What follows belongs to an exercise in optimizing a design on an open flow for small area and few clock cycles; a production flow would make more cautious choices.
RTL that was checked went through simulation tests only; none was proved equivalent to the original.
Not every run is shown, and edits may drop behaviour that the tests do not exercise.
No functional check of the RTL was part of runs 4 and 7 to 10.
Power is estimated from default activity; no workload was simulated.

`run.sh`:
```
#!/bin/bash
# synth_recipe.tcl (not shown) runs the flow's synth.tcl, then flattens the netlist and writes it again
# the make line also repeats each setting of config.mk as NAME=value (left out here)
make -C /OpenROAD-flow-scripts/flow DESIGN_CONFIG=/design/flow/config.mk WORK_HOME=/design/flow/orfs CLKGATE_MAP_FILE= SYNTH_SCRIPT=/design/flow/synth_recipe.tcl finish
```
`config.mk`:
```
export PLATFORM = sky130hd
export DESIGN_NAME = nic_output_port_lookup
export DESIGN_NICKNAME = nic_output_port_lookup
export VERILOG_FILES = /design/flow/design.v
export SDC_FILE = /design/flow/constraint.sdc
export NUM_CORES = 4
export LEC_CHECK = 0
export CAP_MARGIN = 20
export CORE_AREA = 10 10 690 690
export DIE_AREA = 0 0 700 700
export SLEW_MARGIN = 20
```
`constraint.sdc`:
```
create_clock -name core_clock -period 4.0 [get_ports {axis_aclk}]
set_input_delay 0.8000 -clock core_clock [delete_from_list [all_inputs] [get_ports {axis_aclk}]]
set_output_delay 0.8000 -clock core_clock [all_outputs]
set_load 0.01 [all_outputs]
```
`design.v`:
```
module nic_output_port_lookup #(
    parameter int unsigned C_M_AXIS_DATA_WIDTH = 512,
    parameter int unsigned C_S_AXIS_DATA_WIDTH = 512,
    parameter int unsigned C_M_AXIS_TUSER_WIDTH = 128,
    parameter int unsigned C_S_AXIS_TUSER_WIDTH = 128,
    parameter int unsigned SRC_PORT_POS = 16,
    parameter int unsigned DST_PORT_POS = 24,
    parameter int unsigned        C_S_AXI_DATA_WIDTH = 32,
    parameter int unsigned        C_S_AXI_ADDR_WIDTH = 12,
    parameter bit          [31:0] C_BASEADDR         = 32'h00000000
) (
    input axis_aclk,
    input axis_resetn,
    output [        C_M_AXIS_DATA_WIDTH - 1:0] m_axis_tdata,
    output [((C_M_AXIS_DATA_WIDTH / 8)) - 1:0] m_axis_tkeep,
    output [         C_M_AXIS_TUSER_WIDTH-1:0] m_axis_tuser,
    output                                     m_axis_tvalid,
    input                                      m_axis_tready,
    output                                     m_axis_tlast,
    input  [        C_S_AXIS_DATA_WIDTH - 1:0] s_axis_tdata,
    input  [((C_S_AXIS_DATA_WIDTH / 8)) - 1:0] s_axis_tkeep,
    input  [         C_S_AXIS_TUSER_WIDTH-1:0] s_axis_tuser,
    input                                      s_axis_tvalid,
    output                                     s_axis_tready,
    input                                      s_axis_tlast,
    input  [  C_S_AXI_ADDR_WIDTH-1 : 0] S_AXI_AWADDR,
    input                               S_AXI_AWVALID,
    input  [  C_S_AXI_DATA_WIDTH-1 : 0] S_AXI_WDATA,
    input  [C_S_AXI_DATA_WIDTH/8-1 : 0] S_AXI_WSTRB,
    input                               S_AXI_WVALID,
    input                               S_AXI_BREADY,
    input  [  C_S_AXI_ADDR_WIDTH-1 : 0] S_AXI_ARADDR,
    input                               S_AXI_ARVALID,
    input                               S_AXI_RREADY,
    output                              S_AXI_ARREADY,
    output [  C_S_AXI_DATA_WIDTH-1 : 0] S_AXI_RDATA,
    output [                     1 : 0] S_AXI_RRESP,
    output                              S_AXI_RVALID,
    output                              S_AXI_WREADY,
    output [                     1 : 0] S_AXI_BRESP,
    output                              S_AXI_BVALID,
    output                              S_AXI_AWREADY
);
  localparam int unsigned DW = C_M_AXIS_DATA_WIDTH;
  localparam int unsigned KW = C_M_AXIS_DATA_WIDTH / 8;
  localparam int unsigned UW = C_M_AXIS_TUSER_WIDTH;
  localparam int unsigned W = DW + KW + UW + 1;
  wire rst = ~axis_resetn;
  reg  [W-1:0] out_q;   
  reg  [W-1:0] skid_q;   
  reg          out_v;
  reg          skid_v;
  reg          out_first;   
  wire [W-1:0] s_beat = {s_axis_tlast, s_axis_tuser, s_axis_tkeep, s_axis_tdata};
  wire         out_ld = ~out_v | m_axis_tready;
  always @(posedge axis_aclk) begin
    if (~skid_v) skid_q <= s_beat;
    if (out_ld) out_q <= skid_v ? skid_q : s_beat;
  end
  always @(posedge axis_aclk) begin
    if (rst) begin
      out_v     <= 1'b0;
      skid_v    <= 1'b0;
      out_first <= 1'b1;
    end else begin
      if (out_ld) begin
        out_v  <= skid_v | s_axis_tvalid;
        skid_v <= 1'b0;
      end else if (s_axis_tvalid) begin
        skid_v <= 1'b1;
      end
      if (out_v & m_axis_tready) out_first <= m_axis_tlast;
    end
  end
  assign s_axis_tready = ~skid_v;
  assign m_axis_tvalid = out_v;
  assign m_axis_tdata  = out_q[DW-1:0];
  assign m_axis_tkeep  = out_q[DW+:KW];
  assign m_axis_tlast  = out_q[W-1];
  wire [UW-1:0] out_user = out_q[DW+KW+:UW];
  wire [7:0] src_port = out_user[SRC_PORT_POS+:8];
  wire [7:0] dst_port = ~|src_port ? 8'h01
                      : (src_port[1] | src_port[3] | src_port[5] | src_port[7]) ? {1'b0, src_port[7:1]}
                      : {src_port[6:0], 1'b0};
  assign m_axis_tuser = out_first
      ? {out_user[UW-1:DST_PORT_POS+8], dst_port, out_user[DST_PORT_POS-1:0]} : out_user;
  wire s_fire = s_axis_tvalid & ~skid_v;
  wire m_fire = out_v & m_axis_tready;
  wire in_pkt_end = s_fire & s_axis_tlast;
  wire out_pkt_end = m_fire & m_axis_tlast;
  wire out_pkt_begin = m_fire & out_first;
  wire [7:0] ip_protocol = m_axis_tdata[184+:8];
  wire [31:0] ip_src = m_axis_tdata[208+:32];
  wire [31:0] ip_dst = m_axis_tdata[240+:32];
  wire [15:0] udp_sp = m_axis_tdata[272+:16];
  wire [15:0] udp_dp = m_axis_tdata[288+:16];
  reg [31:0] tgtip_q;
  reg [15:0] tgtport_q;
  wire is_icmp = out_pkt_begin & (ip_protocol == 8'h01);
  wire is_tgtip = out_pkt_begin & (ip_dst == tgtip_q);
  wire is_tgtudp = out_pkt_begin & (ip_protocol == 8'h11) & (ip_src == 32'hC0A80001)
                 & (ip_dst == 32'hC0A80101) & (udp_sp == 16'd12345) & (udp_dp == tgtport_q);
  reg        wr_rdy;   
  reg        bvalid;
  reg        ar_rdy;
  reg        rvalid;
  reg [31:0] rdata;
  wire       wr_go = S_AXI_AWVALID & S_AXI_WVALID & ~wr_rdy;
  wire       rd_go = S_AXI_ARVALID & ~ar_rdy & ~rvalid;
  wire [11:0] waddr = S_AXI_AWADDR ^ C_BASEADDR[11:0];
  wire [11:0] raddr = S_AXI_ARADDR ^ C_BASEADDR[11:0];
  always @(posedge axis_aclk) begin
    if (rst) begin
      wr_rdy <= 1'b0;
      bvalid <= 1'b0;
      ar_rdy <= 1'b0;
      rvalid <= 1'b0;
    end else begin
      wr_rdy <= wr_go;
      if (wr_rdy) bvalid <= 1'b1;
      else if (S_AXI_BREADY) bvalid <= 1'b0;
      ar_rdy <= rd_go;
      if (ar_rdy) rvalid <= 1'b1;
      else if (S_AXI_RREADY) rvalid <= 1'b0;
    end
  end
  assign S_AXI_AWREADY = wr_rdy;
  assign S_AXI_WREADY  = wr_rdy;
  assign S_AXI_BVALID  = bvalid;
  assign S_AXI_BRESP   = 2'b00;
  assign S_AXI_ARREADY = ar_rdy;
  assign S_AXI_RVALID  = rvalid;
  assign S_AXI_RRESP   = 2'b00;
  assign S_AXI_RDATA   = rdata;
  function automatic [31:0] merge(input [31:0] old, input [31:0] d, input [3:0] s);
    for (int i = 0; i < 4; i++) merge[i*8+:8] = s[i] ? d[i*8+:8] : old[i*8+:8];
  endfunction
  wire wr_reset = wr_go & (waddr == 32'h8);
  wire wr_flip = wr_go & (waddr == 32'hC);
  wire wr_debug = wr_go & (waddr == 32'h10);
  wire wr_tgtip = wr_go & (waddr == 32'h20);
  wire wr_tgtport = wr_go & (waddr == 32'h2C);
  wire clear_all = rst | (wr_reset & S_AXI_WSTRB[0] & (S_AXI_WDATA[0] | S_AXI_WDATA[4]));
  wire rd_pktin = rd_go & (raddr == 32'h14);
  wire rd_pktout = rd_go & (raddr == 32'h18);
  wire rd_icmp = rd_go & (raddr == 32'h1C);
  wire rd_tgtipout = rd_go & (raddr == 32'h24);
  reg  [31:0] flip_q;
  reg  [31:0] debug_q;
  reg  [31:0] pktin_q;
  reg  [31:0] pktout_q;
  reg  [31:0] icmp_q;
  reg  [31:0] tgtipout_q;
  reg  [31:0] tgtipoutlst_q;
  reg  [31:0] tgtudpcnt_q;
  wire [31:0] tgtip_new = merge(tgtip_q, S_AXI_WDATA, S_AXI_WSTRB);
  always @(posedge axis_aclk) begin
    if (rst) begin
      flip_q    <= 32'h0;
      debug_q   <= 32'h0;
      tgtip_q   <= 32'h0;
      tgtport_q <= 16'h0;
    end else begin
      if (wr_flip) flip_q <= merge(flip_q, S_AXI_WDATA, S_AXI_WSTRB);
      if (wr_debug) debug_q <= merge(debug_q, S_AXI_WDATA, S_AXI_WSTRB);
      if (wr_tgtip) tgtip_q <= tgtip_new;
      if (wr_tgtport) tgtport_q <= merge({16'h0, tgtport_q}, S_AXI_WDATA, S_AXI_WSTRB) & 32'hFFFF;
    end
  end
  function automatic [31:0] count(input [31:0] c, input inc);
    count = {c[31] | (&c[30:0] & inc), c[30:0] + {30'h0, inc}};
  endfunction
  always @(posedge axis_aclk) begin
    if (clear_all) begin
      pktin_q       <= 32'h0;
      pktout_q      <= 32'h0;
      icmp_q        <= 32'h0;
      tgtipout_q    <= 32'h0;
      tgtipoutlst_q <= 32'h0;
      tgtudpcnt_q   <= 32'h0;
    end else begin
      pktin_q     <= rd_pktin ? 32'h0 : count(pktin_q, in_pkt_end);
      pktout_q    <= rd_pktout ? 32'h0 : count(pktout_q, out_pkt_end);
      icmp_q      <= rd_icmp ? 32'h0 : count(icmp_q, is_icmp);
      tgtipout_q  <= rd_tgtipout ? 32'h0 : count(tgtipout_q, is_tgtip);
      tgtudpcnt_q <= tgtudpcnt_q + {31'h0, is_tgtudp};
      if (wr_tgtip & (tgtip_new != tgtip_q)) tgtipoutlst_q <= tgtipout_q;
    end
  end
  always @(posedge axis_aclk) begin
    if (rst) rdata <= 32'h0;
    else if (rd_go) begin
      case (raddr)
        32'h0:          rdata <= 32'h0000DA02;
        32'h4:     rdata <= 32'h1;
        32'hC:        rdata <= ~flip_q;
        32'h10:       rdata <= debug_q;
        32'h14:       rdata <= pktin_q;
        32'h18:      rdata <= pktout_q;
        32'h1C:     rdata <= icmp_q;
        32'h20:   rdata <= tgtip_q;
        32'h24:    rdata <= tgtipout_q;
        32'h28: rdata <= tgtipoutlst_q;
        32'h2C:  rdata <= {16'h0, tgtport_q};
        32'h2E:   rdata <= tgtudpcnt_q;
        default:               rdata <= 32'hFEE1DEAD;
      endcase
    end
  end
endmodule
```
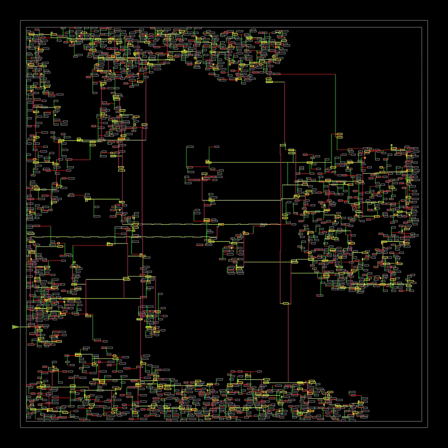
Figure 1: run 1, clock routing.
TritonCTS Sinks: 1,753
clk latency of the worst-skew pair: 0.92 ns
number of clock buffers in the layout: 309
cts bufs inserted: 214

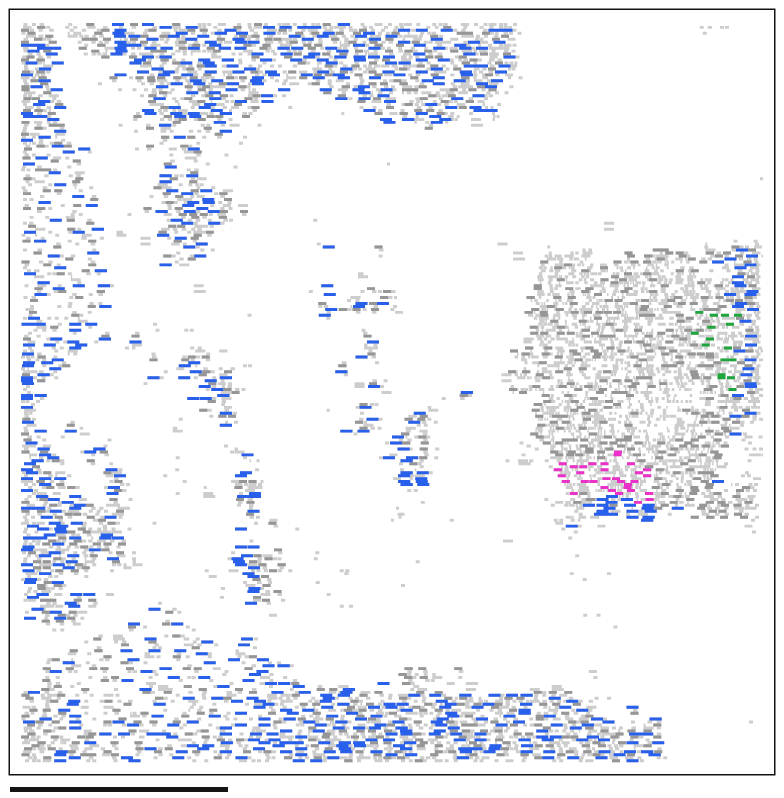
Figure 2: run 1, register map, names as in the netlist.
Bar = 200 µm. Other sequential cells in the stronger gray, the rest of the logic in the fainter gray.
Key: tgtport_q = green [sequential cells 16, where east]; pktin_q = magenta [sequential cells 32, where east]; out_q = blue [sequential cells 705, where spread over the die]

==> notes.md, run 1 <==
* First-pass GRT wire length at 467.6 mm
* Critical path class: reg2reg
* CP bufs+invs at 2
* Cell count after synthesis at 5,113
* Post-synthesis async set-or-reset flop share at 0%
* WL/cell at 29.70 µm
* Max transition margin at 36.04%
* Yosys top cell area share at 31.48%
* Met3 Track Usage GR at 6.048%
* Leakage power at 32.33 nW
* PwrDens at 483.4 nW/µm²
* CTS tree: done
* Post-synthesis sequential area ratio at 62.68%
* Final setup viols at 0
* Largest stage delay on the critical path at 0.55 ns
* Clk pin slew, worst setup/hold paths at 0.06 ns
* Tcrit/Tclk final at 94.43%
* Cell Area, Synth at 67,250 µm²
* WL final at 371.7 mm
* Met2 usage at 23.87%
* Outcome: finished clean
* Top cell type by total area after synthesis: edfxtp_1
* Final ANT Viol Nets at 0
* Synth top area cells: edfxtp_1 31%, dfxtp_1 31%, mux2_2 12%, buf_4 7.8%, mux2i_1 1.6%
* Fin crit period at 3.777 ns
* Io pins at 1,522
* Total grt overflow at 0
* Avg Cell Area, Syn at 13.15 µm²
* Min-Delay Startpoint: axis_resetn
* Setup repair bufs after CTS at 0
* Drt initial violations at 4,578
* FF-to-FF setup slack at 0.22 ns
* Flops & latches, synth at 1,753
* WP data arrival at 4.50 ns
* NumNets Final at 6,910
* Worst hold path depth at 2
* Largest net degree at the start of global routing at 112
* Cts hold-fix bufs at 0
* VDD IR max at 0.3821 mV
* PostCTS Resize Cnt at 0
* Hold-critical path endpoint: rdata[4]
* Reg2reg path depth at 14
* Tightest Hold Check Type: in2reg
* Final Hold Vio Count at 0
* Area of the core at 460,500 µm²
* Total vias in the final route at 45,310
* Die area at 490,000 µm²
* Post-DP HPWL at 309.1 mm
* Gr usage total at 14.41%
* # rows at 249
* IO Port Bufs at 1,517
* Top_reg_cell synth: dfxtp_1
* RSZ-0062 raised after global routing: false
* Die Y at 700 µm
* Syn-to-layout area delta at 38.83%
* CP Cell Sequence: xnor2_1 -> nand4_1 -> nor4_1 -> buf_4 -> nand2_1 -> nor4_1 -> ha_1 -> ha_1 -> nand4_1 -> nor3b_1 -> buf_4 -> nor3b_1 -> xnor2_1 -> nor2_1
* Initial core utilization at 14.60%
* Slew @ Worst Pin at 0.9563 ns
* RePlAce Congestion at 0.9541
* Slew Viols, Final at 0
* Pwr Total at 0.04513 W
* CP max stage cell: dfxtp_1
* Crit path launch type: flop
* Crit-path max FO at 3
* Vias in the first global route at 42,990
* Fill cells at 49,790
* Number of library cell types mapped by synthesis at 73
* Via/cell ratio at 3.620
* Global route hottest layer: met2
* Worst flop-to-flop path endpoint: tgtudpcnt_q[30]
* Finished Layout Cells at 12,520
* Die X at 700 µm
* Max-cap viol count at 0
* CTS H-tree depth at 4
* Placed insts at 12,060
* Drt drc at 0
* Fin Clk Skew at 0.09135 ns
* Longest Clk Path Bufs at 4
* Warning count from the yosys run at 1
* Share of layout cells above drive strength 1 at 20.43%
* GR Layer Usage met1 at 17.60%
* CP endpoint kind: flop
* Fmax at 0.2647 GHz
* Root buffer cell: clkbuf_16
* RR Startpoint: tgtport_q[7]
* Req. time, crit path at 4.73 ns
* Initial antenna violation count at 277
* Gate family responsible for the most delay along the worst path: simple AND/OR/NAND/NOR gates
* Drt first pass iters at 6
* Post-synth EDFFs at 705
Testbench counts for the RTL of run 1, summed over its fixed seeds: cycles 25,265.
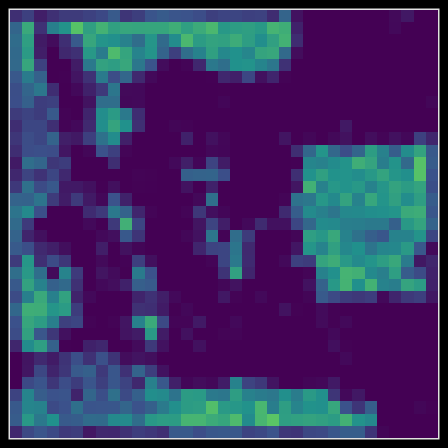
Figure 3: run 1, cell density map.
35 x 35 tiles, from dark purple (low) to yellow (high), 0 to 100% covered.
The densest ninth of the die: east. 43% of the tiles are nearly empty. The fullest tile reaches 73%. The emptiest ninth of the die: north-east. The mean over all tiles is 18%.

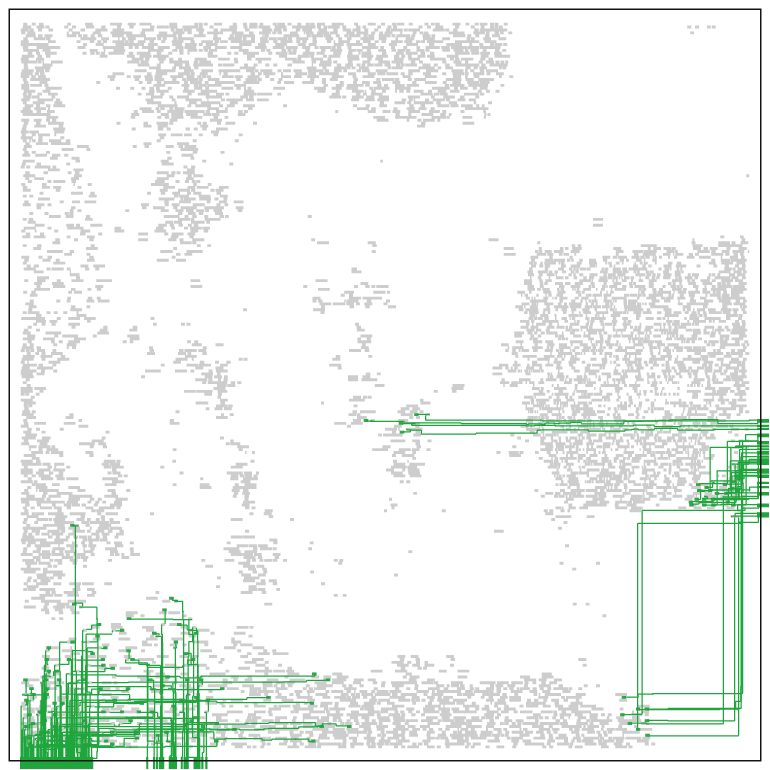
Figure 4: run 1, wires at chosen ports, followed through buffers.
Key: s_axis_tuser = green [bits 128, direction input, end cells 128, buffers 128, wire 15,600 µm]

[run 1: per-layer routing]
metal | vias up | wire length [µm]
met4 | 106 | 8615
met3 | 635 | 42580
met5 | - | 692
met2 | 2396 | 172500
met1 | 22580 | 147400
li1 | 19600 | -
[run 1: worst max path at each step]
stage | from | to | cells past startpoint
finish | tgtport_q[7] | tgtudpcnt_q[30] | 14
global route | out_q[593] | m_axis_tuser[24] | 5
CTS | out_q[593] | m_axis_tuser[24] | 5
detailed placement | m_axis_tready | tgtudpcnt_q[30] | 16
global placement | m_axis_tready | tgtudpcnt_q[28] | 16
floorplan | m_axis_tready | out_v | 2
[run 1: layout make-up]
type | instances | area, µm² | share of cell area (%)
diodes | 58 | 145.1 | 0.1555
clock buffers | 309 | 6316 | 6.765
clock inverters | 90 | 1032 | 1.106
inverters | 65 | 244.0 | 0.2613
multi-input cells | 2376 | 18720 | 20.05
flip-flops and latches | 1753 | 42150 | 45.15
well taps | 6149 | 7694 | 8.240
repair buffers | 1716 | 17060 | 18.28
[run 1: layout by cell type (no fill, tap or decap), types with 58 or more instances in the layout]
master           Yosys  layout
o21ai_0             66      66
xnor2_1            109     109
edfxtp_1           705     705
diode_2              0      58
buf_4              702     173
nand2_1            249     249
mux2i_1            106     106
inv_1               65      65
nor2_1             219     219
nand3_1            110     110
dfxtp_1           1048    1047
xor2_1              97      97
clkbuf_16            0     225
nand4_1             59      59
mux2_2             713     713
nor2b_1             73      73
and3_1              65      65
clkdlybuf4s50_1      0    1508
[run 1: cell families after synthesis]
family | count (synthesis) | synth area share [%]
AOI/OAI and AO/OA | 417 | 4.463
xor gates and xnor gates | 206 | 2.683
adders and majority gates | 10 | 0.1861
buffers and inverters | 987 | 9.591
DFF | 1753 | 62.68
muxes | 823 | 13.65
other | 1 | 0.005576
and+or+nand+nor | 916 | 6.743
[run 1: power breakdown]
group / internal, W / switching [W] / total (W)
sequential: 0.0197 / 0.000557 / 0.0203
combinational: 0.00220 / 0.00229 / 0.00449
clock: 0.0118 / 0.00851 / 0.0203
[run 1: per-stage QoR]
step                utilization [%]  TNS (ns)  hold slack, ns  instance area [µm²]  worst slack, ns
floorplan                         -  -1550.89          0.4300                67270           -2.335
global placement              18.64    -1.471          0.4396                85840          -0.2143
detailed placement            18.64    -2.594          0.4517                85840          -0.3469
CTS                           20.24         0          0.1344                93190          0.01241
global route                  20.25         0          0.2041                93240          0.01446
finish                        20.28         0          0.2557                93370           0.2227
[run 1: flip-flops by register name, indices dropped and copies added (netlist names)]
signal         count
out_v              1
icmp_q            32
rdata             32
bvalid             1
skid_q           705
flip_q            32
tgtudpcnt_q       32
wr_rdy             1
skid_v             1
rvalid             1
out_first          1
tgtipoutlst_q     32
tgtport_q         16
pktin_q           32
debug_q           32
pktout_q          32
tgtip_q           32
tgtipout_q        32
ar_rdy             1
out_q            705
[run 1: synth_stat cells, types with 7 or more instances]
cell type / instances
nor3_1: 29
o22ai_1: 13
a32oi_1: 38
edfxtp_1: 705
nor4b_1: 9
and4_1: 13
nand3_1: 110
a31oi_1: 19
nor4_1: 27
dfxtp_1: 1048
xor2_1: 97
o21ai_0: 66
nand4_1: 59
a22o_1: 8
nor2_1: 219
a2111oi_0: 33
a21boi_0: 57
nor3b_1: 7
clkbuf_1: 165
a221oi_1: 11
inv_1: 65
a22oi_1: 52
and2_1: 23
nand2_1: 249
a222oi_1: 7
buf_4: 702
buf_6: 7
mux2i_1: 106
o2bb2ai_1: 15
xnor2_1: 109
ha_1: 10
a21boi_1: 10
a21oi_1: 48
mux2_2: 713
nor2b_1: 73
buf_2: 45
and3_1: 65
==> run 1 -> run 2 <==
==> flow/run.sh (new file) <==
#!/bin/bash
# Standard ORFS layout; the port buffers use the smallest buffer cell.
set -euo pipefail
bash standard.sh BUFFER_PORTS_ARGS="-buffer_cell sky130_fd_sc_hd__buf_1" finish > standard.log 2>&1
==> standard.sh (new file) <==
#!/bin/bash
# synth_recipe.tcl (not shown) runs the flow's synth.tcl, then flattens the netlist and writes it again
# the make line also repeats each setting of config.mk as NAME=value (left out here)
make -C /OpenROAD-flow-scripts/flow DESIGN_CONFIG=/design/flow/config.mk WORK_HOME=/design/flow/orfs CLKGATE_MAP_FILE= SYNTH_SCRIPT=/design/flow/synth_recipe.tcl "${@:-finish}"
removed: run.sh
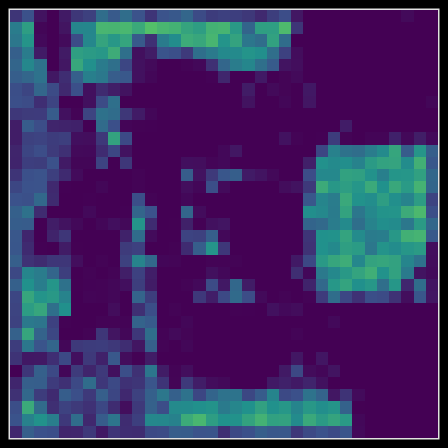
Figure 5: run 2, cell density map.
35 x 35 tiles, from dark purple (low) to yellow (high), 0 to 100% covered.
The emptiest ninth of the die: north-east. The densest ninth of the die: east. The mean over all tiles is 16%. 46% of the tiles are nearly empty. The fullest tile reaches 71%.
initial core utilization: 14.60%
fin util: 18.28%
area of the core: 460,500 µm²

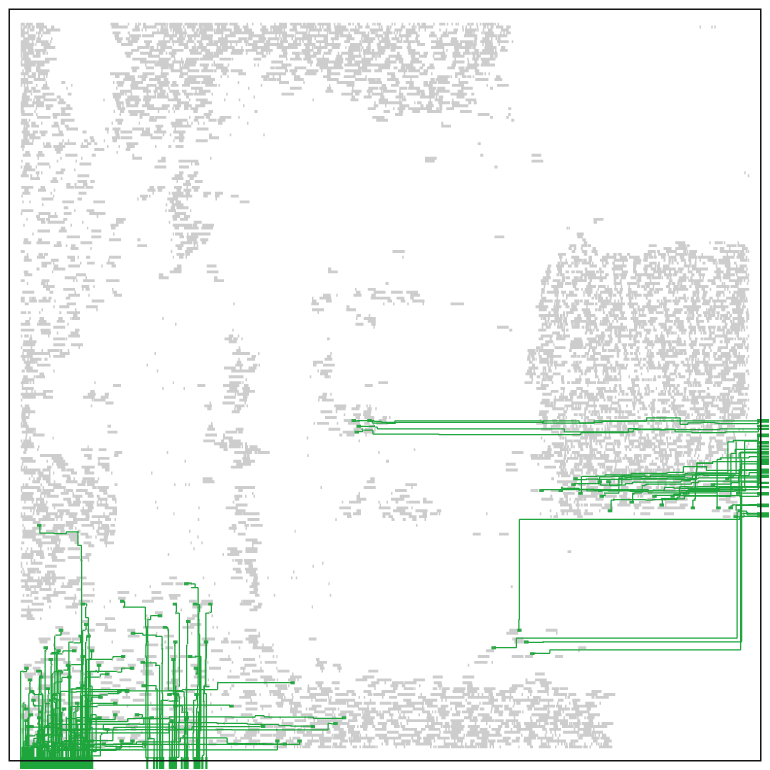
Figure 6: run 2, wires at chosen ports, followed through buffers.
Key: s_axis_tuser = green [bits 128, direction input, end cells 128, buffers 145, wire 16,100 µm]

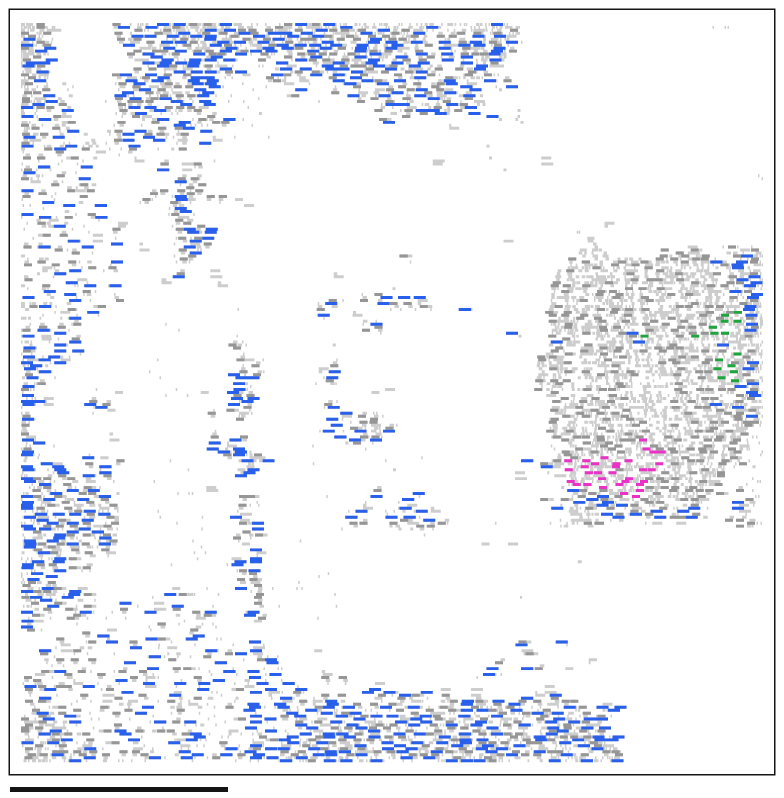
Figure 7: run 2, register map, names as in the netlist.
Bar = 200 µm. Other sequential cells in the stronger gray, the rest of the logic in the fainter gray.
Key: tgtport_q = green [sequential cells 16, where east]; pktin_q = magenta [sequential cells 32, where east]; out_q = blue [sequential cells 705, where spread over the die]
Another 1,000 sequential cells are not colored.
sequential power: 0.0203 W
Reg area: 42,150 µm²
sequential share of cell area: 50.08%

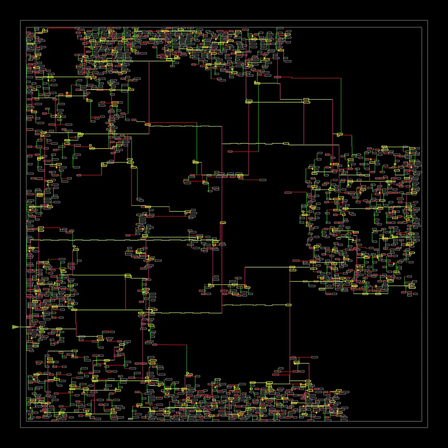
Figure 8: run 2, clock routing.
flip-flop and latch count: 1,753
number of clock buffers in the layout: 291
Fin Clk Skew: 0.07423 ns
clk latency of the worst-skew pair: 0.91 ns
Clock group: 0.0201 W

==> notes.md, run 2 <==
* Outcome: finished clean
* Final setup viols at 0 (unchanged)
* CP endpoint kind: flop
* Number of library cell types mapped by synthesis at 73 (unchanged)
* CTS tree: done
* Top Registers: out_q: 705 flops, skid_q: 705 flops
* Commonest non-fill, non-tap cell in the layout: buf_1
* Clk pin slew, worst setup/hold paths at 0.06 ns (about the same)
* Pwr Total at 0.04376 W (-3.0%)
* Yosys top cell area share at 31.48% (unchanged)
* Die Y at 700 µm (unchanged)
* Initial antenna violation count at 272 (-1.8%)
* Most instantiated library cell after synthesis: dfxtp_1
* Total vias in the final route at 45,740 (+0.95%)
* PwrDens at 519.9 nW/µm² (+7.6%)
* RSZ-0062 raised after global routing: false
* Leakage power at 28.24 nW (-13%)
* Final Hold Vio Count at 0 (unchanged)
* Share of layout cells above drive strength 1 at 19.89% (-0.54 points)
* Crit-path max FO at 4 (+1)
* Drt first pass iters at 6 (unchanged)
* Post-DP HPWL at 308.1 mm (-0.35%)
* Drt drc at 0 (unchanged)
* Tightest Hold Check Type: in2reg
* Cts bufs inserted at 214 (unchanged)
* Post-synthesis async set-or-reset flop share at 0% (unchanged)
* Io pins at 1,522 (unchanged)
* Vias in the first global route at 43,270 (+0.64%)
* Fill cells at 50,810 (+2.1%)
* Min-Delay Startpoint: s_axis_tuser[64]
* Fmax at 0.2670 GHz (+0.87%)
* Most frequent cells in the layout: 1,504 x buf_1, 1,047 x dfxtp_1, 713 x mux2_2
* Tcrit/Tclk final at 93.62% (-0.82 points)
* RR Startpoint: out_q[260]
* First-pass GRT wire length at 465.1 mm (-0.52%)
* TritonCTS Sinks at 1,753 (unchanged)
* IO Port Bufs at 1,517 (unchanged)
* Avg Cell Area, Syn at 13.15 µm² (unchanged)
* WP data arrival at 4.45 ns (-0.05 ns)
* Top cell type by total area after synthesis: edfxtp_1
* Longest Clk Path Bufs at 4 (unchanged)
* Cell count after synthesis at 5,113 (unchanged)
* RePlAce Congestion at 0.9710 (+1.8%)
* Via/cell ratio at 3.639 (+0.52%)
* Final ANT Viol Nets at 0 (unchanged)
* Warning count from the yosys run at 1 (unchanged)
* Slew @ Worst Pin at 1.044 ns (+0.08738 ns)
* Slew Viols, Final at 0 (unchanged)
* Req. time, crit path at 4.71 ns (-0.02 ns)
* Post-synth EDFFs at 705 (unchanged)
* Max transition margin at 30.42% (-5.6 points)
* Root buffer cell: clkbuf_16
* Critical path class: reg2reg
* WL final at 370.1 mm (-0.45%)
* Max-cap viol count at 0 (unchanged)
* NumNets Final at 6,954 (+0.64%)
* Gr usage total at 14.32% (-0.092 points)
* Synth top area cells: edfxtp_1 31%, dfxtp_1 31%, mux2_2 12%, buf_4 7.8%, mux2i_1 1.6%
* Cell Area, Synth at 67,250 µm² (unchanged)
* Crit path launch type: flop
* Total grt overflow at 0 (unchanged)
* Post-synthesis sequential area ratio at 62.68% (unchanged)
* Flops & latches, synth at 1,753 (unchanged)
* # rows at 249 (unchanged)
* Commonest cells in the netlist: 1,048 x dfxtp_1, 713 x mux2_2, 705 x edfxtp_1
* Largest net degree at the start of global routing at 128 (+14%)
* Syn-to-layout area delta at 25.16%
* VDD IR max at 0.3959 mV (+3.6%)
* CP startpoint: out_q[260]
* Drt initial violations at 4,776 (+4.3%)
* WL/cell at 29.44 µm (-0.88%)
* Multi-input logic area at 18,700 µm² (about the same)
* Die X at 700 µm (unchanged)
* CTS H-tree depth at 4 (unchanged)
* Die area at 490,000 µm² (unchanged)
* Fin crit period at 3.745 ns (-0.03260 ns)
* Top_reg_cell synth: dfxtp_1
-- run 2: cell counts after synthesis --
No cell type changed its count.
-- run 2: logic make-up after synthesis --
kind of cell / synth area share, %
adder cells (fa/ha/maj): 0.1861
XOR/XNOR: 2.683
flip-flops: 62.68
buffers and inverters: 9.591
other: 0.005576
AND/OR/NAND/NOR: 6.743
multiplexers: 13.65
AO/OA/AOI/OAI: 4.463
-- run 2: path summary, 6_finish.rpt --
kind         slack [ns]  cells after the start               to
max                0.26                     15  tgtudpcnt_q[30]
min                0.12                      2      skid_q[640]
max reg2reg        0.26                     15  tgtudpcnt_q[30]
min reg2reg        0.46                      2      debug_q[26]
-- run 2: repair_timing --
item / CTS / global route
gates resized for setup: 0 / 1
endpoints found under the setup margin: 0 / 5
setup buffers: 0 / 0
endpoints found under the hold margin: 67 / 0
hold buffers: 67 / 0
-- run 2: metrics by stage --
step | setup TNS (ns) | instance area, µm² | hold WS, ns | cells | setup WS [ns]
finish | 0 | 84170 | 0.1196 | 12570 | 0.2553
global route | 0 | 84040 | 0.04067 | 12520 | 0.01303
CTS | 0 | 84000 | 0.0007306 | 12510 | 0.008756
detailed placement | 0 | 76150 | 0.4442 | 12040 | 0.05156
global placement | 0 | 76150 | 0.4365 | 12040 | 0.1030
floorplan | -1550.89 | 67270 | 0.4300 | 5116 | -2.335
-- run 2: layout make-up --
| type | instances | share of cell area [%] |
|---|---|---|
| clock inverters | 111 | 1.430 |
| well taps | 6149 | 9.141 |
| repair buffers | 1760 | 9.556 |
| flip-flops and latches | 1753 | 50.08 |
| multi-input cells | 2376 | 22.22 |
| diodes | 65 | 0.1933 |
| inverters | 65 | 0.2899 |
| clock buffers | 291 | 7.091 |
-- run 2: critical path, cell delays in order (launching register included) --
cell and delay (ns):
edfxtp_1 0.38, nor4b_1 0.39, nand4_1 0.30, buf_4 0.28, nor4_1 0.28, buf_4 0.17
nand2_1 0.06, nor4_1 0.36, ha_1 0.24, ha_1 0.16, nand4_1 0.12, nor3b_1 0.23
buf_4 0.17, nor3b_1 0.24, xnor2_1 0.15, nor2_1 0.05
-- run 2: power by group --
part | total (W) | switching, W | internal [W]
combinational | 0.00336 | 0.00233 | 0.00103
sequential | 0.0203 | 0.000585 | 0.0197
clock | 0.0201 | 0.00860 | 0.0115
-- run 2: per-layer routing --
metal | up-vias | GRT usage, % | share of wire (%)
met4 | 88 | 2.812 | 2.5
met3 | 660 | 5.835 | 11
met2 | 2458 | 23.43 | 46
li1 | 19680 | - | -
met1 | 22850 | 17.74 | 40
met5 | - | 0 | 0.16
==> run 2 -> run 3 <==
==> flow/run.sh (replaced) <==
#!/bin/bash
# Standard ORFS layout; the port buffers use the smallest buffer cell, smaller clock tree.
set -euo pipefail
bash standard.sh BUFFER_PORTS_ARGS="-buffer_cell sky130_fd_sc_hd__buf_1" \
  CTS_BUF_LIST="sky130_fd_sc_hd__clkbuf_8 sky130_fd_sc_hd__clkbuf_4" CTS_CLUSTER_SIZE=24 \
  DIE_AREA="0 0 450 450" CORE_AREA="10 10 440 440" finish > standard.log 2>&1
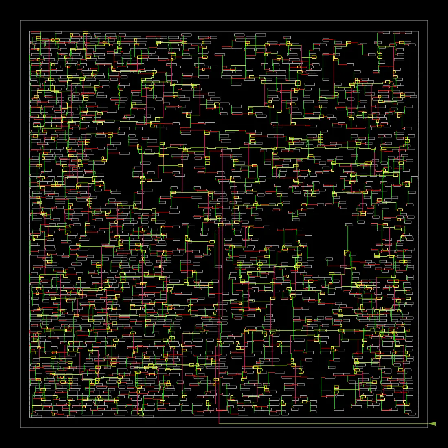
Figure 9: run 3, clock routing.
Clock group: 0.0178 W
Fin Clk Skew: 0.07516 ns
cts bufs inserted: 323

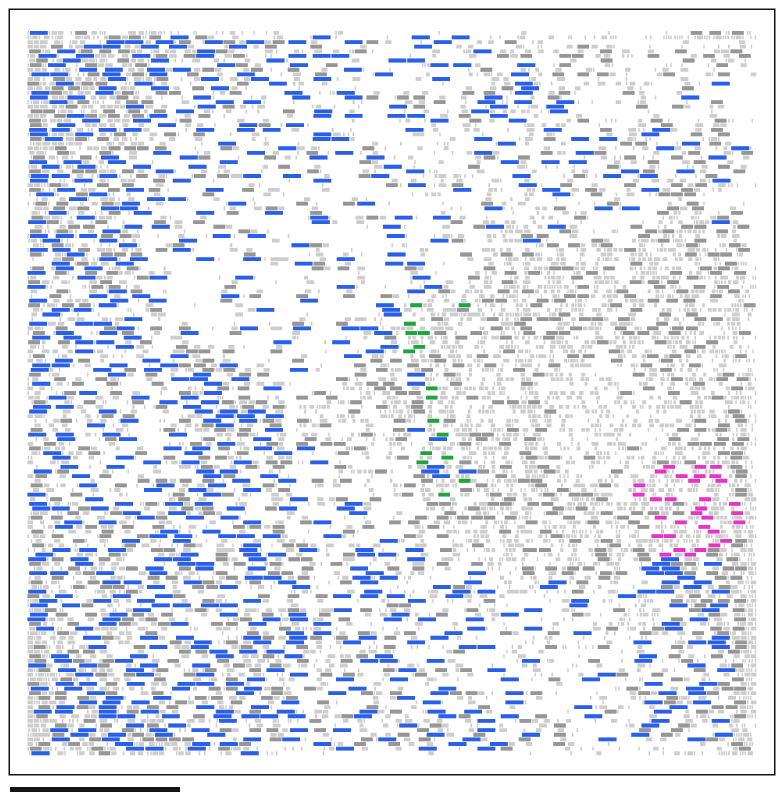
Figure 10: run 3, register map, names as in the netlist.
Bar = 100 µm. Other sequential cells in the stronger gray, the rest of the logic in the fainter gray.
Key: out_q = blue [sequential cells 705, where spread over the die]; tgtport_q = green [sequential cells 16, where center]; pktin_q = magenta [sequential cells 32]
Another 1,000 sequential cells are not colored.

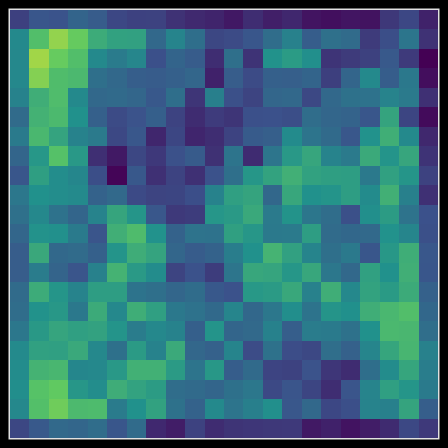
Figure 11: run 3, cell density map.
22 x 22 tiles, from dark purple (low) to yellow (high), 0 to 100% covered.
The densest ninth of the die: south-west. 0.40% of the tiles are nearly empty. 1.4% of the tiles are over 75% full. The emptiest ninth of the die: north.

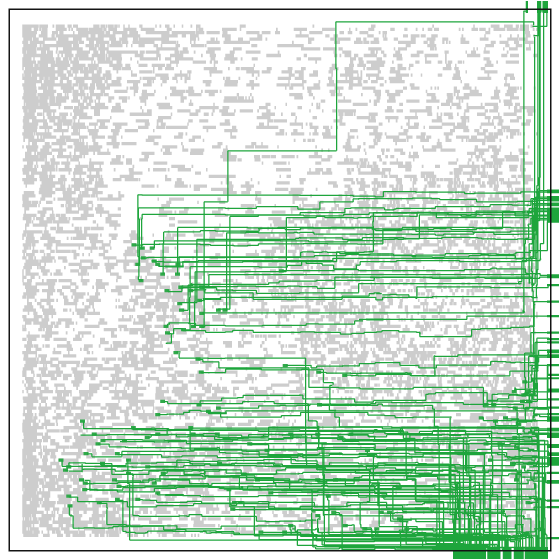
Figure 12: run 3, wires at chosen ports, followed through buffers.
Key: s_axis_tuser = green [bits 128, direction input, end cells 128, buffers 165, wire 36.4 mm]

==> notes.md, run 3 <==
* Post-synth EDFFs at 705 (unchanged)
* WP data arrival at 3.03 ns (-1.42 ns)
* NumNets Final at 7,346 (+5.6%)
* # rows at 157 (-37%)
* TritonCTS Sinks at 1,753 (unchanged)
* Finished Layout Cells at 9,381 (-25%)
* Commonest cells in the netlist: 1,048 x dfxtp_1, 713 x mux2_2, 705 x edfxtp_1
* Warning count from the yosys run at 1 (unchanged)
* Avg Cell Area, Syn at 13.15 µm² (unchanged)
* First-pass GRT wire length at 476.8 mm (+2.5%)
* Clk latency of the worst-skew pair at 1.04 ns (+0.13 ns)
* Area of the core at 183,500 µm² (-60%)
* Crit path launch type: flop
* Initial antenna violation count at 252 (-7.4%)
* Compound-Gate Fraction of Synth Area at 4.463% (unchanged)
* Vias in the first global route at 46,490 (+7.5%)
* Met2 WL post-DR at 167.0 mm (-2.1%)
* CTS tree: done
* Post-Synth Simple-Gate Area at 6.743% (unchanged)
* CTS H-tree depth at 5 (+1)
* Via/cell ratio at 5.346 (+47%)
* Clk pin slew, worst setup/hold paths at 0.07 ns (about the same)
* Tightest Hold Check Type: in2reg
* Post-synthesis async set-or-reset flop share at 0% (unchanged)
* Metal3 WL at 46.24 mm (+15%)
* Final ANT Viol Nets at 0 (unchanged)
* RePlAce Congestion at 1.115 (+15%)
* WL final at 377.8 mm (+2.1%)
* Top cell type by total area after synthesis: edfxtp_1
* Outcome: finished clean
* Final TNS setup at 0 ns (unchanged)
* Max transition margin at 30.86% (+0.44 points)
* Max-cap viol count at 0 (unchanged)
* Die Y at 450 µm (-36%)
* Combinational share of power at 9.4% (+1.7 points)
* XOR/XNOR Fraction of Synth Area at 2.683% (unchanged)
* Max layer used: met5
* Drt first pass iters at 6 (unchanged)
* Wire length on met1 at 154.1 mm (+3.0%)
* Clock network power share at 42.4% (-3.5 points)
* Post-synthesis sequential area ratio at 62.68% (unchanged)
* Switching pwr at 0.01127 W (-2.2%)
* Yosys top cell area share at 31.48% (unchanged)
* Placed insts at 8,313 (-31%)
* Worst hold slack at 0.09542 ns (-0.02420 ns)
* WL/cell at 40.27 µm (+37%)
* Most frequent cells in the layout: 1,514 x buf_1, 1,047 x dfxtp_1, 713 x mux2_2
* Drt initial violations at 6,829 (+43%)
* Slew Viols, Final at 0 (unchanged)
* Tcrit/Tclk final at 95.72% (+2.1 points)
* CP endpoint kind: primary output
* Critical path class: reg2out
* Total vias in the final route at 50,150 (+9.6%)
* Root buffer cell: clkbuf_8
* Die area at 202,500 µm² (-59%)
* Fin crit period at 3.829 ns (+0.08423 ns)
* Syn-to-layout area delta at 21.79%
* Post-Synth Adder-Cell Area at 0.1861% (unchanged)
* Cell count after synthesis at 5,113 (unchanged)
* Pwr Total at 0.04206 W (-3.9%)
* Gr usage total at 35.60% (+21 points)
* Cell Area, Synth at 67,250 µm² (unchanged)
* Top_reg_cell synth: dfxtp_1
* Leakage power at 29.36 nW (+4.0%)
* Sw Share at 26.79% (+0.47 points)
* Pint at 0.03079 W (-4.5%)
* RSZ-0062 raised after global routing: false
* Die X at 450 µm (-36%)
* Final setup viols at 0 (unchanged)
* Total grt overflow at 0 (unchanged)
* Crit-path max FO at 5 (+1)
* Seq pwr share at 48.2% (+1.7 points)
* Largest family of logic cells by synthesized area: multiplexers
* Final Hold Vio Count at 0 (unchanged)
* Flops & latches, synth at 1,753 (unchanged)
* Io pins at 1,522 (unchanged)
* Synth top area cells: edfxtp_1 31%, dfxtp_1 31%, mux2_2 12%, buf_4 7.8%, mux2i_1 1.6%
* Largest net degree at the start of global routing at 126 (-1.6%)
* Post-DP HPWL at 312.4 mm (+1.4%)
* Slew @ Worst Pin at 1.037 ns (-0.006592 ns)
* PwrDens at 513.5 nW/µm² (-1.2%)
* IO Port Bufs at 1,517 (unchanged)
* Commonest non-fill, non-tap cell in the layout: buf_1
* Number of library cell types mapped by synthesis at 73 (unchanged)
* Most instantiated library cell after synthesis: dfxtp_1
* VDD IR max at 0.3868 mV (-2.3%)
* Req. time, crit path at 3.20 ns (-1.51 ns)
* Top Registers: out_q: 705 flops, skid_q: 705 flops
* Fmax at 0.2612 GHz (-2.2%)
* Mux contribution to synthesized area at 13.65% (unchanged)
* Share of layout cells above drive strength 1 at 20.92% (+1.0 points)
* Longest Clk Path Bufs at 4 (unchanged)
* Drt drc at 0 (unchanged)
* Initial core utilization at 36.65% (+22 points)
-- run 3: final timing paths --
kind / startpoint / endpoint / slack, ns / depth (start not counted)
worst max-delay path: out_q[597] / m_axis_tuser[29] / 0.17 / 5
worst min-delay path: s_axis_tdata[253] / skid_q[253] / 0.1 / 2
worst max register to register: out_q[260] / tgtudpcnt_q[31] / 0.26 / 14
worst min register to register: debug_q[21] / debug_q[21] / 0.46 / 2
-- run 3: power groups by stage --
stage	clock (W)	combinational [W]	sequential [W]
floorplan	0	0.00198	0.0204
global placement	0	0.00350	0.0206
global route	0.0189	0.00404	0.0203
detailed placement	0	0.00348	0.0206
CTS	0.0181	0.00393	0.0202
finish	0.0178	0.00397	0.0203
-- run 3: layer usage --
layer	GRT usage, %	vias up
li1	-	20520
met1	46.97	25490
met2	54.51	3393
met3	14.62	676
met4	7.929	74
met5	0	-
-- run 3: repair_timing --
action	in CTS	in global routing
pin swaps	1	1
endpoints found under the hold margin	569	0
endpoints found under the setup margin	1	5
hold buffers	387	0
gates resized for setup	0	3
setup buffers	1	0
-- run 3: final cells by class --
class / count / area, µm²
Clock buffer: 497 / 6077
Fill cell: 17420 / 101600
Sequential cell: 1753 / 42150
Multi-Input combinational cell: 2376 / 18700
Antenna cell: 111 / 277.8
Timing Repair Buffer: 2043 / 10940
Clock inverter: 72 / 424.2
Inverter: 65 / 244.0
Tap cell: 2464 / 3083
-- run 3: worst max-delay path: stages (launching register included) --
cell and delay (ns):
edfxtp_1 0.56, nor4_1 0.29, buf_4 0.19, mux2i_1 0.07
a21oi_1 0.58, buf_1 0.32
-- run 3: logic make-up after synthesis --
group | Yosys count
other | 1
buffers and inverters | 987
xor gates and xnor gates | 206
muxes | 823
adders and majority gates | 10
DFF | 1753
AOI/OAI and AO/OA | 417
and+or+nand+nor | 916
-- run 3: metrics by stage --
stage | setup slack, ns | utilization, % | cell area [µm²]
finish | 0.1711 | 44.64 | 81900
global route | 0.07035 | 44.52 | 81680
CTS | 0.08308 | 44.48 | 81610
detailed placement | -0.2514 | 38.82 | 71230
global placement | -0.1816 | 38.82 | 71230
floorplan | -2.335 | - | 67270
==> run 3 -> run 4 <==
--- a/design.v
+++ b/design.v
@@ -156,17 +156,28 @@
   wire [31:0] tgtip_new = merge(tgtip_q, S_AXI_WDATA, S_AXI_WSTRB);
-  always @(posedge axis_aclk) begin
-    if (rst) begin
-      flip_q    <= 32'h0;
-      debug_q   <= 32'h0;
-      tgtip_q   <= 32'h0;
-      tgtport_q <= 16'h0;
-    end else begin
-      if (wr_flip) flip_q <= merge(flip_q, S_AXI_WDATA, S_AXI_WSTRB);
-      if (wr_debug) debug_q <= merge(debug_q, S_AXI_WDATA, S_AXI_WSTRB);
-      if (wr_tgtip) tgtip_q <= tgtip_new;
-      if (wr_tgtport) tgtport_q <= merge({16'h0, tgtport_q}, S_AXI_WDATA, S_AXI_WSTRB) & 32'hFFFF;
-    end
-  end
-  function automatic [31:0] count(input [31:0] c, input inc);
-    count = {c[31] | (&c[30:0] & inc), c[30:0] + {30'h0, inc}};
+  wire [31:0] wdata_rst = S_AXI_WDATA & {32{axis_resetn}};
+  always @(posedge axis_aclk) begin
+    for (int b = 0; b < 4; b++) begin
+      if (rst | (wr_flip & S_AXI_WSTRB[b])) flip_q[b*8+:8] <= wdata_rst[b*8+:8];
+      if (rst | (wr_debug & S_AXI_WSTRB[b])) debug_q[b*8+:8] <= wdata_rst[b*8+:8];
+      if (rst | (wr_tgtip & S_AXI_WSTRB[b])) tgtip_q[b*8+:8] <= wdata_rst[b*8+:8];
+    end
+    for (int b = 0; b < 2; b++)
+      if (rst | (wr_tgtport & S_AXI_WSTRB[b])) tgtport_q[b*8+:8] <= wdata_rst[b*8+:8];
+  end
+  function automatic [31:0] count(input [31:0] q, input inc);
+    logic c;
+    c = inc;
+    for (int i = 0; i < 31; i++) begin
+      count[i] = q[i] ^ c;
+      c = c & q[i];
+    end
+    count[31] = q[31] | c;
+  endfunction
+  function automatic [31:0] count32(input [31:0] q, input inc);
+    logic c;
+    c = inc;
+    for (int i = 0; i < 32; i++) begin
+      count32[i] = q[i] ^ c;
+      c = c & q[i];
+    end
   endfunction
@@ -185,3 +196,3 @@
       tgtipout_q  <= rd_tgtipout ? 32'h0 : count(tgtipout_q, is_tgtip);
-      tgtudpcnt_q <= tgtudpcnt_q + {31'h0, is_tgtudp};
+      tgtudpcnt_q <= count32(tgtudpcnt_q, is_tgtudp);
       if (wr_tgtip & (tgtip_new != tgtip_q)) tgtipoutlst_q <= tgtipout_q;
==> flow/run.sh (replaced) <==
#!/bin/bash
set -euo pipefail
bash standard.sh BUFFER_PORTS_ARGS="-buffer_cell sky130_fd_sc_hd__buf_1" \
  CTS_ARGS="-sink_clustering_enable -repair_clock_nets -dont_use_dummy_load" finish > standard.log 2>&1
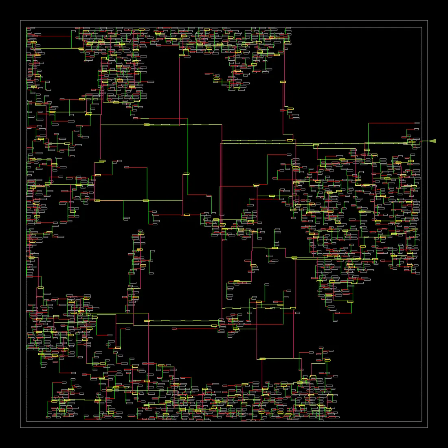
Figure 13: run 4, clock routing.
clk latency of the worst-skew pair: 0.94 ns
Fin Clk Skew: 0.1393 ns
Clock group: 0.0165 W
number of clock buffers in the layout: 211
cts bufs inserted: 211

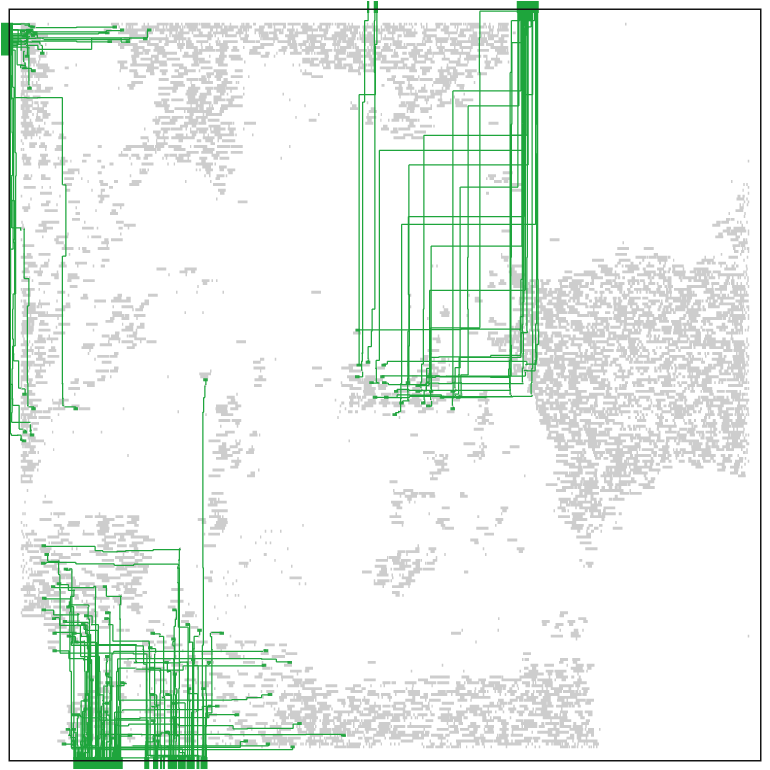
Figure 14: run 4, wires at chosen ports, followed through buffers.
Key: s_axis_tuser = green [bits 128, direction input, end cells 128, buffers 142, wire 24.5 mm]
IO Port Bufs: 1,517
io pins: 1,522

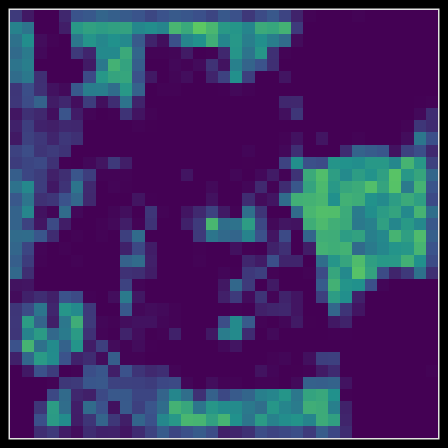
Figure 15: run 4, cell density map.
35 x 35 tiles, from dark purple (low) to yellow (high), 0 to 100% covered.
48% of the tiles are nearly empty. The mean over all tiles is 16%. The emptiest ninth of the die: north-east. The fullest tile reaches 74%.

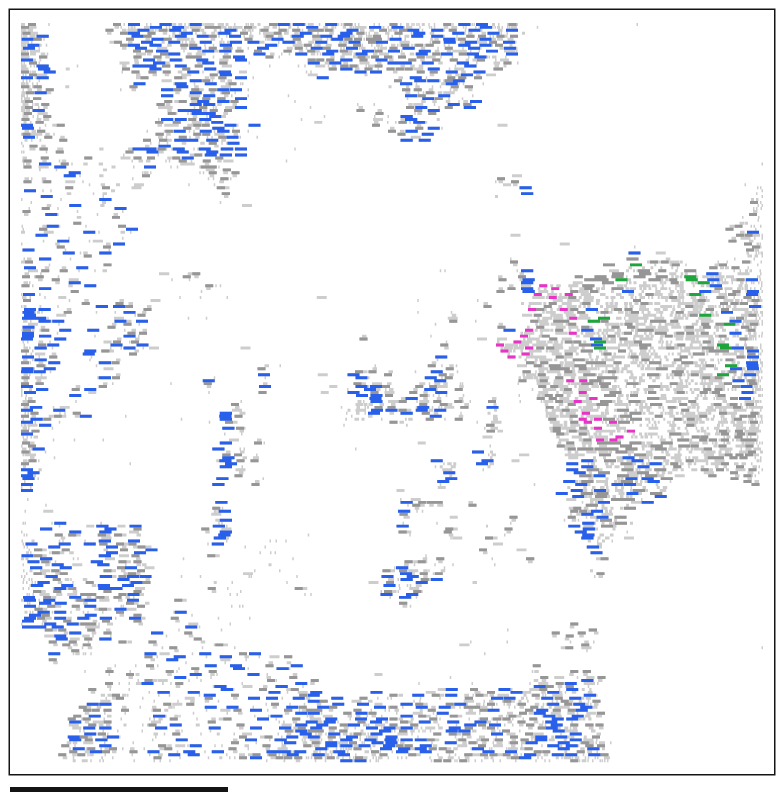
Figure 16: run 4, register map, names as in the netlist.
Bar = 200 µm. Other sequential cells in the stronger gray, the rest of the logic in the fainter gray.
Key: tgtport_q = green [sequential cells 16, where east]; pktin_q = magenta [sequential cells 32, where east]; out_q = blue [sequential cells 705, where spread over the die]

==> notes.md, run 4 <==
* Commonest cells in the netlist: 936 x dfxtp_1, 817 x edfxtp_1, 718 x mux2_2
* Final ANT Viol Nets at 0 (unchanged)
* Combinational share of power at 9.0% (-0.4 points)
* Via/cell ratio at 3.473 (-35%)
* Total grt overflow at 0 (unchanged)
* Tightest Hold Check Type: in2reg
* Drt first pass iters at 6 (unchanged)
* CTS tree: done
* Pwr Total at 0.04083 W (-2.9%)
* Top_reg_cell synth: dfxtp_1
* Fin crit period at 6.317 ns (+2.489 ns)
* Final setup viols at 76 (+76)
* Final Cell Area at 83,840 µm² (+2.4%)
* Total vias in the final route at 41,110 (-18%)
* Die X at 700 µm (+56%)
* Crit-path max FO at 2 (-3)
* Seq pwr share at 50.5% (+2.3 points)
* Yosys top cell area share at 37.71% (+6.2 points)
* CP max stage cell: edfxtp_1
* VDD IR max at 0.3076 mV (-20%)
* CP endpoint kind: flop
* Tcrit/Tclk final at 157.9% (+62 points)
* Post-synthesis async set-or-reset flop share at 0% (unchanged)
* Switching pwr at 0.01045 W (-7.3%)
* Vias in the first global route at 40,100 (-14%)
* Top Registers: out_q: 705 flops, skid_q: 705 flops
* Met2 usage at 24.81% (-30 points)
* Flops & latches, synth at 1,753 (unchanged)
* Setup WS post-layout at -2.317 ns (-2.489 ns)
* Worst hold path depth at 2 (unchanged)
* Pint at 0.03038 W (-1.3%)
* Most frequent cells in the layout: 1,511 x buf_1, 933 x dfxtp_1, 817 x edfxtp_1
* Met3 Track Usage GR at 5.944% (-8.7 points)
* Warning count from the yosys run at 1 (unchanged)
* Req. time, crit path at 4.81 ns (+1.61 ns)
* Slew @ Worst Pin at 1.009 ns (-0.02845 ns)
* Sw Share at 25.59% (-1.2 points)
* Crit path launch type: flop
* Global route hottest layer: met2
* Post-synth EDFFs at 817 (+16%)
* Fin util at 18.21% (-26 points)
* Final Hold Vio Count at 0 (unchanged)
* Slew Viols, Final at 0 (unchanged)
* Reg2reg path depth at 39 (+25)
* Largest net degree at the start of global routing at 127 (+0.79%)
* Gr usage total at 14.33% (-21 points)
* Leakage power at 28.45 nW (-3.1%)
* Avg Cell Area, Syn at 14.90 µm² (+13%)
* RePlAce Congestion at 0.9387 (-16%)
* WP data arrival at 7.13 ns (+4.10 ns)
* Initial core utilization at 14.13% (-23 points)
* NumNets Final at 6,557 (-11%)
* Clk pin slew, worst setup/hold paths at 0.06 ns (about the same)
* Post-DP HPWL at 311.6 mm (-0.24%)
* Max transition margin at 33.03% (+2.2 points)
* Outcome: complete, but fails checks
* Initial antenna violation count at 272 (+7.9%)
* Post-synthesis sequential area ratio at 66.51% (+3.8 points)
* Cell count after synthesis at 4,365 (-15%)
* Most instantiated library cell after synthesis: dfxtp_1
* Drt drc at 0 (unchanged)
* Number of library cell types mapped by synthesis at 68 (-6.8%)
* CTS H-tree depth at 4 (-1)
* Worst hold slack at 0.1281 ns (+0.03268 ns)
* Die area at 490,000 µm² (+140%)
* Cell Area, Synth at 65,060 µm² (-3.3%)
* Commonest non-fill, non-tap cell in the layout: buf_1
* Die Y at 700 µm (+56%)
* Placed inst area at 77,480 µm² (+8.8%)
* Share of layout cells above drive strength 1 at 27.30% (+6.4 points)
* Drt initial violations at 4,196 (-39%)
* # rows at 249 (+59%)
* Critical path class: reg2reg
* Worst slack, placed at -3.059 ns (-2.807 ns)
* GR Layer Usage met1 at 16.43% (-31 points)
* First-pass GRT wire length at 457.4 mm (-4.1%)
* Area of the core at 460,500 µm² (+150%)
* Root buffer cell: clkbuf_16
* PwrDens at 487.0 nW/µm² (-5.2%)
* WL final at 368.7 mm (-2.4%)
* Clock network power share at 40.5% (-1.9 points)
* Max-cap viol count at 0 (unchanged)
* RSZ-0062 raised after global routing: true
* Synth top area cells: edfxtp_1 38%, dfxtp_1 29%, mux2_2 12%, buf_4 8.1%, ha_1 3.0%
* WL/cell at 31.15 µm (-23%)
* Top cell type by total area after synthesis: edfxtp_1
* Largest stage delay on the critical path at 0.39 ns (-0.19 ns)
* Most numerous cell on the critical path: ha_4
* Fmax at 0.1583 GHz (-39%)
* TritonCTS Sinks at 1,753 (unchanged)
* SO Viols: setup timing
* Syn-to-layout area delta at 28.87%
* Longest Clk Path Bufs at 4 (unchanged)
## run 4: metrics by stage
stage               std cells  TNS (ns)
detailed placement      11510   -176.76
global route            11790    -92.04
CTS                     11770    -91.27
finish                  11840    -82.62
floorplan                4368  -1638.75
global placement        11510   -181.20
## run 4: final timing paths
check / to / slack, ns / from
worst max-delay path: tgtipout_q[30] / -2.32 / out_q[261]
worst min-delay path: skid_q[358] / 0.13 / s_axis_tdata[358]
worst max register to register: tgtipout_q[30] / -2.32 / out_q[261]
worst min register to register: out_q[482] / 0.42 / skid_q[482]
## run 4: critical path, delay by kind of cell (launching register included)
family | cells | cell delay, ns
adder cells (fa/ha/maj) | 31 | 4.90
AND/OR/NAND/NOR | 5 | 0.50
flip-flops | 1 | 0.39
buffers and inverters | 2 | 0.28
XOR/XNOR | 1 | 0.11
## run 4: layout make-up
type | count | area (µm²)
fill | 50420 | 376600
antenna | 61 | 152.6
clock buffer | 211 | 5280
tap | 6149 | 7694
sequential | 1753 | 43280
timing repair buffer | 1908 | 9208
inverter | 9 | 38.79
multi-input combinational | 1745 | 18180
## run 4: cells by family (layout without fill, tap and decap cells)
group | after synthesis | after routing | synth area share (%)
flip-flops | 1753 | 1753 | 66.51
buffers and inverters | 870 | 2128 | 9.112
multiplexers | 781 | 781 | 13.51
AND/OR/NAND/NOR | 453 | 453 | 3.972
AO/OA/AOI/OAI | 271 | 271 | 2.812
adder cells (fa/ha/maj) | 155 | 155 | 2.981
XOR/XNOR | 81 | 81 | 1.090
other | 1 | 65 | 0.005764
## run 4: repair_timing
action	CTS	global route
gates resized for setup	50	45
endpoints found under the setup margin	257	84
endpoints found under the hold margin	47	0
hold buffers	47	0
pin swaps	45	14
buffers inserted	8	7
## run 4: power groups by stage
stage	Clock [W]	Sequential, W	Combinational (W)
4_1_cts	0.0172	0.0206	0.00381
3_3_place_gp	0	0.0209	0.00374
3_5_place_dp	0	0.0210	0.00372
6_report	0.0165	0.0206	0.00369
5_1_grt	0.0177	0.0207	0.00395
2_1_floorplan	0	0.0207	0.00203
## run 4: metal layers
| metal | wire [µm] | share of wire, % | vias up |
|---|---|---|---|
| li1 | - | - | 17460 |
| met1 | 139000 | 38 | 20590 |
| met2 | 178300 | 48 | 2284 |
| met3 | 39890 | 11 | 723 |
| met4 | 11090 | 3.0 | 60 |
| met5 | 405 | 0.11 | - |
==> run 4 -> run 5 <==
--- a/design.v
+++ b/design.v
@@ -166,18 +166,21 @@
   end
+  function automatic [31:0] ones_below(input [31:0] q);
+    logic g, r;
+    g = 1'b1;
+    for (int k = 0; k < 8; k++) begin
+      r = g;
+      for (int j = 0; j < 4; j++) begin
+        ones_below[4*k+j] = r;
+        r = r & q[4*k+j];
+      end
+      g = g & (&q[4*k+:4]);
+    end
+  endfunction
   function automatic [31:0] count(input [31:0] q, input inc);
-    logic c;
-    c = inc;
-    for (int i = 0; i < 31; i++) begin
-      count[i] = q[i] ^ c;
-      c = c & q[i];
-    end
-    count[31] = q[31] | c;
+    logic [31:0] t;
+    t = ones_below(q) & {32{inc}};
+    count = {q[31] | t[31], q[30:0] ^ t[30:0]};
   endfunction
   function automatic [31:0] count32(input [31:0] q, input inc);
-    logic c;
-    c = inc;
-    for (int i = 0; i < 32; i++) begin
-      count32[i] = q[i] ^ c;
-      c = c & q[i];
-    end
+    count32 = q ^ (ones_below(q) & {32{inc}});
   endfunction
==> flow/run.sh (replaced) <==
#!/bin/bash
set -euo pipefail
bash standard.sh BUFFER_PORTS_ARGS="-buffer_cell sky130_fd_sc_hd__buf_1" \
  CTS_ARGS="-sink_clustering_enable -repair_clock_nets -dont_use_dummy_load" \
  DIE_AREA="0 0 450 450" CORE_AREA="10 10 440 440" finish > standard.log 2>&1
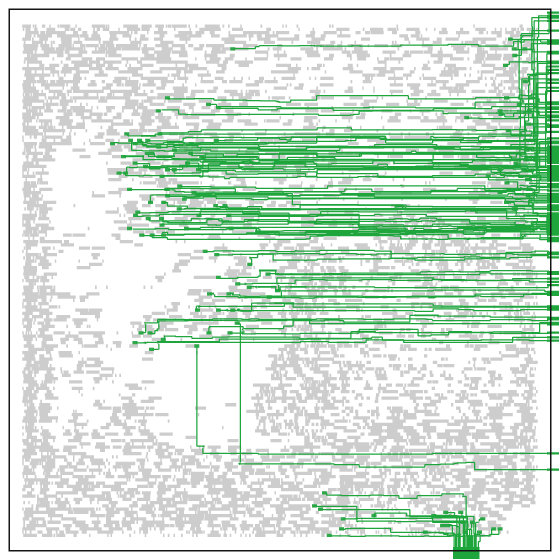
Figure 17: run 5, wires at chosen ports, followed through buffers.
Key: s_axis_tuser = green [bits 128, direction input, end cells 128, buffers 128, wire 29.0 mm]

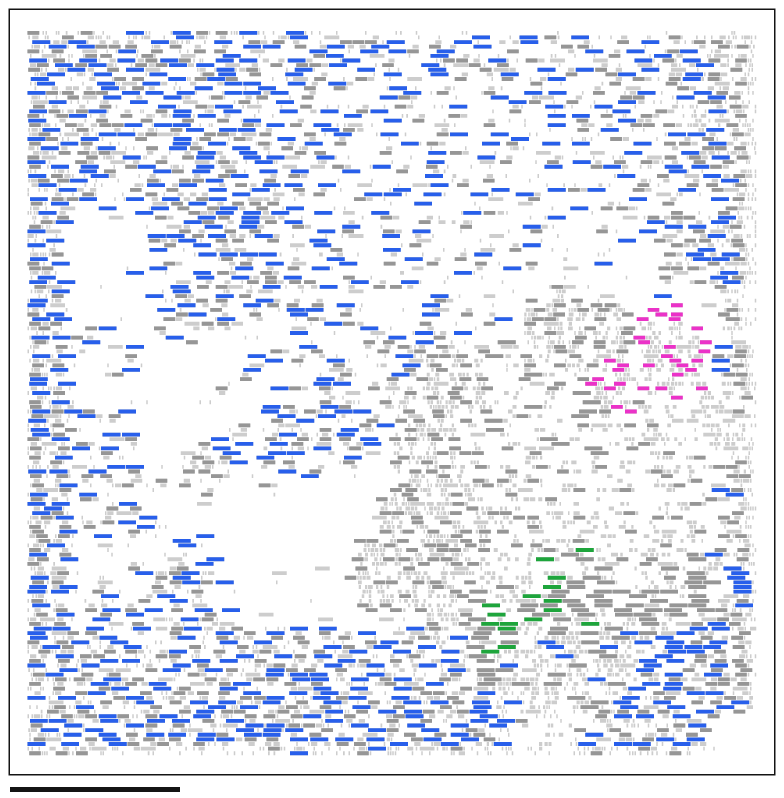
Figure 18: run 5, register map, names as in the netlist.
Bar = 100 µm. Other sequential cells in the stronger gray, the rest of the logic in the fainter gray.
Key: out_q = blue [sequential cells 705, where spread over the die]; tgtport_q = green [sequential cells 16]; pktin_q = magenta [sequential cells 32, where east]
Another 1,000 sequential cells are not colored.

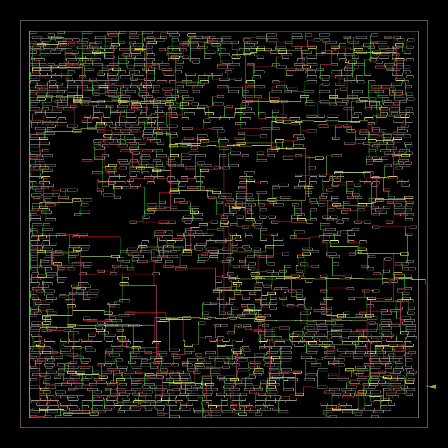
Figure 19: run 5, clock routing.
Fin Clk Skew: 0.06880 ns
number of clock buffers in the layout: 190
clk latency of the worst-skew pair: 0.82 ns
cts bufs inserted: 190

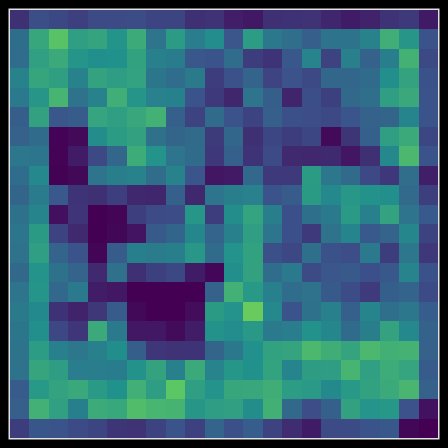
Figure 20: run 5, cell density map.
22 x 22 tiles, from dark purple (low) to yellow (high), 0 to 100% covered.
3.3% of the tiles are nearly empty. The mean over all tiles is 35%. The fullest tile reaches 77%. 0.20% of the tiles are over 75% full.
area of the core: 183,500 µm²
initial core utilization: 35.72%
fin util: 40.46%

==> notes.md, run 5 <==
* Outcome: finished clean
* Number of library cell types mapped by synthesis at 74 (+8.8%)
* Crit-path max FO at 5 (+3)
* Max transition margin at 22.14% (-11 points)
* RSZ-0062 raised after global routing: false
* Setup repair bufs after CTS at 0 (-8)
* TritonCTS Sinks at 1,753 (unchanged)
* CP endpoint kind: primary output
* Share of layout cells above drive strength 1 at 18.40% (-8.9 points)
* NumNets Final at 6,369 (-2.9%)
* Cts hold-fix bufs at 0 (-100%)
* Critical path class: reg2out
* Worst slack, placed at 0.5340 ns (+3.593 ns)
* Largest net degree at the start of global routing at 141 (+11%)
* RePlAce Congestion at 1.068 (+14%)
* Die area at 202,500 µm² (-59%)
* First-pass GRT wire length at 416.6 mm (-8.9%)
* Drt drc at 0 (unchanged)
* Max-cap viol count at 0 (unchanged)
* Synth top area cells: edfxtp_1 37%, dfxtp_1 29%, mux2_2 12%, buf_4 8.1%, xnor2_1 1.6%
* Io pins at 1,522 (unchanged)
* Post-DP HPWL at 272.7 mm (-12%)
* Flops & latches, synth at 1,753 (unchanged)
* Via/cell ratio at 5.394 (+55%)
* Total grt overflow at 0 (unchanged)
* Yosys top cell area share at 37.44% (-0.27 points)
* Post-synthesis async set-or-reset flop share at 0% (unchanged)
* Reg2reg path depth at 7 (-82%)
* Final Hold Vio Count at 0 (unchanged)
* Min-Delay Startpoint: s_axis_tdata[119]
* RR Startpoint: out_q[253]
* CP startpoint: out_q[595]
* # rows at 157 (-37%)
* Syn-to-layout area delta at 13.27%
* PwrDens at 525.2 nW/µm² (+7.8%)
* Commonest non-fill, non-tap cell in the layout: buf_1
* Cell count after synthesis at 4,670 (+7.0%)
* Drt first pass iters at 9 (+3)
* Cell Area, Synth at 65,530 µm² (+0.73%)
* Finished Layout Cells at 8,121 (-31%)
* Top cell type by total area after synthesis: edfxtp_1
* Post-synthesis sequential area ratio at 66.03% (-0.48 points)
* Most frequent cells in the layout: 1,516 x buf_1, 935 x dfxtp_1, 817 x edfxtp_1
* Top Registers: out_q: 705 flops, skid_q: 705 flops
* Initial antenna violation count at 212 (-22%)
* Die X at 450 µm (-36%)
* CTS H-tree depth at 4 (unchanged)
* Longest Clk Path Bufs at 3 (-1)
* CP endpoint: m_axis_tuser[29]
* CTS tree: done
* WL/cell at 40.61 µm (+30%)
* Req. time, crit path at 3.20 ns (-1.61 ns)
* Fill cells at 17,700 (-65%)
* Tightest Hold Check Type: in2reg
* Post-synth EDFFs at 817 (unchanged)
* Drt initial violations at 5,983 (+43%)
* Fin crit period at 3.745 ns (-2.572 ns)
* Placed insts at 7,862 (-32%)
* VDD IR max at 0.3804 mV (+24%)
* Crit path launch type: flop
* Top_reg_cell synth: dfxtp_1
* Total vias in the final route at 43,800 (+6.5%)
* IO Port Bufs at 1,517 (unchanged)
* Avg Cell Area, Syn at 14.03 µm² (-5.8%)
* Root buffer cell: clkbuf_16
* PostCTS Resize Cnt at 0 (-100%)
* Clk pin slew, worst setup/hold paths at 0.06 ns (about the same)
* WP data arrival at 2.95 ns (-4.18 ns)
* Gr usage total at 31.01% (+17 points)
* Slew Viols, Final at 0 (unchanged)
* Most instantiated library cell after synthesis: dfxtp_1
* Tcrit/Tclk final at 93.63% (-64 points)
* Warning count from the yosys run at 1 (unchanged)
* Vias in the first global route at 40,320 (+0.54%)
* Slew @ Worst Pin at 1.152 ns (+0.1429 ns)
* Commonest cells in the netlist: 936 x dfxtp_1, 817 x edfxtp_1, 709 x mux2_2
Testbench counts for the RTL of run 5, summed over its fixed seeds: cycles 25,265.
## run 5: cell count changes after synthesis, sizes merged, moves of 32 or more
cell   before  now
mux2i      57   11
xnor2      68  120
ha        155    5
inv         9   41
and2      167   49
or3         4   38
o21ai      69  112
or4         1   33
a21oi      44  138
nand4      26   61
nand2      41   94
nand3      22   90
nor2       78  149
## run 5: stage by stage
stage | instance area (µm²) | power (W) | hold slack, ns | TNS [ns]
5_1_grt | 74090 | 0.04007 | 0.1763 | 0
2_1_floorplan | 65550 | 0.02270 | 0.4255 | -1551.27
6_report | 74220 | 0.03898 | 0.2144 | 0
3_5_place_dp | 69300 | 0.02423 | 0.4552 | 0
4_1_cts | 74050 | 0.03925 | 0.1518 | 0
3_3_place_gp | 69300 | 0.02423 | 0.4512 | 0
## run 5: area by class of cell
type                       instances  area [µm²]  area share (%)
antenna                           69       172.7          0.2326
clock buffer                     190        4755           6.406
inverter                          41       153.9          0.2073
multi-input combinational       1994       16150           21.76
sequential                      1753       43280           58.30
tap                             2464        3083           4.154
timing repair buffer            1610        6631           8.934
## run 5: cells by family after synthesis
kind of cell,after synthesis,synth area share [%]
xor gates and xnor gates,158,2.112
AOI/OAI and AO/OA,439,4.330
buffers and inverters,926,9.396
muxes,720,12.35
other,1,0.005722
adders and majority gates,5,0.09547
and+or+nand+nor,668,5.678
DFF,1753,66.03
## run 5: critical path: stages, from the launching register on
cell and delay (ns):
edfxtp_1 0.51, nor4_1 0.89, mux2i_1 0.16, a21oi_1 0.28, buf_1 0.28
## run 5: worst min path at each step
| stage | to | slack, ns | depth (start not counted) |
|---|---|---|---|
| finish | skid_q[119] | 0.21 | 2 |
| global route | skid_q[405] | 0.18 | 2 |
| CTS | skid_q[119] | 0.15 | 2 |
| detailed placement | skid_q[640] | 0.46 | 1 |
| global placement | skid_q[518] | 0.45 | 1 |
| floorplan | pktout_q[31] | 0.43 | 2 |
## run 5: per-layer routing
layer | up-vias | track usage, % | part of all wire, %
li1 | 17980 | - | -
met1 | 22430 | 43.28 | 43
met2 | 2766 | 44.39 | 42
met4 | 86 | 8.480 | 2.9
met5 | - | 0 | 0.16
met3 | 545 | 12.18 | 12
## run 5: report_power, final
part | switching, W | internal, W
Combinational | 0.00227 | 0.000946
Clock | 0.00679 | 0.00826
Sequential | 0.000682 | 0.0200
Total | 0.00974 | 0.0292
==> run 5 -> run 6 <==
==> flow/run.sh (replaced) <==
#!/bin/bash
set -euo pipefail
bash standard.sh BUFFER_PORTS_ARGS="-buffer_cell sky130_fd_sc_hd__buf_1" \
  CTS_ARGS="-sink_clustering_enable -repair_clock_nets -dont_use_dummy_load -sink_clustering_size 20 -sink_clustering_max_diameter 60" \
  DIE_AREA="0 0 450 450" CORE_AREA="10 10 440 440" finish > standard.log 2>&1
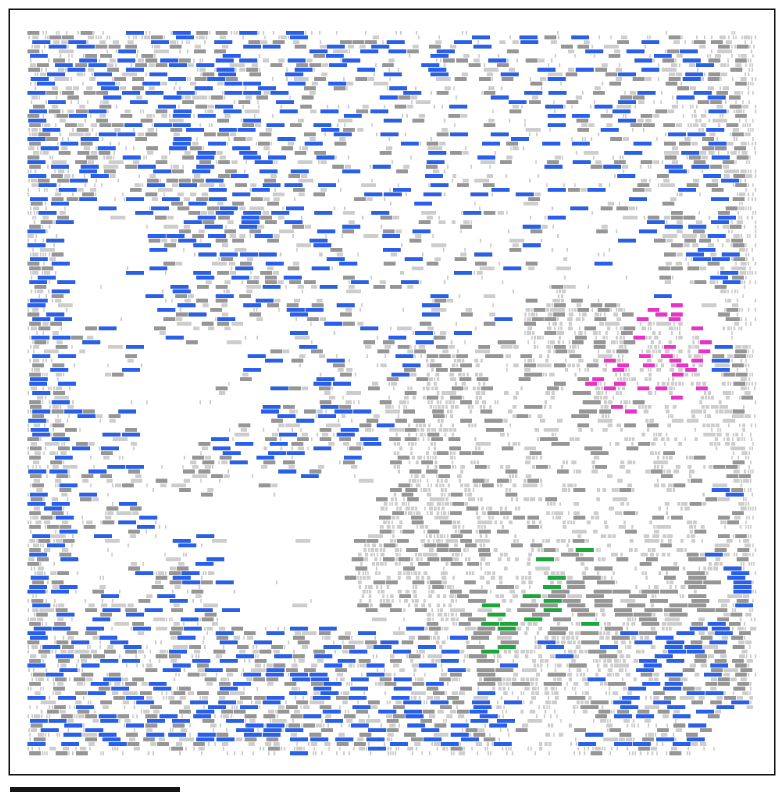
Figure 21: run 6, register map, names as in the netlist.
Bar = 100 µm. Other sequential cells in the stronger gray, the rest of the logic in the fainter gray.
Key: pktin_q = magenta [sequential cells 32, where east]; out_q = blue [sequential cells 705, where spread over the die]; tgtport_q = green [sequential cells 16]
Another 1,000 sequential cells are not colored.
sequential share of cell area: 59.07%
sequential power: 0.0207 W
Reg area: 43,280 µm²
fin util: 39.93%

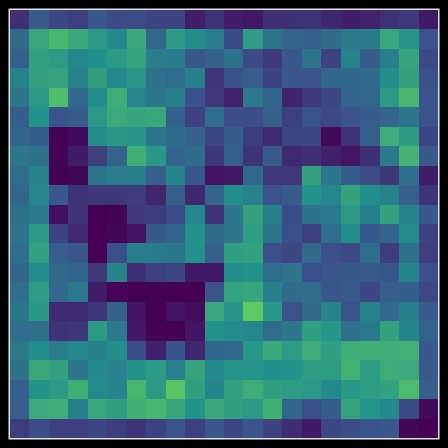
Figure 22: run 6, cell density map.
22 x 22 tiles, from dark purple (low) to yellow (high), 0 to 100% covered.
The fullest tile reaches 75%. 0.20% of the tiles are over 75% full. 3.5% of the tiles are nearly empty. The mean over all tiles is 35%.

==> notes.md, run 6 <==
* PwrDens at 504.8 nW/µm² (-3.9%)
* Final Cell Area at 73,260 µm² (-1.3%)
* NumNets Final at 6,330 (-0.61%)
* WL final at 328.8 mm
* Drt first pass iters at 7 (-2)
* Placed inst area at 69,300 µm² (unchanged)
* Leakage power at 24.78 nW
* CP bufs+invs at 1 (unchanged)
* Multi-input logic area at 16,160 µm² (about the same)
* Via/cell ratio at 5.384 (-0.19%)
* Final Hold Vio Count at 0 (unchanged)
* Worst slack, placed at 0.5340 ns (unchanged)
* Initial antenna violation count at 206 (-2.8%)
* Post-synth EDFFs at 817 (unchanged)
* Crit-path max FO at 5 (unchanged)
* Top Registers: out_q: 705 flops, skid_q: 705 flops
* Number of library cell types mapped by synthesis at 74 (unchanged)
* Post-synthesis sequential area ratio at 66.03% (unchanged)
* Worst hold slack at 0.2125 ns (-0.001844 ns)
* Drt initial violations at 6,081 (+1.6%)
* Vias in the first global route at 39,850 (-1.2%)
* Total vias in the final route at 43,520 (-0.65%)
* RePlAce Congestion at 1.068 (unchanged)
* Critical path class: reg2out
* Flops & latches, synth at 1,753 (unchanged)
* Setup repair bufs after CTS at 0 (unchanged)
* Final setup viols at 0
* Commonest non-fill, non-tap cell in the layout: buf_1
* Drt drc at 0 (unchanged)
* Die Y at 450 µm
* Slew Viols, Final at 0 (unchanged)
* Req. time, crit path at 3.20 ns (about the same)
* Cts hold-fix bufs at 0 (unchanged)
* Tcrit/Tclk final at 92.95% (-0.68 points)
* WP data arrival at 2.92 ns (-0.03 ns)
* Share of layout cells above drive strength 1 at 17.84% (-0.56 points)
* Top_reg_cell synth: dfxtp_1
* CP endpoint kind: primary output
* Initial core utilization at 35.72% (unchanged)
* Longest Clk Path Bufs at 3 (unchanged)
* Area of the core at 183,500 µm² (unchanged)
* Final ANT Viol Nets at 0
* Fmax at 0.2690 GHz
* Yosys top cell area share at 37.44% (unchanged)
* Synth top area cells: edfxtp_1 37%, dfxtp_1 29%, mux2_2 12%, buf_4 8.1%, xnor2_1 1.6%
* Root buffer cell: clkbuf_16
* Warning count from the yosys run at 1 (unchanged)
* First-pass GRT wire length at 415.3 mm (-0.31%)
* RSZ-0062 raised after global routing: false
* Top cell type by total area after synthesis: edfxtp_1
* Fin crit period at 3.718 ns (-0.02703 ns)
* Avg Cell Area, Syn at 14.03 µm² (unchanged)
* Clk pin slew, worst setup/hold paths at 0.09 ns (+0.03 ns)
* CP Cell Sequence: nor4_1 -> mux2i_1 -> a21oi_1 -> buf_1
* Crit path launch type: flop
* CTS H-tree depth at 4 (unchanged)
* WL/cell at 40.68 µm (+0.18%)
* Gr usage total at 30.92% (-0.084 points)
* CP max stage cell: nor4_1
* Gate family responsible for the most delay along the worst path: simple AND/OR/NAND/NOR gates
* Outcome: finished clean
* Total grt overflow at 0 (unchanged)
* Io pins at 1,522 (unchanged)
* TritonCTS Sinks at 1,753 (unchanged)
* IO Port Bufs at 1,517 (unchanged)
* Fill cells at 17,790 (+0.50%)
* Syn-to-layout area delta at 11.79%
* CTS tree: done
* Max-cap viol count at 0 (unchanged)
* Slew @ Worst Pin at 1.107 ns (-0.04470 ns)
* Largest stage delay on the critical path at 0.88 ns (about the same)
* Final TNS setup at 0 ns (unchanged)
* Tightest Hold Check Type: in2reg
* PostCTS Resize Cnt at 0 (unchanged)
* Cell count after synthesis at 4,670 (unchanged)
* Most frequent cells in the layout: 1,516 x buf_1, 935 x dfxtp_1, 817 x edfxtp_1
* Largest net degree at the start of global routing at 141 (unchanged)
* Setup WS post-layout at 0.2819 ns
* Most instantiated library cell after synthesis: dfxtp_1
* Die area at 202,500 µm² (unchanged)
* Cell Area, Synth at 65,530 µm² (unchanged)
* Max transition margin at 26.21% (+4.1 points)
* Die X at 450 µm (unchanged)
* VDD IR max at 0.3691 mV (-3.0%)
* Post-DP HPWL at 272.7 mm (unchanged)
* Post-synthesis async set-or-reset flop share at 0% (unchanged)
* # rows at 157 (unchanged)
* Commonest cells in the netlist: 936 x dfxtp_1, 817 x edfxtp_1, 709 x mux2_2
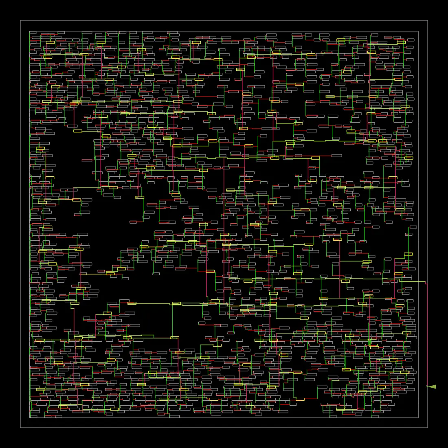
Figure 23: run 6, clock routing.
Fin Clk Skew: 0.06940 ns
clk latency of the worst-skew pair: 0.81 ns
Clock group: 0.0131 W
number of clock buffers in the layout: 151
cts bufs inserted: 151

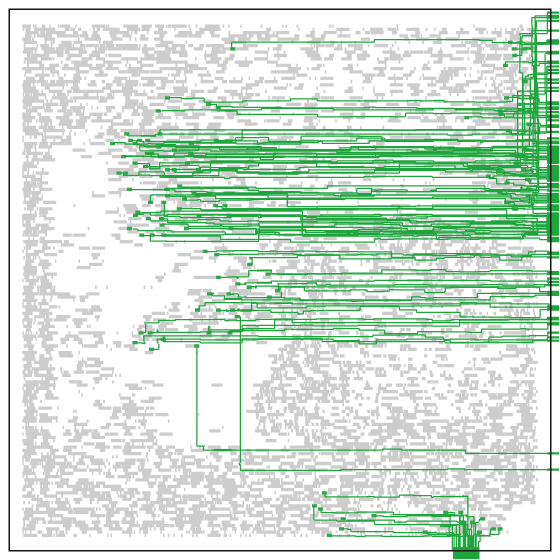
Figure 24: run 6, wires at chosen ports, followed through buffers.
Key: s_axis_tuser = green [bits 128, direction input, end cells 128, buffers 128, wire 29.1 mm]

run 6: kinds of logic after synthesis:
| logic type | share of synthesized area, % |
|---|---|
| compound gates | 4.330 |
| xor+xnor | 2.112 |
| fa+ha+maj | 0.09547 |
| buf+inv | 9.396 |
| flops | 66.03 |
| mux | 12.35 |
| other cells | 0.005722 |
| simple gates | 5.678 |
run 6: final cells by class:
cell class	count	share of cell area [%]
Sequential cell	1753	59.07
Multi-Input combinational cell	1994	22.06
Timing Repair Buffer	1610	9.052
Clock buffer	151	5.158
Tap cell	2464	4.208
Antenna cell	70	0.2391
Inverter	41	0.2101
run 6: metal layers:
layer  up-vias  part of all wire (%)  track usage (%)
met2      2696                    42            44.72
met1     22310                    43            43.04
met5         -                  0.17                0
li1      17890                     -                -
met4        90                   2.7            7.357
met3       534                    12            12.41
run 6: per-stage QoR:
| stage | total power, W | std cells |
|---|---|---|
| after floorplan | 0.02270 | 4673 |
| after global routing | 0.03802 | 8025 |
| after CTS | 0.03719 | 8013 |
| final | 0.03698 | 8083 |
| after global placement | 0.02423 | 7862 |
| after detailed placement | 0.02423 | 7862 |
run 6: final timing paths:
check             depth (start not counted)  slack, ns                to             start
setup reg to reg                          7       0.89   tgtudpcnt_q[28]        out_q[253]
hold / removal                            2       0.21        skid_q[60]  s_axis_tdata[60]
hold reg to reg                           1       0.47       skid_q[201]       skid_q[201]
setup / recovery                          4       0.28  m_axis_tuser[29]        out_q[595]
run 6: where the power goes:
part,total (W),switching [W],internal [W]
sequential,0.0207,0.000685,0.0200
clock,0.0131,0.00645,0.00663
combinational,0.00321,0.00226,0.000946
==> run 6 -> run 7 <==
--- a/design.v
+++ b/design.v
@@ -204,4 +204,3 @@
   always @(posedge axis_aclk) begin
-    if (rst) rdata <= 32'h0;
-    else if (rd_go) begin
+    if (rd_go) begin
       case (raddr)
==> flow/run.sh (replaced) <==
#!/bin/bash
set -euo pipefail
bash standard.sh BUFFER_PORTS_ARGS="-buffer_cell sky130_fd_sc_hd__buf_1" \
  CTS_ARGS="-sink_clustering_enable -repair_clock_nets -dont_use_dummy_load -sink_clustering_size 20 -sink_clustering_max_diameter 60" \
  DIE_AREA="0 0 400 400" CORE_AREA="10 10 390 390" SLEW_MARGIN=10 CAP_MARGIN=10 finish > standard.log 2>&1
==> notes.md, run 7 <==
* Outcome: did not finish
* Fail Step: 3_2_place_iop
* Error message: [ERROR PPL-0024] Number of IO pins (1522) exceeds maximum number of available positions (1446). Increase the die perimeter from 1600.00um to 2069.92um.
* Commonest cells in the netlist: 904 x dfxtp_1, 849 x edfxtp_1, 709 x mux2_2
* Avg Cell Area, Syn at 14.27 µm² (+1.7%)
* Number of library cell types mapped by synthesis at 64 (-14%)
* Cell count after synthesis at 4,571 (-2.1%)
* Most instantiated library cell after synthesis: dfxtp_1
* Warning count from the yosys run at 1 (unchanged)
* Post-synthesis sequential area ratio at 66.82% (+0.78 points)
* Synth top area cells: edfxtp_1 39%, dfxtp_1 28%, mux2_2 12%, buf_4 8.1%, xnor2_1 1.1%
* Post-synth EDFFs at 849 (+3.9%)
* Initial core utilization at 45.47% (+9.8 points)
* Cell Area, Synth at 65,240 µm² (-0.44%)
* Top_reg_cell synth: dfxtp_1
* Post-Synth Simple-Gate Area at 5.658% (-0.021 points)
* Post-Synth Adder-Cell Area at 0.09589% (+0.00042 points)
* Compound-Gate Fraction of Synth Area at 3.573% (-0.76 points)
* Mux contribution to synthesized area at 12.54% (+0.19 points)
* Die Y at 400 µm (-11%)
* Die X at 400 µm (-11%)
* Post-synthesis async set-or-reset flop share at 0% (unchanged)
* Flops & latches, synth at 1,753 (unchanged)
* Largest family of logic cells by synthesized area: multiplexers
* Yosys top cell area share at 39.08% (+1.6 points)
* XOR/XNOR Fraction of Synth Area at 2.041% (-0.071 points)
* Top cell type by total area after synthesis: edfxtp_1
* # rows at 139 (-11%)
-- run 7: kinds of logic after synthesis --
| kind of cell | after synthesis |
|---|---|
| DFF | 1753 |
| buffers and inverters | 902 |
| muxes | 729 |
| and+or+nand+nor | 670 |
| AOI/OAI and AO/OA | 359 |
| xor gates and xnor gates | 152 |
| adders and majority gates | 5 |
| other | 1 |
==> run 7 -> run 8 <==
==> flow/run.sh (replaced) <==
#!/bin/bash
set -euo pipefail
bash standard.sh BUFFER_PORTS_ARGS="-buffer_cell sky130_fd_sc_hd__buf_1" \
  CTS_ARGS="-sink_clustering_enable -repair_clock_nets -dont_use_dummy_load -sink_clustering_size 20 -sink_clustering_max_diameter 60" \
  DIE_AREA="0 0 430 430" CORE_AREA="10 10 420 420" SLEW_MARGIN=10 CAP_MARGIN=10 finish > standard.log 2>&1
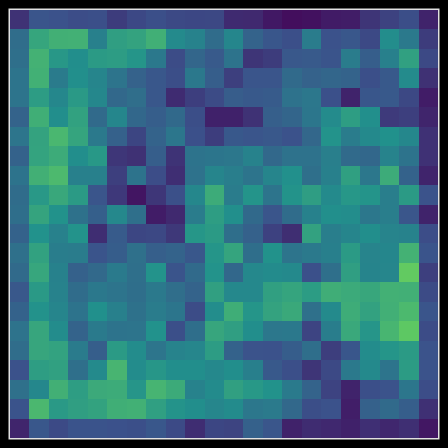
Figure 25: run 8, cell density map.
22 x 22 tiles, from dark purple (low) to yellow (high), 0 to 100% covered.
The mean over all tiles is 38%. The fullest tile reaches 76%. 0.20% of the tiles are over 75% full.

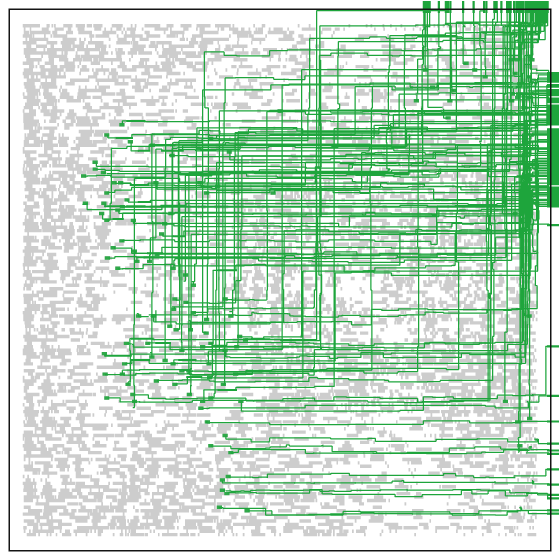
Figure 26: run 8, wires at chosen ports, followed through buffers.
Key: s_axis_tuser = green [bits 128, direction input, end cells 128, buffers 128, wire 45.0 mm]

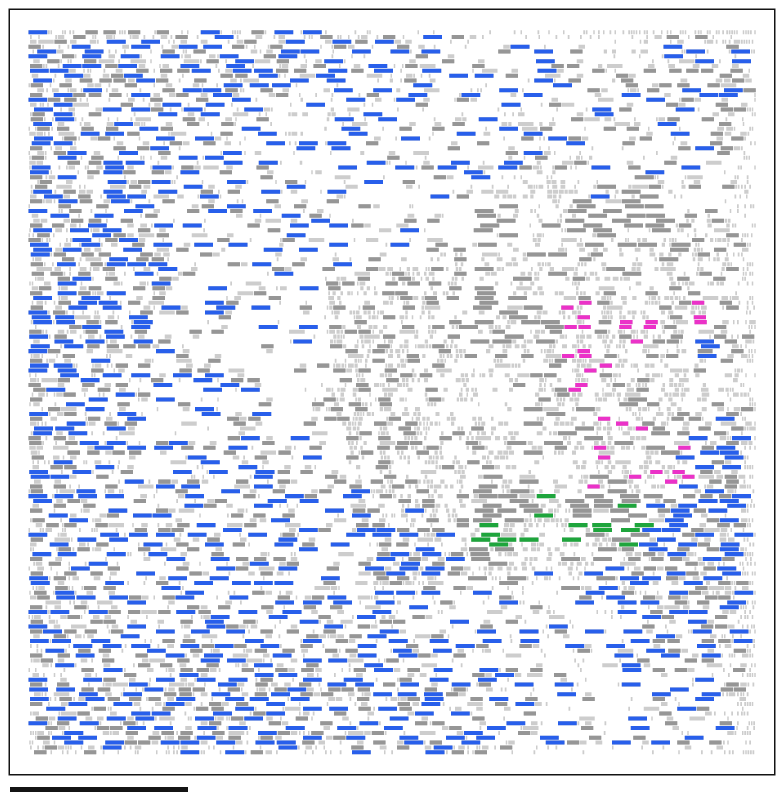
Figure 27: run 8, register map, names as in the netlist.
Bar = 100 µm. Other sequential cells in the stronger gray, the rest of the logic in the fainter gray.
Key: out_q = blue [sequential cells 705, where spread over the die]; tgtport_q = green [sequential cells 16]; pktin_q = magenta [sequential cells 32, where east]

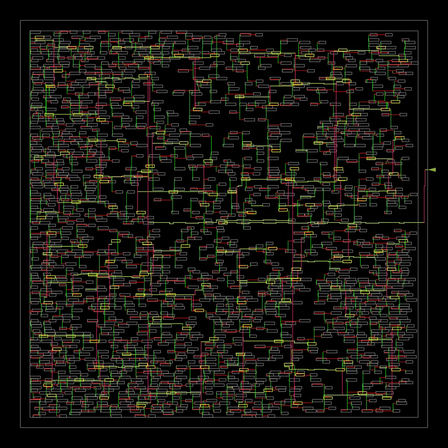
Figure 28: run 8, clock routing.
Clock group: 0.0130 W
Fin Clk Skew: 0.05865 ns

==> notes.md, run 8 <==
* Clock network power share at 35.2%
* PwrDens at 507.7 nW/µm²
* Die area at 184,900 µm²
* Outcome: finished clean
* Fin crit period at 3.711 ns
* Root buffer cell: clkbuf_16
* Most instantiated library cell after synthesis: dfxtp_1
* Longest Clk Path Bufs at 3
* Flops & latches, synth at 1,753 (unchanged)
* Placed inst area at 68,930 µm²
* Cts hold-fix bufs at 0
* Crit-path max FO at 21
* Fill cells at 15,760
* Final Hold Vio Count at 0
* WP data arrival at 4.41 ns
* Io pins at 1,522
* CP endpoint kind: flop
* Tightest Hold Check Type: in2reg
* Placed insts at 7,533
* Warning count from the yosys run at 1 (unchanged)
* Drt drc at 0
* Initial antenna violation count at 199
* Drt initial violations at 5,831
* Max transition margin at 13.17%
* Number of library cell types mapped by synthesis at 64 (unchanged)
* Die Y at 430 µm (+7.5%)
* Avg Cell Area, Syn at 14.27 µm² (unchanged)
* NumNets Final at 6,261
* Die X at 430 µm (+7.5%)
* Syn-to-layout area delta at 11.74%
* PostCTS Resize Cnt at 0
* Largest net degree at the start of global routing at 103
* Yosys top cell area share at 39.08% (unchanged)
* Initial core utilization at 39.01% (-6.5 points)
* Slew Viols, Final at 0
* Switching pwr at 0.009404 W
* Cts bufs inserted at 151
* Finished Layout Cells at 7,758
* Worst hold slack at 0.2201 ns
* Req. time, crit path at 4.70 ns
* Vias in the first global route at 39,350
* TritonCTS Sinks at 1,753
* CTS tree: done
* VDD IR max at 0.4652 mV
* RSZ-0062 raised after global routing: false
* Max-cap viol count at 0
* Gr usage total at 34.99%
* Pint at 0.02761 W
* WL final at 337.6 mm
* Final ANT Viol Nets at 0
* Leakage power at 25.03 nW
* Worst slack, placed at 0.4970 ns
* Setup WS post-layout at 0.2886 ns
* Reg2reg path depth at 9
* Sw Share at 25.41%
* First-pass GRT wire length at 422.9 mm
* Area of the core at 167,200 µm²
* WL/cell at 43.52 µm
* Worst hold path depth at 2
* # rows at 150 (+7.9%)
* Total vias in the final route at 42,930
* Clk pin slew, worst setup/hold paths at 0.08 ns
* Post-DP HPWL at 283.4 mm
* CTS H-tree depth at 4
* IO Port Bufs at 1,517
* Fmax at 0.2694 GHz
* Top_reg_cell synth: dfxtp_1
* Drt first pass iters at 6
* Combinational share of power at 9.1%
* Setup repair bufs after CTS at 0
* Top cell type by total area after synthesis: edfxtp_1
* Commonest cells in the netlist: 904 x dfxtp_1, 849 x edfxtp_1, 709 x mux2_2
* Synth top area cells: edfxtp_1 39%, dfxtp_1 28%, mux2_2 12%, buf_4 8.1%, xnor2_1 1.1%
* Commonest non-fill, non-tap cell in the layout: buf_1
* Post-synthesis sequential area ratio at 66.82% (unchanged)
* Most frequent cells in the layout: 1,516 x buf_1, 903 x dfxtp_1, 849 x edfxtp_1
* Seq pwr share at 55.8%
* Via/cell ratio at 5.534
* Slew @ Worst Pin at 1.302 ns
* Post-synthesis async set-or-reset flop share at 0% (unchanged)
* Pwr Total at 0.03701 W
* Post-synth EDFFs at 849 (unchanged)
* Crit path launch type: flop
* Final setup viols at 0
* RePlAce Congestion at 1.049
* Cell count after synthesis at 4,571 (unchanged)
* Share of layout cells above drive strength 1 at 18.25%
* Final Cell Area at 72,900 µm²
* Critical path class: reg2reg
* Total grt overflow at 0
* Clk latency of the worst-skew pair at 0.81 ns
* Tcrit/Tclk final at 92.78%
* Cell Area, Synth at 65,240 µm² (unchanged)
* Top Registers: out_q: 705 flops, skid_q: 705 flops
-- run 8: cell type report --
cell class	instances	area [µm²]	share of cell area (%)
Tap cell	2204	2758	3.783
Timing Repair Buffer	1627	6784	9.306
Clock buffer	151	3779	5.183
Sequential cell	1753	43600	59.80
Inverter	30	112.6	0.1545
Multi-Input combinational cell	1919	15680	21.51
Antenna cell	74	185.2	0.2540
-- run 8: per-stage QoR --
step                util, %  TNS (ns)
global route          43.51         0
global placement      41.21    -24.82
CTS                   43.48         0
floorplan                 -  -1550.87
detailed placement    41.22         0
finish                43.59         0
-- run 8: worst paths after layout --
check	from	endpoint	slack, ns
max	out_q[255]	tgtudpcnt_q[29]	0.29
min	s_axis_tdata[52]	skid_q[52]	0.22
max reg2reg	out_q[255]	tgtudpcnt_q[29]	0.29
min reg2reg	skid_q[649]	skid_q[649]	0.47
-- run 8: cells by family after synthesis --
kind of cell	count (synthesis)	synth area share, %
AND/OR/NAND/NOR	670	5.658
buffers and inverters	902	9.267
AO/OA/AOI/OAI	359	3.573
multiplexers	729	12.54
adder cells (fa/ha/maj)	5	0.09589
other	1	0.005748
flip-flops	1753	66.82
XOR/XNOR	152	2.041
-- run 8: critical path, stage by stage (launching register included) --
cell,delay [ns]
edfxtp_1,0.54
buf_4,0.25
nor4_1,1.00
nand4_1,0.23
nor4_1,0.38
buf_4,0.21
nand4_1,0.09
buf_4,0.25
or4_1,0.53
a21oi_1,0.14
-- run 8: power groups by stage --
stage          clock network [W]  logic (W)  registers, W
3_5_place_dp                   0    0.00335        0.0210
5_1_grt                   0.0138    0.00347        0.0207
4_1_cts                   0.0132    0.00337        0.0206
3_3_place_gp                   0    0.00335        0.0210
2_1_floorplan                  0    0.00194        0.0208
6_report                  0.0130    0.00336        0.0206
-- run 8: per-layer routing --
layer | vias to the layer above | routed length (µm) | share of wire (%) | GRT usage [%]
met5 | - | 568 | 0.17 | 0
met4 | 94 | 11240 | 3.3 | 9.848
met3 | 558 | 45040 | 13 | 16.93
met2 | 2751 | 148500 | 44 | 53.12
met1 | 21970 | 132300 | 39 | 44.18
li1 | 17560 | - | - | -
==> run 8 -> run 9 <==
==> flow/run.sh (replaced) <==
#!/bin/bash
set -euo pipefail
bash standard.sh BUFFER_PORTS_ARGS="-buffer_cell sky130_fd_sc_hd__buf_1" \
  CTS_ARGS="-sink_clustering_enable -repair_clock_nets -dont_use_dummy_load -sink_clustering_size 30 -sink_clustering_max_diameter 60" \
  DIE_AREA="0 0 450 450" CORE_AREA="10 10 440 440" finish > standard.log 2>&1
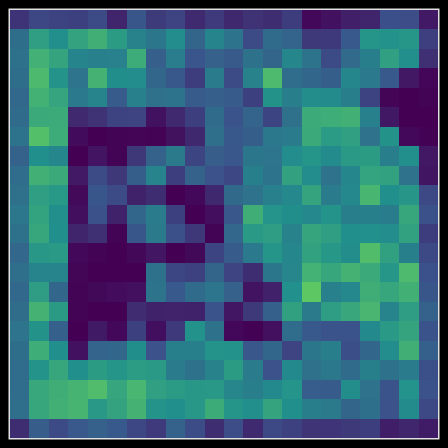
Figure 29: run 9, cell density map.
22 x 22 tiles, from dark purple (low) to yellow (high), 0 to 100% covered.
6.2% of the tiles are nearly empty. The emptiest ninth of the die: west. The mean over all tiles is 34%. The densest ninth of the die: east. The fullest tile reaches 74%.
initial core utilization: 35.56%
fin util: 39.77%

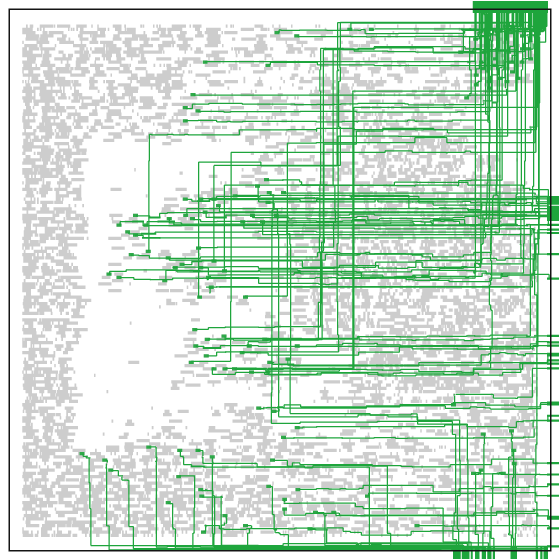
Figure 30: run 9, wires at chosen ports, followed through buffers.
Key: s_axis_tuser = green [bits 128, direction input, end cells 128, buffers 128, wire 35.3 mm]

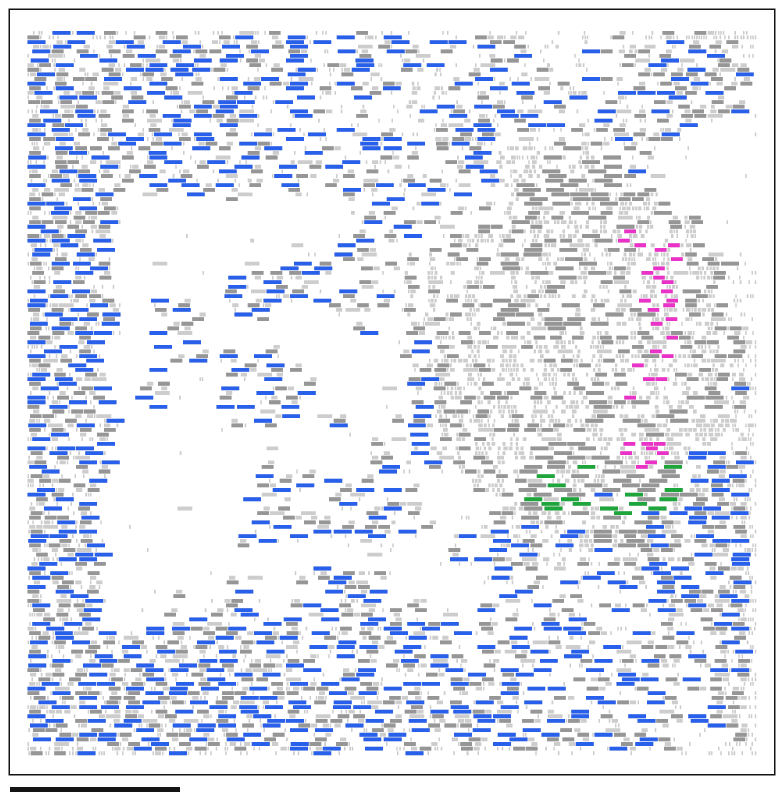
Figure 31: run 9, register map, names as in the netlist.
Bar = 100 µm. Other sequential cells in the stronger gray, the rest of the logic in the fainter gray.
Key: out_q = blue [sequential cells 705, where spread over the die]; tgtport_q = green [sequential cells 16]; pktin_q = magenta [sequential cells 32, where east]
Another 1,000 sequential cells are not colored.

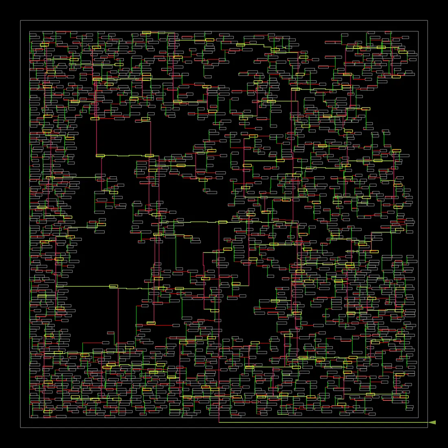
Figure 32: run 9, clock routing.
clk latency of the worst-skew pair: 0.85 ns
cts bufs inserted: 147
number of clock buffers in the layout: 147
Clock group: 0.0128 W
Fin Clk Skew: 0.08521 ns

==> notes.md, run 9 <==
* TritonCTS Sinks at 1,753 (unchanged)
* WL final at 311.5 mm (-7.7%)
* Worst hold slack at 0.1856 ns (-0.03450 ns)
* Cts hold-fix bufs at 0 (unchanged)
* Post-synthesis sequential area ratio at 66.82% (unchanged)
* Placed inst area at 69,100 µm² (+0.24%)
* PwrDens at 501.0 nW/µm² (-1.3%)
* Total grt overflow at 0 (unchanged)
* Post-DP HPWL at 258.5 mm (-8.8%)
* Fmax at 0.2747 GHz (+2.0%)
* Initial antenna violation count at 198 (-0.50%)
* Drt first pass iters at 7 (+1)
* CTS tree: done
* Cell Area, Synth at 65,240 µm² (unchanged)
* First-pass GRT wire length at 395.8 mm (-6.4%)
* Number of library cell types mapped by synthesis at 64 (unchanged)
* Commonest non-fill, non-tap cell in the layout: buf_1
* Post-synth EDFFs at 849 (unchanged)
* Syn-to-layout area delta at 11.83% (about the same)
* Tightest Hold Check Type: in2reg
* Via/cell ratio at 5.265 (-4.8%)
* Pwr Total at 0.03655 W (-1.2%)
* Crit-path max FO at 16 (-24%)
* Post-synthesis async set-or-reset flop share at 0% (unchanged)
* IO Port Bufs at 1,517 (unchanged)
* Total vias in the final route at 42,130 (-1.9%)
* Area of the core at 183,500 µm² (+9.7%)
* Max transition margin at 23.30% (+10 points)
* Final TNS setup at 0 ns (unchanged)
* Io pins at 1,522 (unchanged)
* Leakage power at 24.91 nW (-0.51%)
* Gr usage total at 29.36% (-5.6 points)
* Vias in the first global route at 39,150 (-0.51%)
* Crit path launch type: flop
* Most instantiated library cell after synthesis: dfxtp_1
* RePlAce Congestion at 1.069 (+1.9%)
* Fin crit period at 3.640 ns (-0.07155 ns)
* Cell count after synthesis at 4,571 (unchanged)
* Most frequent cells in the layout: 1,516 x buf_1, 903 x dfxtp_1, 849 x edfxtp_1
* VDD IR max at 0.3964 mV (-15%)
* Avg Cell Area, Syn at 14.27 µm² (unchanged)
* Yosys top cell area share at 39.08% (unchanged)
* Synth top area cells: edfxtp_1 39%, dfxtp_1 28%, mux2_2 12%, buf_4 8.1%, xnor2_1 1.1%
* Die Y at 450 µm (+4.7%)
* Top Registers: out_q: 705 flops, skid_q: 705 flops
* Die X at 450 µm (+4.7%)
* Final ANT Viol Nets at 0 (unchanged)
* Slew @ Worst Pin at 1.150 ns (-0.1519 ns)
* # rows at 157 (+4.7%)
* Longest Clk Path Bufs at 3 (unchanged)
* Top_reg_cell synth: dfxtp_1
* Slew Viols, Final at 0 (unchanged)
* Final setup viols at 0 (unchanged)
* WP data arrival at 4.35 ns (-0.06 ns)
* Max-cap viol count at 0 (unchanged)
* Largest net degree at the start of global routing at 143 (+39%)
* Final Cell Area at 72,960 µm² (about the same)
* RSZ-0062 raised after global routing: false
* Setup repair bufs after CTS at 0 (unchanged)
* Outcome: finished clean
* Commonest cells in the netlist: 904 x dfxtp_1, 849 x edfxtp_1, 709 x mux2_2
* Critical path class: reg2reg
* Root buffer cell: clkbuf_16
* Final Hold Vio Count at 0 (unchanged)
* Req. time, crit path at 4.71 ns (about the same)
* Clk pin slew, worst setup/hold paths at 0.11 ns (+0.03 ns)
* Top cell type by total area after synthesis: edfxtp_1
* Warning count from the yosys run at 1 (unchanged)
* Drt initial violations at 5,786 (-0.77%)
* NumNets Final at 6,246 (-0.24%)
-- run 9: report_power, final --
group	internal, W	switching (W)
clock	0.00646	0.00633
combinational	0.000924	0.00218
sequential	0.0200	0.000609
total	0.0274	0.00912
-- run 9: cell type report --
class / count / area [µm²]
Inverter: 30 / 112.6
Antenna cell: 73 / 182.7
Clock buffer: 147 / 3679
Fill cell: 17690 / 110500
Timing Repair Buffer: 1616 / 6626
Sequential cell: 1753 / 43600
Tap cell: 2464 / 3083
Multi-Input combinational cell: 1919 / 15680
-- run 9: per-layer routing --
metal / share of wire [%] / GRT usage [%] / up-vias
met5: 0.21 / 0 / -
met4: 3.4 / 8.475 / 70
met3: 13 / 12.60 / 557
met2: 44 / 45.01 / 2659
met1: 39 / 37.63 / 21310
li1: - / - / 17540
-- run 9: stage by stage --
step                setup WS (ns)  instances  util (%)
floorplan                  -2.335       4574         -
global placement           0.3651       7782     37.66
detailed placement         0.3401       7782     37.66
CTS                        0.4064       7929     39.67
global route               0.3343       7946     39.69
finish                     0.3602       8002     39.77
-- run 9: cell families (layout without fill, tap and decap cells) --
kind of cell	count (synthesis)	after routing	synth area share, %
and+or+nand+nor	670	670	5.658
buffers and inverters	902	1793	9.267
muxes	729	729	12.54
xor gates and xnor gates	152	152	2.041
adders and majority gates	5	5	0.09589
AOI/OAI and AO/OA	359	359	3.573
DFF	1753	1753	66.82
other	1	77	0.005748
-- run 9: critical path, stage by stage (launching register included) --
cell	delay (ns)
edfxtp_1	0.37
or4_1	0.67
or3_1	0.38
nor3_1	0.68
nand3_1	0.57
buf_4	0.36
or3_1	0.35
a21oi_1	0.15
-- run 9: final timing paths --
check                                       start              end  slack, ns  depth (start not counted)
worst min register to register        skid_q[174]      skid_q[174]       0.47                          1
worst max-delay path                   out_q[185]  tgtudpcnt_q[12]       0.36                          7
worst min-delay path            s_axis_tdata[296]      skid_q[296]       0.19                          2
worst max register to register         out_q[185]  tgtudpcnt_q[12]       0.36                          7
==> run 9 -> run 10 <==
==> flow/run.sh (replaced) <==
#!/bin/bash
set -euo pipefail
bash standard.sh BUFFER_PORTS_ARGS="-buffer_cell sky130_fd_sc_hd__buf_1" \
  CTS_ARGS="-sink_clustering_enable -repair_clock_nets -dont_use_dummy_load -sink_clustering_size 30 -sink_clustering_max_diameter 80" \
  DIE_AREA="0 0 450 450" CORE_AREA="10 10 440 440" finish > standard.log 2>&1
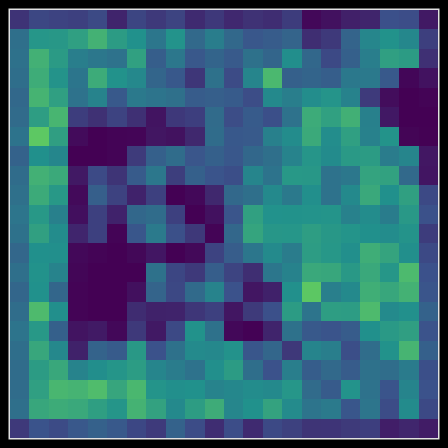
Figure 33: run 10, cell density map.
22 x 22 tiles, from dark purple (low) to yellow (high), 0 to 100% covered.
The densest ninth of the die: east. The fullest tile reaches 75%. 6.4% of the tiles are nearly empty. The emptiest ninth of the die: west. The mean over all tiles is 34%.

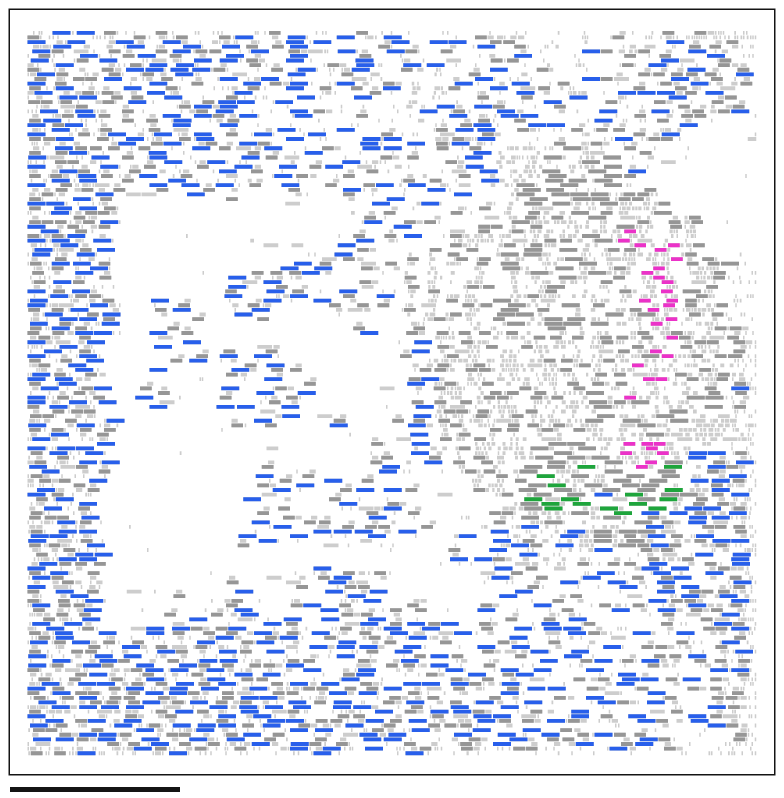
Figure 34: run 10, register map, names as in the netlist.
Bar = 100 µm. Other sequential cells in the stronger gray, the rest of the logic in the fainter gray.
Key: pktin_q = magenta [sequential cells 32, where east]; tgtport_q = green [sequential cells 16]; out_q = blue [sequential cells 705, where spread over the die]
Another 1,000 sequential cells are not colored.
sequential share of cell area: 60.67%
Reg area: 43,600 µm²
sequential power: 0.0206 W
fin util: 39.17%

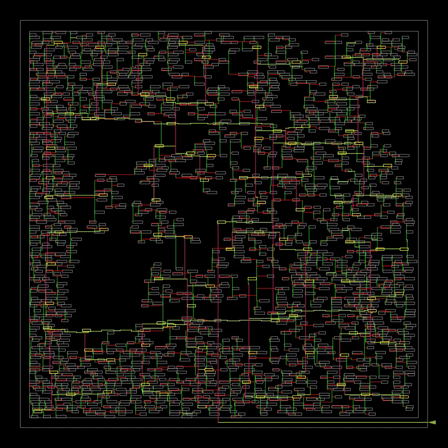
Figure 35: run 10, clock routing.
clk latency of the worst-skew pair: 0.78 ns
number of clock buffers in the layout: 103

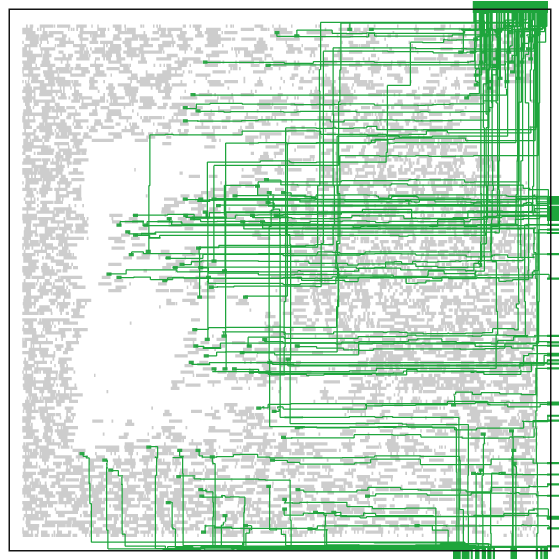
Figure 36: run 10, wires at chosen ports, followed through buffers.
Key: s_axis_tuser = green [bits 128, direction input, end cells 128, buffers 129, wire 35.3 mm]

==> notes.md, run 10 <==
* Max transition margin at 28.60% (+5.3 points)
* Cell Area, Synth at 65,240 µm² (unchanged)
* CP startpoint: out_q[185]
* Post-Synth Adder-Cell Area at 0.09589% (unchanged)
* Io pins at 1,522 (unchanged)
* Setup repair bufs after CTS at 0 (unchanged)
* WL/cell at 39.06 µm
* Drt drc at 0
* Vias in the first global route at 38,720 (-1.1%)
* Crit path launch type: flop
* Top_reg_cell synth: dfxtp_1
* # rows at 157 (unchanged)
* Yosys top cell area share at 39.08% (unchanged)
* Worst flop-to-flop path endpoint: tgtudpcnt_q[12]
* Gr usage total at 29.21% (-0.15 points)
* Drt first pass iters at 7 (unchanged)
* Tcrit/Tclk final at 92.12%
* Die area at 202,500 µm²
* Top Registers: out_q: 705 flops, skid_q: 705 flops
* Final setup viols at 0 (unchanged)
* FF-to-FF setup slack at 0.32 ns (-0.04 ns)
* NumNets Final at 6,203 (-0.69%)
* Total grt overflow at 0 (unchanged)
* Via/cell ratio at 5.245 (-0.39%)
* Fmax at 0.2714 GHz (-1.2%)
* WP data arrival at 4.38 ns (+0.03 ns)
* Compound-Gate Fraction of Synth Area at 3.573% (unchanged)
* Fin crit period at 3.685 ns (+0.04480 ns)
* PwrDens at 476.5 nW/µm² (-4.9%)
* Slew @ Worst Pin at 1.071 ns (-0.07940 ns)
* Cts bufs inserted at 103 (-30%)
* Syn-to-layout area delta at 10.14%
* Fill cells at 17,770 (+0.44%)
* Final Hold Vio Count at 0 (unchanged)
* Share of layout cells above drive strength 1 at 17.37%
* First-pass GRT wire length at 394.2 mm (-0.40%)
* CTS H-tree depth at 3
* Drt initial violations at 5,569 (-3.8%)
* Largest family of logic cells by synthesized area: multiplexers
* Clk pin slew, worst setup/hold paths at 0.11 ns (about the same)
* Warning count from the yosys run at 1 (unchanged)
* Longest Clk Path Bufs at 3 (unchanged)
* Most frequent cells in the layout: 1,516 x buf_1, 903 x dfxtp_1, 849 x edfxtp_1
* Leakage power at 24.37 nW (-2.1%)
* Commonest non-fill, non-tap cell in the layout: buf_1
* Total vias in the final route at 41,710 (-1.0%)
* Synth top area cells: edfxtp_1 39%, dfxtp_1 28%, mux2_2 12%, buf_4 8.1%, xnor2_1 1.1%
* Die X at 450 µm (unchanged)
* Avg Cell Area, Syn at 14.27 µm² (unchanged)
* Setup WS post-layout at 0.3154 ns (-0.04480 ns)
* Largest net degree at the start of global routing at 143 (unchanged)
* Mux contribution to synthesized area at 12.54% (unchanged)
* Final ANT Viol Nets at 0 (unchanged)
* Top cell type by total area after synthesis: edfxtp_1
* CP endpoint: tgtudpcnt_q[12]
* Number of library cell types mapped by synthesis at 64 (unchanged)
* RePlAce Congestion at 1.069 (unchanged)
* Most instantiated library cell after synthesis: dfxtp_1
* Post-synthesis async set-or-reset flop share at 0% (unchanged)
* Cell count after synthesis at 4,571 (unchanged)
* Fin Clk Skew at 0.06292 ns (-0.02230 ns)
* IO Port Bufs at 1,517 (unchanged)
* Post-Synth Simple-Gate Area at 5.658% (unchanged)
* VDD IR max at 0.3503 mV (-12%)
* Initial core utilization at 35.56% (unchanged)
* Area of the core at 183,500 µm² (unchanged)
* Worst slack, placed at 0.3401 ns (unchanged)
* PostCTS Resize Cnt at 0
* Post-DP HPWL at 258.5 mm (unchanged)
* Req. time, crit path at 4.70 ns (about the same)
* Post-synthesis sequential area ratio at 66.82% (unchanged)
* Tightest Hold Check Type: in2reg
* Critical path class: reg2reg
* Reg2reg path depth at 7 (unchanged)
* RSZ-0062 raised after global routing: false
* Crit-path max FO at 16 (unchanged)
* WL final at 310.6 mm (-0.29%)
* Pwr Total at 0.03424 W (-6.3%)
* CTS tree: done
* Outcome: finished clean
* Cts hold-fix bufs at 0 (unchanged)
* Initial antenna violation count at 199 (+0.51%)
* TritonCTS Sinks at 1,753 (unchanged)
* Post-synth EDFFs at 849 (unchanged)
* XOR/XNOR Fraction of Synth Area at 2.041% (unchanged)
* Slew Viols, Final at 0 (unchanged)
* Root buffer cell: clkbuf_16
* Flops & latches, synth at 1,753
* Max-cap viol count at 0 (unchanged)
* Commonest cells in the netlist: 904 x dfxtp_1, 849 x edfxtp_1, 709 x mux2_2
* RR Startpoint: out_q[185]
* CP endpoint kind: flop
* Die Y at 450 µm (unchanged)
==> run 10: cell counts after synthesis <==
Identical to the previous run, type by type.
==> run 10: area by class of cell <==
type                    count  area, µm²  area share, %
repair buffers           1617       6641          9.242
multi-input cells        1919      15680          21.82
flip-flops and latches   1753      43600          60.67
inverters                  30      112.6         0.1567
well taps                2464       3083          4.290
diodes                     67      167.7         0.2333
clock buffers             103       2577          3.587
==> run 10: worst min path at each step <==
stage	cells past startpoint	end	slack, ns	start
CTS	2	skid_q[296]	0.19	s_axis_tdata[296]
finish	2	skid_q[478]	0.25	s_axis_tdata[478]
floorplan	2	pktout_q[31]	0.42	pktout_q[31]
detailed placement	1	skid_q[480]	0.46	skid_q[480]
global route	2	skid_q[499]	0.21	s_axis_tdata[499]
global placement	1	skid_q[303]	0.45	skid_q[303]
==> run 10: routing by layer <==
layer | global-route usage, % | vias to the layer above | routed length, µm
met5 | 0 | - | 442
met4 | 7.519 | 72 | 9516
met3 | 12.56 | 474 | 38610
met2 | 45.04 | 2618 | 138700
met1 | 37.56 | 21100 | 123400
li1 | - | 17450 | -
==> run 10: report_power, final <==
group,leakage [nW],internal (W),switching (W)
registers,16.2,0.0200,0.000609
clock network,1.27,0.00456,0.00593
logic,6.92,0.000925,0.00218
total,24.4,0.0255,0.00872
==> run 10: critical path: stages (launching register included) <==
cell	delay, ns
edfxtp_1	0.39
or4_1	0.67
or3_1	0.38
nor3_1	0.70
nand3_1	0.59
buf_4	0.36
or3_1	0.36
a21oi_1	0.15
==> run 10: cell families after synthesis <==
| group | Yosys count |
|---|---|
| buf+inv | 902 |
| fa+ha+maj | 5 |
| xor+xnor | 152 |
| mux | 729 |
| compound gates | 359 |
| simple gates | 670 |
| flops | 1753 |
| other cells | 1 |
==> run 10: stage by stage <==
stage	TNS, ns	area [µm²]	std cells	hold slack [ns]
final	0	71860	7953	0.2488
after global routing	0	71740	7906	0.2051
after CTS	0	71680	7885	0.1861
after detailed placement	0	69100	7782	0.4552
after global placement	0	69100	7782	0.4508
after floorplan	-1550.87	65270	4574	0.4240
==> run 10 -> run 11 <==
--- a/design.v
+++ b/design.v
@@ -204,3 +204,4 @@
   always @(posedge axis_aclk) begin
-    if (rd_go) begin
+    if (rst) rdata <= 32'h0;
+    else if (rd_go) begin
       case (raddr)
==> flow/run.sh (replaced) <==
#!/bin/bash
set -euo pipefail
bash standard.sh BUFFER_PORTS_ARGS="-buffer_cell sky130_fd_sc_hd__buf_1" \
  CTS_ARGS="-sink_clustering_enable -repair_clock_nets -dont_use_dummy_load" finish > standard.log 2>&1
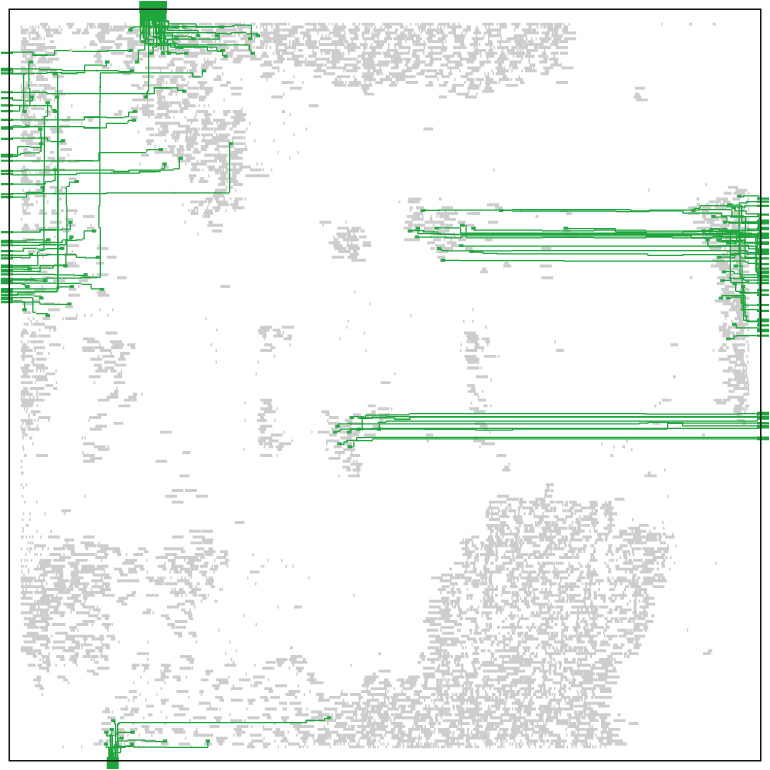
Figure 37: run 11, wires at chosen ports, followed through buffers.
Key: s_axis_tuser = green [bits 128, direction input, end cells 128, buffers 129, wire 15,100 µm]

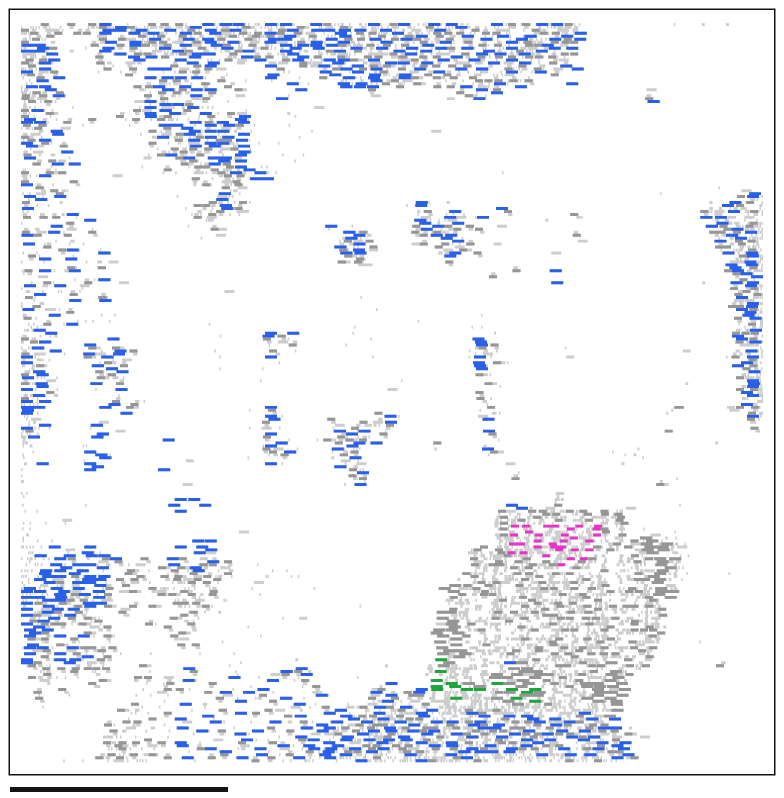
Figure 38: run 11, register map, names as in the netlist.
Bar = 200 µm. Other sequential cells in the stronger gray, the rest of the logic in the fainter gray.
Key: tgtport_q = green [sequential cells 16, where south]; out_q = blue [sequential cells 705, where spread over the die]; pktin_q = magenta [sequential cells 32]
Another 1,000 sequential cells are not colored.

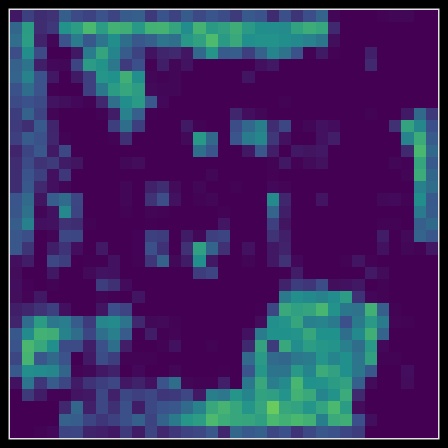
Figure 39: run 11, cell density map.
35 x 35 tiles, from dark purple (low) to yellow (high), 0 to 100% covered.
The mean over all tiles is 15%. 0.10% of the tiles are over 75% full. The fullest tile reaches 77%.

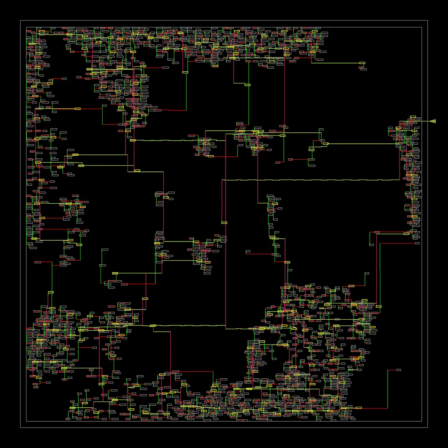
Figure 40: run 11, clock routing.
number of clock buffers in the layout: 209
clk latency of the worst-skew pair: 0.94 ns

==> notes.md, run 11 <==
* # rows at 249 (+59%)
* Global route hottest layer: met2
* Slew Viols, Final at 0 (unchanged)
* Post-synthesis sequential area ratio at 66.03% (-0.78 points)
* WL/cell at 29.31 µm (-25%)
* Met2 usage at 22.51% (-23 points)
* Via/cell ratio at 3.531 (-33%)
* Commonest non-fill, non-tap cell in the layout: buf_1
* Top Registers: out_q: 705 flops, skid_q: 705 flops
* Die X at 700 µm (+56%)
* Longest Clk Path Bufs at 4 (+1)
* Warning count from the yosys run at 1 (unchanged)
* Total vias in the final route at 41,860 (+0.37%)
* Number of library cell types mapped by synthesis at 74 (+16%)
* Avg Cell Area, Syn at 14.03 µm² (-1.7%)
* RSZ-0062 raised after global routing: false
* Commonest cells in the netlist: 936 x dfxtp_1, 817 x edfxtp_1, 709 x mux2_2
* CP endpoint kind: primary output
* Fin util at 17.31% (-22 points)
* Slew @ Worst Pin at 1.029 ns (-0.04188 ns)
* Gr usage total at 13.46% (-16 points)
* Yosys top cell area share at 37.44% (-1.6 points)
* Drt initial violations at 3,997 (-28%)
* Crit path launch type: flop
* Fmax at 0.2971 GHz (+9.5%)
* Cell count after synthesis at 4,670 (+2.2%)
* Critical path class: reg2out
* Post-synthesis async set-or-reset flop share at 0% (unchanged)
* Max transition margin at 31.67% (+3.1 points)
* Die area at 490,000 µm² (+140%)
* Setup repair bufs after CTS at 0 (unchanged)
* Initial antenna violation count at 270 (+36%)
* Post-DP HPWL at 290.3 mm (+12%)
* First-pass GRT wire length at 436.1 mm (+11%)
* Most instantiated library cell after synthesis: dfxtp_1
* CTS H-tree depth at 4 (+1)
* NumNets Final at 6,419 (+3.5%)
* Req. time, crit path at 3.20 ns (-1.50 ns)
* Final setup viols at 0 (unchanged)
* Fill cells at 50,800 (+190%)
* Vias in the first global route at 40,560 (+4.7%)
* WL final at 347.5 mm (+12%)
* VDD IR max at 0.3378 mV (-3.5%)
* Post-synth EDFFs at 817 (-3.8%)
* Cell Area, Synth at 65,530 µm² (+0.44%)
* Area of the core at 460,500 µm² (+150%)
* Max-cap viol count at 0 (unchanged)
* RePlAce Congestion at 0.9044 (-15%)
* Cts bufs inserted at 209 (+100%)
* Fin crit period at 3.366 ns (-0.3185 ns)
* Die Y at 700 µm (+56%)
* Syn-to-layout area delta at 21.65%
* Fin Clk Skew at 0.1615 ns (+0.09858 ns)
* Final Hold Vio Count at 0 (unchanged)
* Final ANT Viol Nets at 0 (unchanged)
* Total grt overflow at 0 (unchanged)
* Met3 Track Usage GR at 5.671% (-6.9 points)
* Top cell type by total area after synthesis: edfxtp_1
* Drt drc at 0 (unchanged)
* Largest net degree at the start of global routing at 140 (-2.1%)
* Root buffer cell: clkbuf_16
* Final TNS setup at 0 ns (unchanged)
* TritonCTS Sinks at 1,753 (unchanged)
* Outcome: finished clean
* PwrDens at 503.8 nW/µm² (+5.7%)
* WP data arrival at 2.57 ns (-1.81 ns)
* Top_reg_cell synth: dfxtp_1
* Clk pin slew, worst setup/hold paths at 0.06 ns (-0.05 ns)
* Most frequent cells in the layout: 1,507 x buf_1, 935 x dfxtp_1, 817 x edfxtp_1
* Flops & latches, synth at 1,753 (unchanged)
* IO Port Bufs at 1,517 (unchanged)
* Leakage power at 25.72 nW (+5.5%)
* Synth top area cells: edfxtp_1 37%, dfxtp_1 29%, mux2_2 12%, buf_4 8.1%, xnor2_1 1.6%
* Io pins at 1,522 (unchanged)
* Drt first pass iters at 6 (-1)
* GR Layer Usage met1 at 16.10% (-21 points)
* Share of layout cells above drive strength 1 at 19.28% (+1.9 points)
* Tightest Hold Check Type: in2reg
* CTS tree: done
* Initial core utilization at 14.23% (-21 points)
* Tcrit/Tclk final at 84.15% (-8.0 points)
* Crit-path max FO at 5 (-11)
Testbench counts for the RTL of run 11, summed over its fixed seeds: cycles 25,265.
## run 11: area by class of cell
| class | count | area [µm²] | share of cell area [%] |
|---|---|---|---|
| repair buffers | 1641 | 7025 | 8.813 |
| clock buffers | 209 | 5230 | 6.560 |
| well taps | 6149 | 7694 | 9.651 |
| flip-flops and latches | 1753 | 43280 | 54.28 |
| inverters | 41 | 153.9 | 0.1930 |
| diodes | 70 | 175.2 | 0.2197 |
| multi-input cells | 1994 | 16170 | 20.28 |
## run 11: kinds of logic (layout without fill, tap and decap cells)
group / after synthesis / in the layout / synth area share, %
muxes: 720 / 720 / 12.35
AOI/OAI and AO/OA: 439 / 439 / 4.330
and+or+nand+nor: 668 / 668 / 5.678
buffers and inverters: 926 / 1891 / 9.396
xor gates and xnor gates: 158 / 158 / 2.112
adders and majority gates: 5 / 5 / 0.09547
DFF: 1753 / 1753 / 66.03
other: 1 / 74 / 0.005722
## run 11: metrics by stage
stage               setup WS (ns)  cells  area (µm²)  hold slack [ns]  total power, W
floorplan                  -2.195   4673       65550           0.4255         0.02270
global placement           0.4416  11570       74280           0.4506         0.02429
detailed placement         0.4385  11570       74280           0.4552         0.02431
CTS                        0.3337  11790       79540         0.005758         0.04095
global route               0.3815  11790       79560          0.06281         0.04165
finish                     0.6338  11860       79720           0.1123         0.04016
## run 11: path summary, 6_finish.rpt
path | start | to | slack [ns] | cells past startpoint
setup / recovery | out_q[595] | m_axis_tuser[25] | 0.63 | 5
hold / removal | s_axis_tdata[186] | skid_q[186] | 0.11 | 2
setup reg to reg | wr_rdy | tgtipout_q[11] | 0.81 | 8
hold reg to reg | skid_q[19] | skid_q[19] | 0.47 | 1
## run 11: where the power goes
group          internal, W  switching, W  total, W
registers           0.0200      0.000703    0.0207
clock network      0.00907       0.00727    0.0163
logic             0.000985       0.00209   0.00308
## run 11: timing repair
| action | in CTS | in global routing |
|---|---|---|
| endpoints found under the setup margin | 0 | 0 |
| resized for setup | 0 | 0 |
| hold buffers | 3 | 0 |
| hold endpoints to repair | 3 | 0 |
## run 11: worst max-delay path: stages, from the launching register on
cell,delay [ns]
edfxtp_1,0.45
nor4_1,0.29
buf_4,0.20
mux2i_1,0.08
a21oi_1,0.44
buf_4,0.27
## run 11: layer usage
layer | wire (µm) | share of wire, %
met3 | 37620 | 11
met5 | 701 | 0.20
met2 | 163400 | 47
met4 | 9220 | 2.7
met1 | 136500 | 39

static timing again, ports no longer ideal:
In the flow no input, the clock included, has a driving cell. The finished layouts below were timed again as built, in two steps. Step 1 sets driving cells, clkbuf_16 on the clock port and buf_2 on the other inputs (assumed; they add their load-dependent delay and slew). Step 2 also shifts input and output timing later by t, the mid clock arrival at the registers, as if the neighbouring blocks saw the same clock. a / b / c = ideal ports / drivers / drivers and shift; a / b = the first two.
run | t, ns | slack for setup (ns) | worst hold slack (ns) | clock arrival spread, ns | worst data-port slew with drivers (ns)
run 1 | 0.980 | 0.223 / 0.151 / -0.460 | 0.256 / 0.198 / 0.458 | 0.106 / 0.106 | 0.47
run 2 | 0.982 | 0.255 / 0.156 / -0.018 | 0.120 / 0.069 / 0.456 | 0.107 / 0.107 | 0.55
run 3 | 1.093 | 0.171 / 0.077 / -0.056 | 0.095 / 0.041 / 0.460 | 0.086 / 0.086 | 0.31
run 4 | 0.952 | -2.317 / -2.317 / -2.904 | 0.128 / 0.098 / 0.423 | 0.160 / 0.159 | 0.38
run 5 | 0.879 | 0.255 / 0.163 / 0.441 | 0.214 / 0.156 / 0.466 | 0.072 / 0.071 | 0.34
run 6 | 0.867 | 0.282 / 0.191 / 0.427 | 0.213 / 0.152 / 0.467 | 0.089 / 0.088 | 0.32
run 8 | 0.860 | 0.289 / 0.289 / 0.289 | 0.220 / 0.178 / 0.469 | 0.066 / 0.066 | 0.44
run 9 | 0.882 | 0.360 / 0.352 / -0.037 | 0.186 / 0.123 / 0.467 | 0.126 / 0.127 | 0.43
run 10 | 0.844 | 0.315 / 0.298 / -0.040 | 0.249 / 0.176 / 0.468 | 0.075 / 0.075 | 0.39
run 11 | 0.950 | 0.634 / 0.543 / 0.269 | 0.112 / 0.058 / 0.467 | 0.169 / 0.169 | 0.38
With both steps, setup timing fails in 5 of these runs, where it was met with ideal ports. For run 1, which loses most, drivers alone change the setup slack by -0.072 ns; drivers and shift together by -0.683 ns.
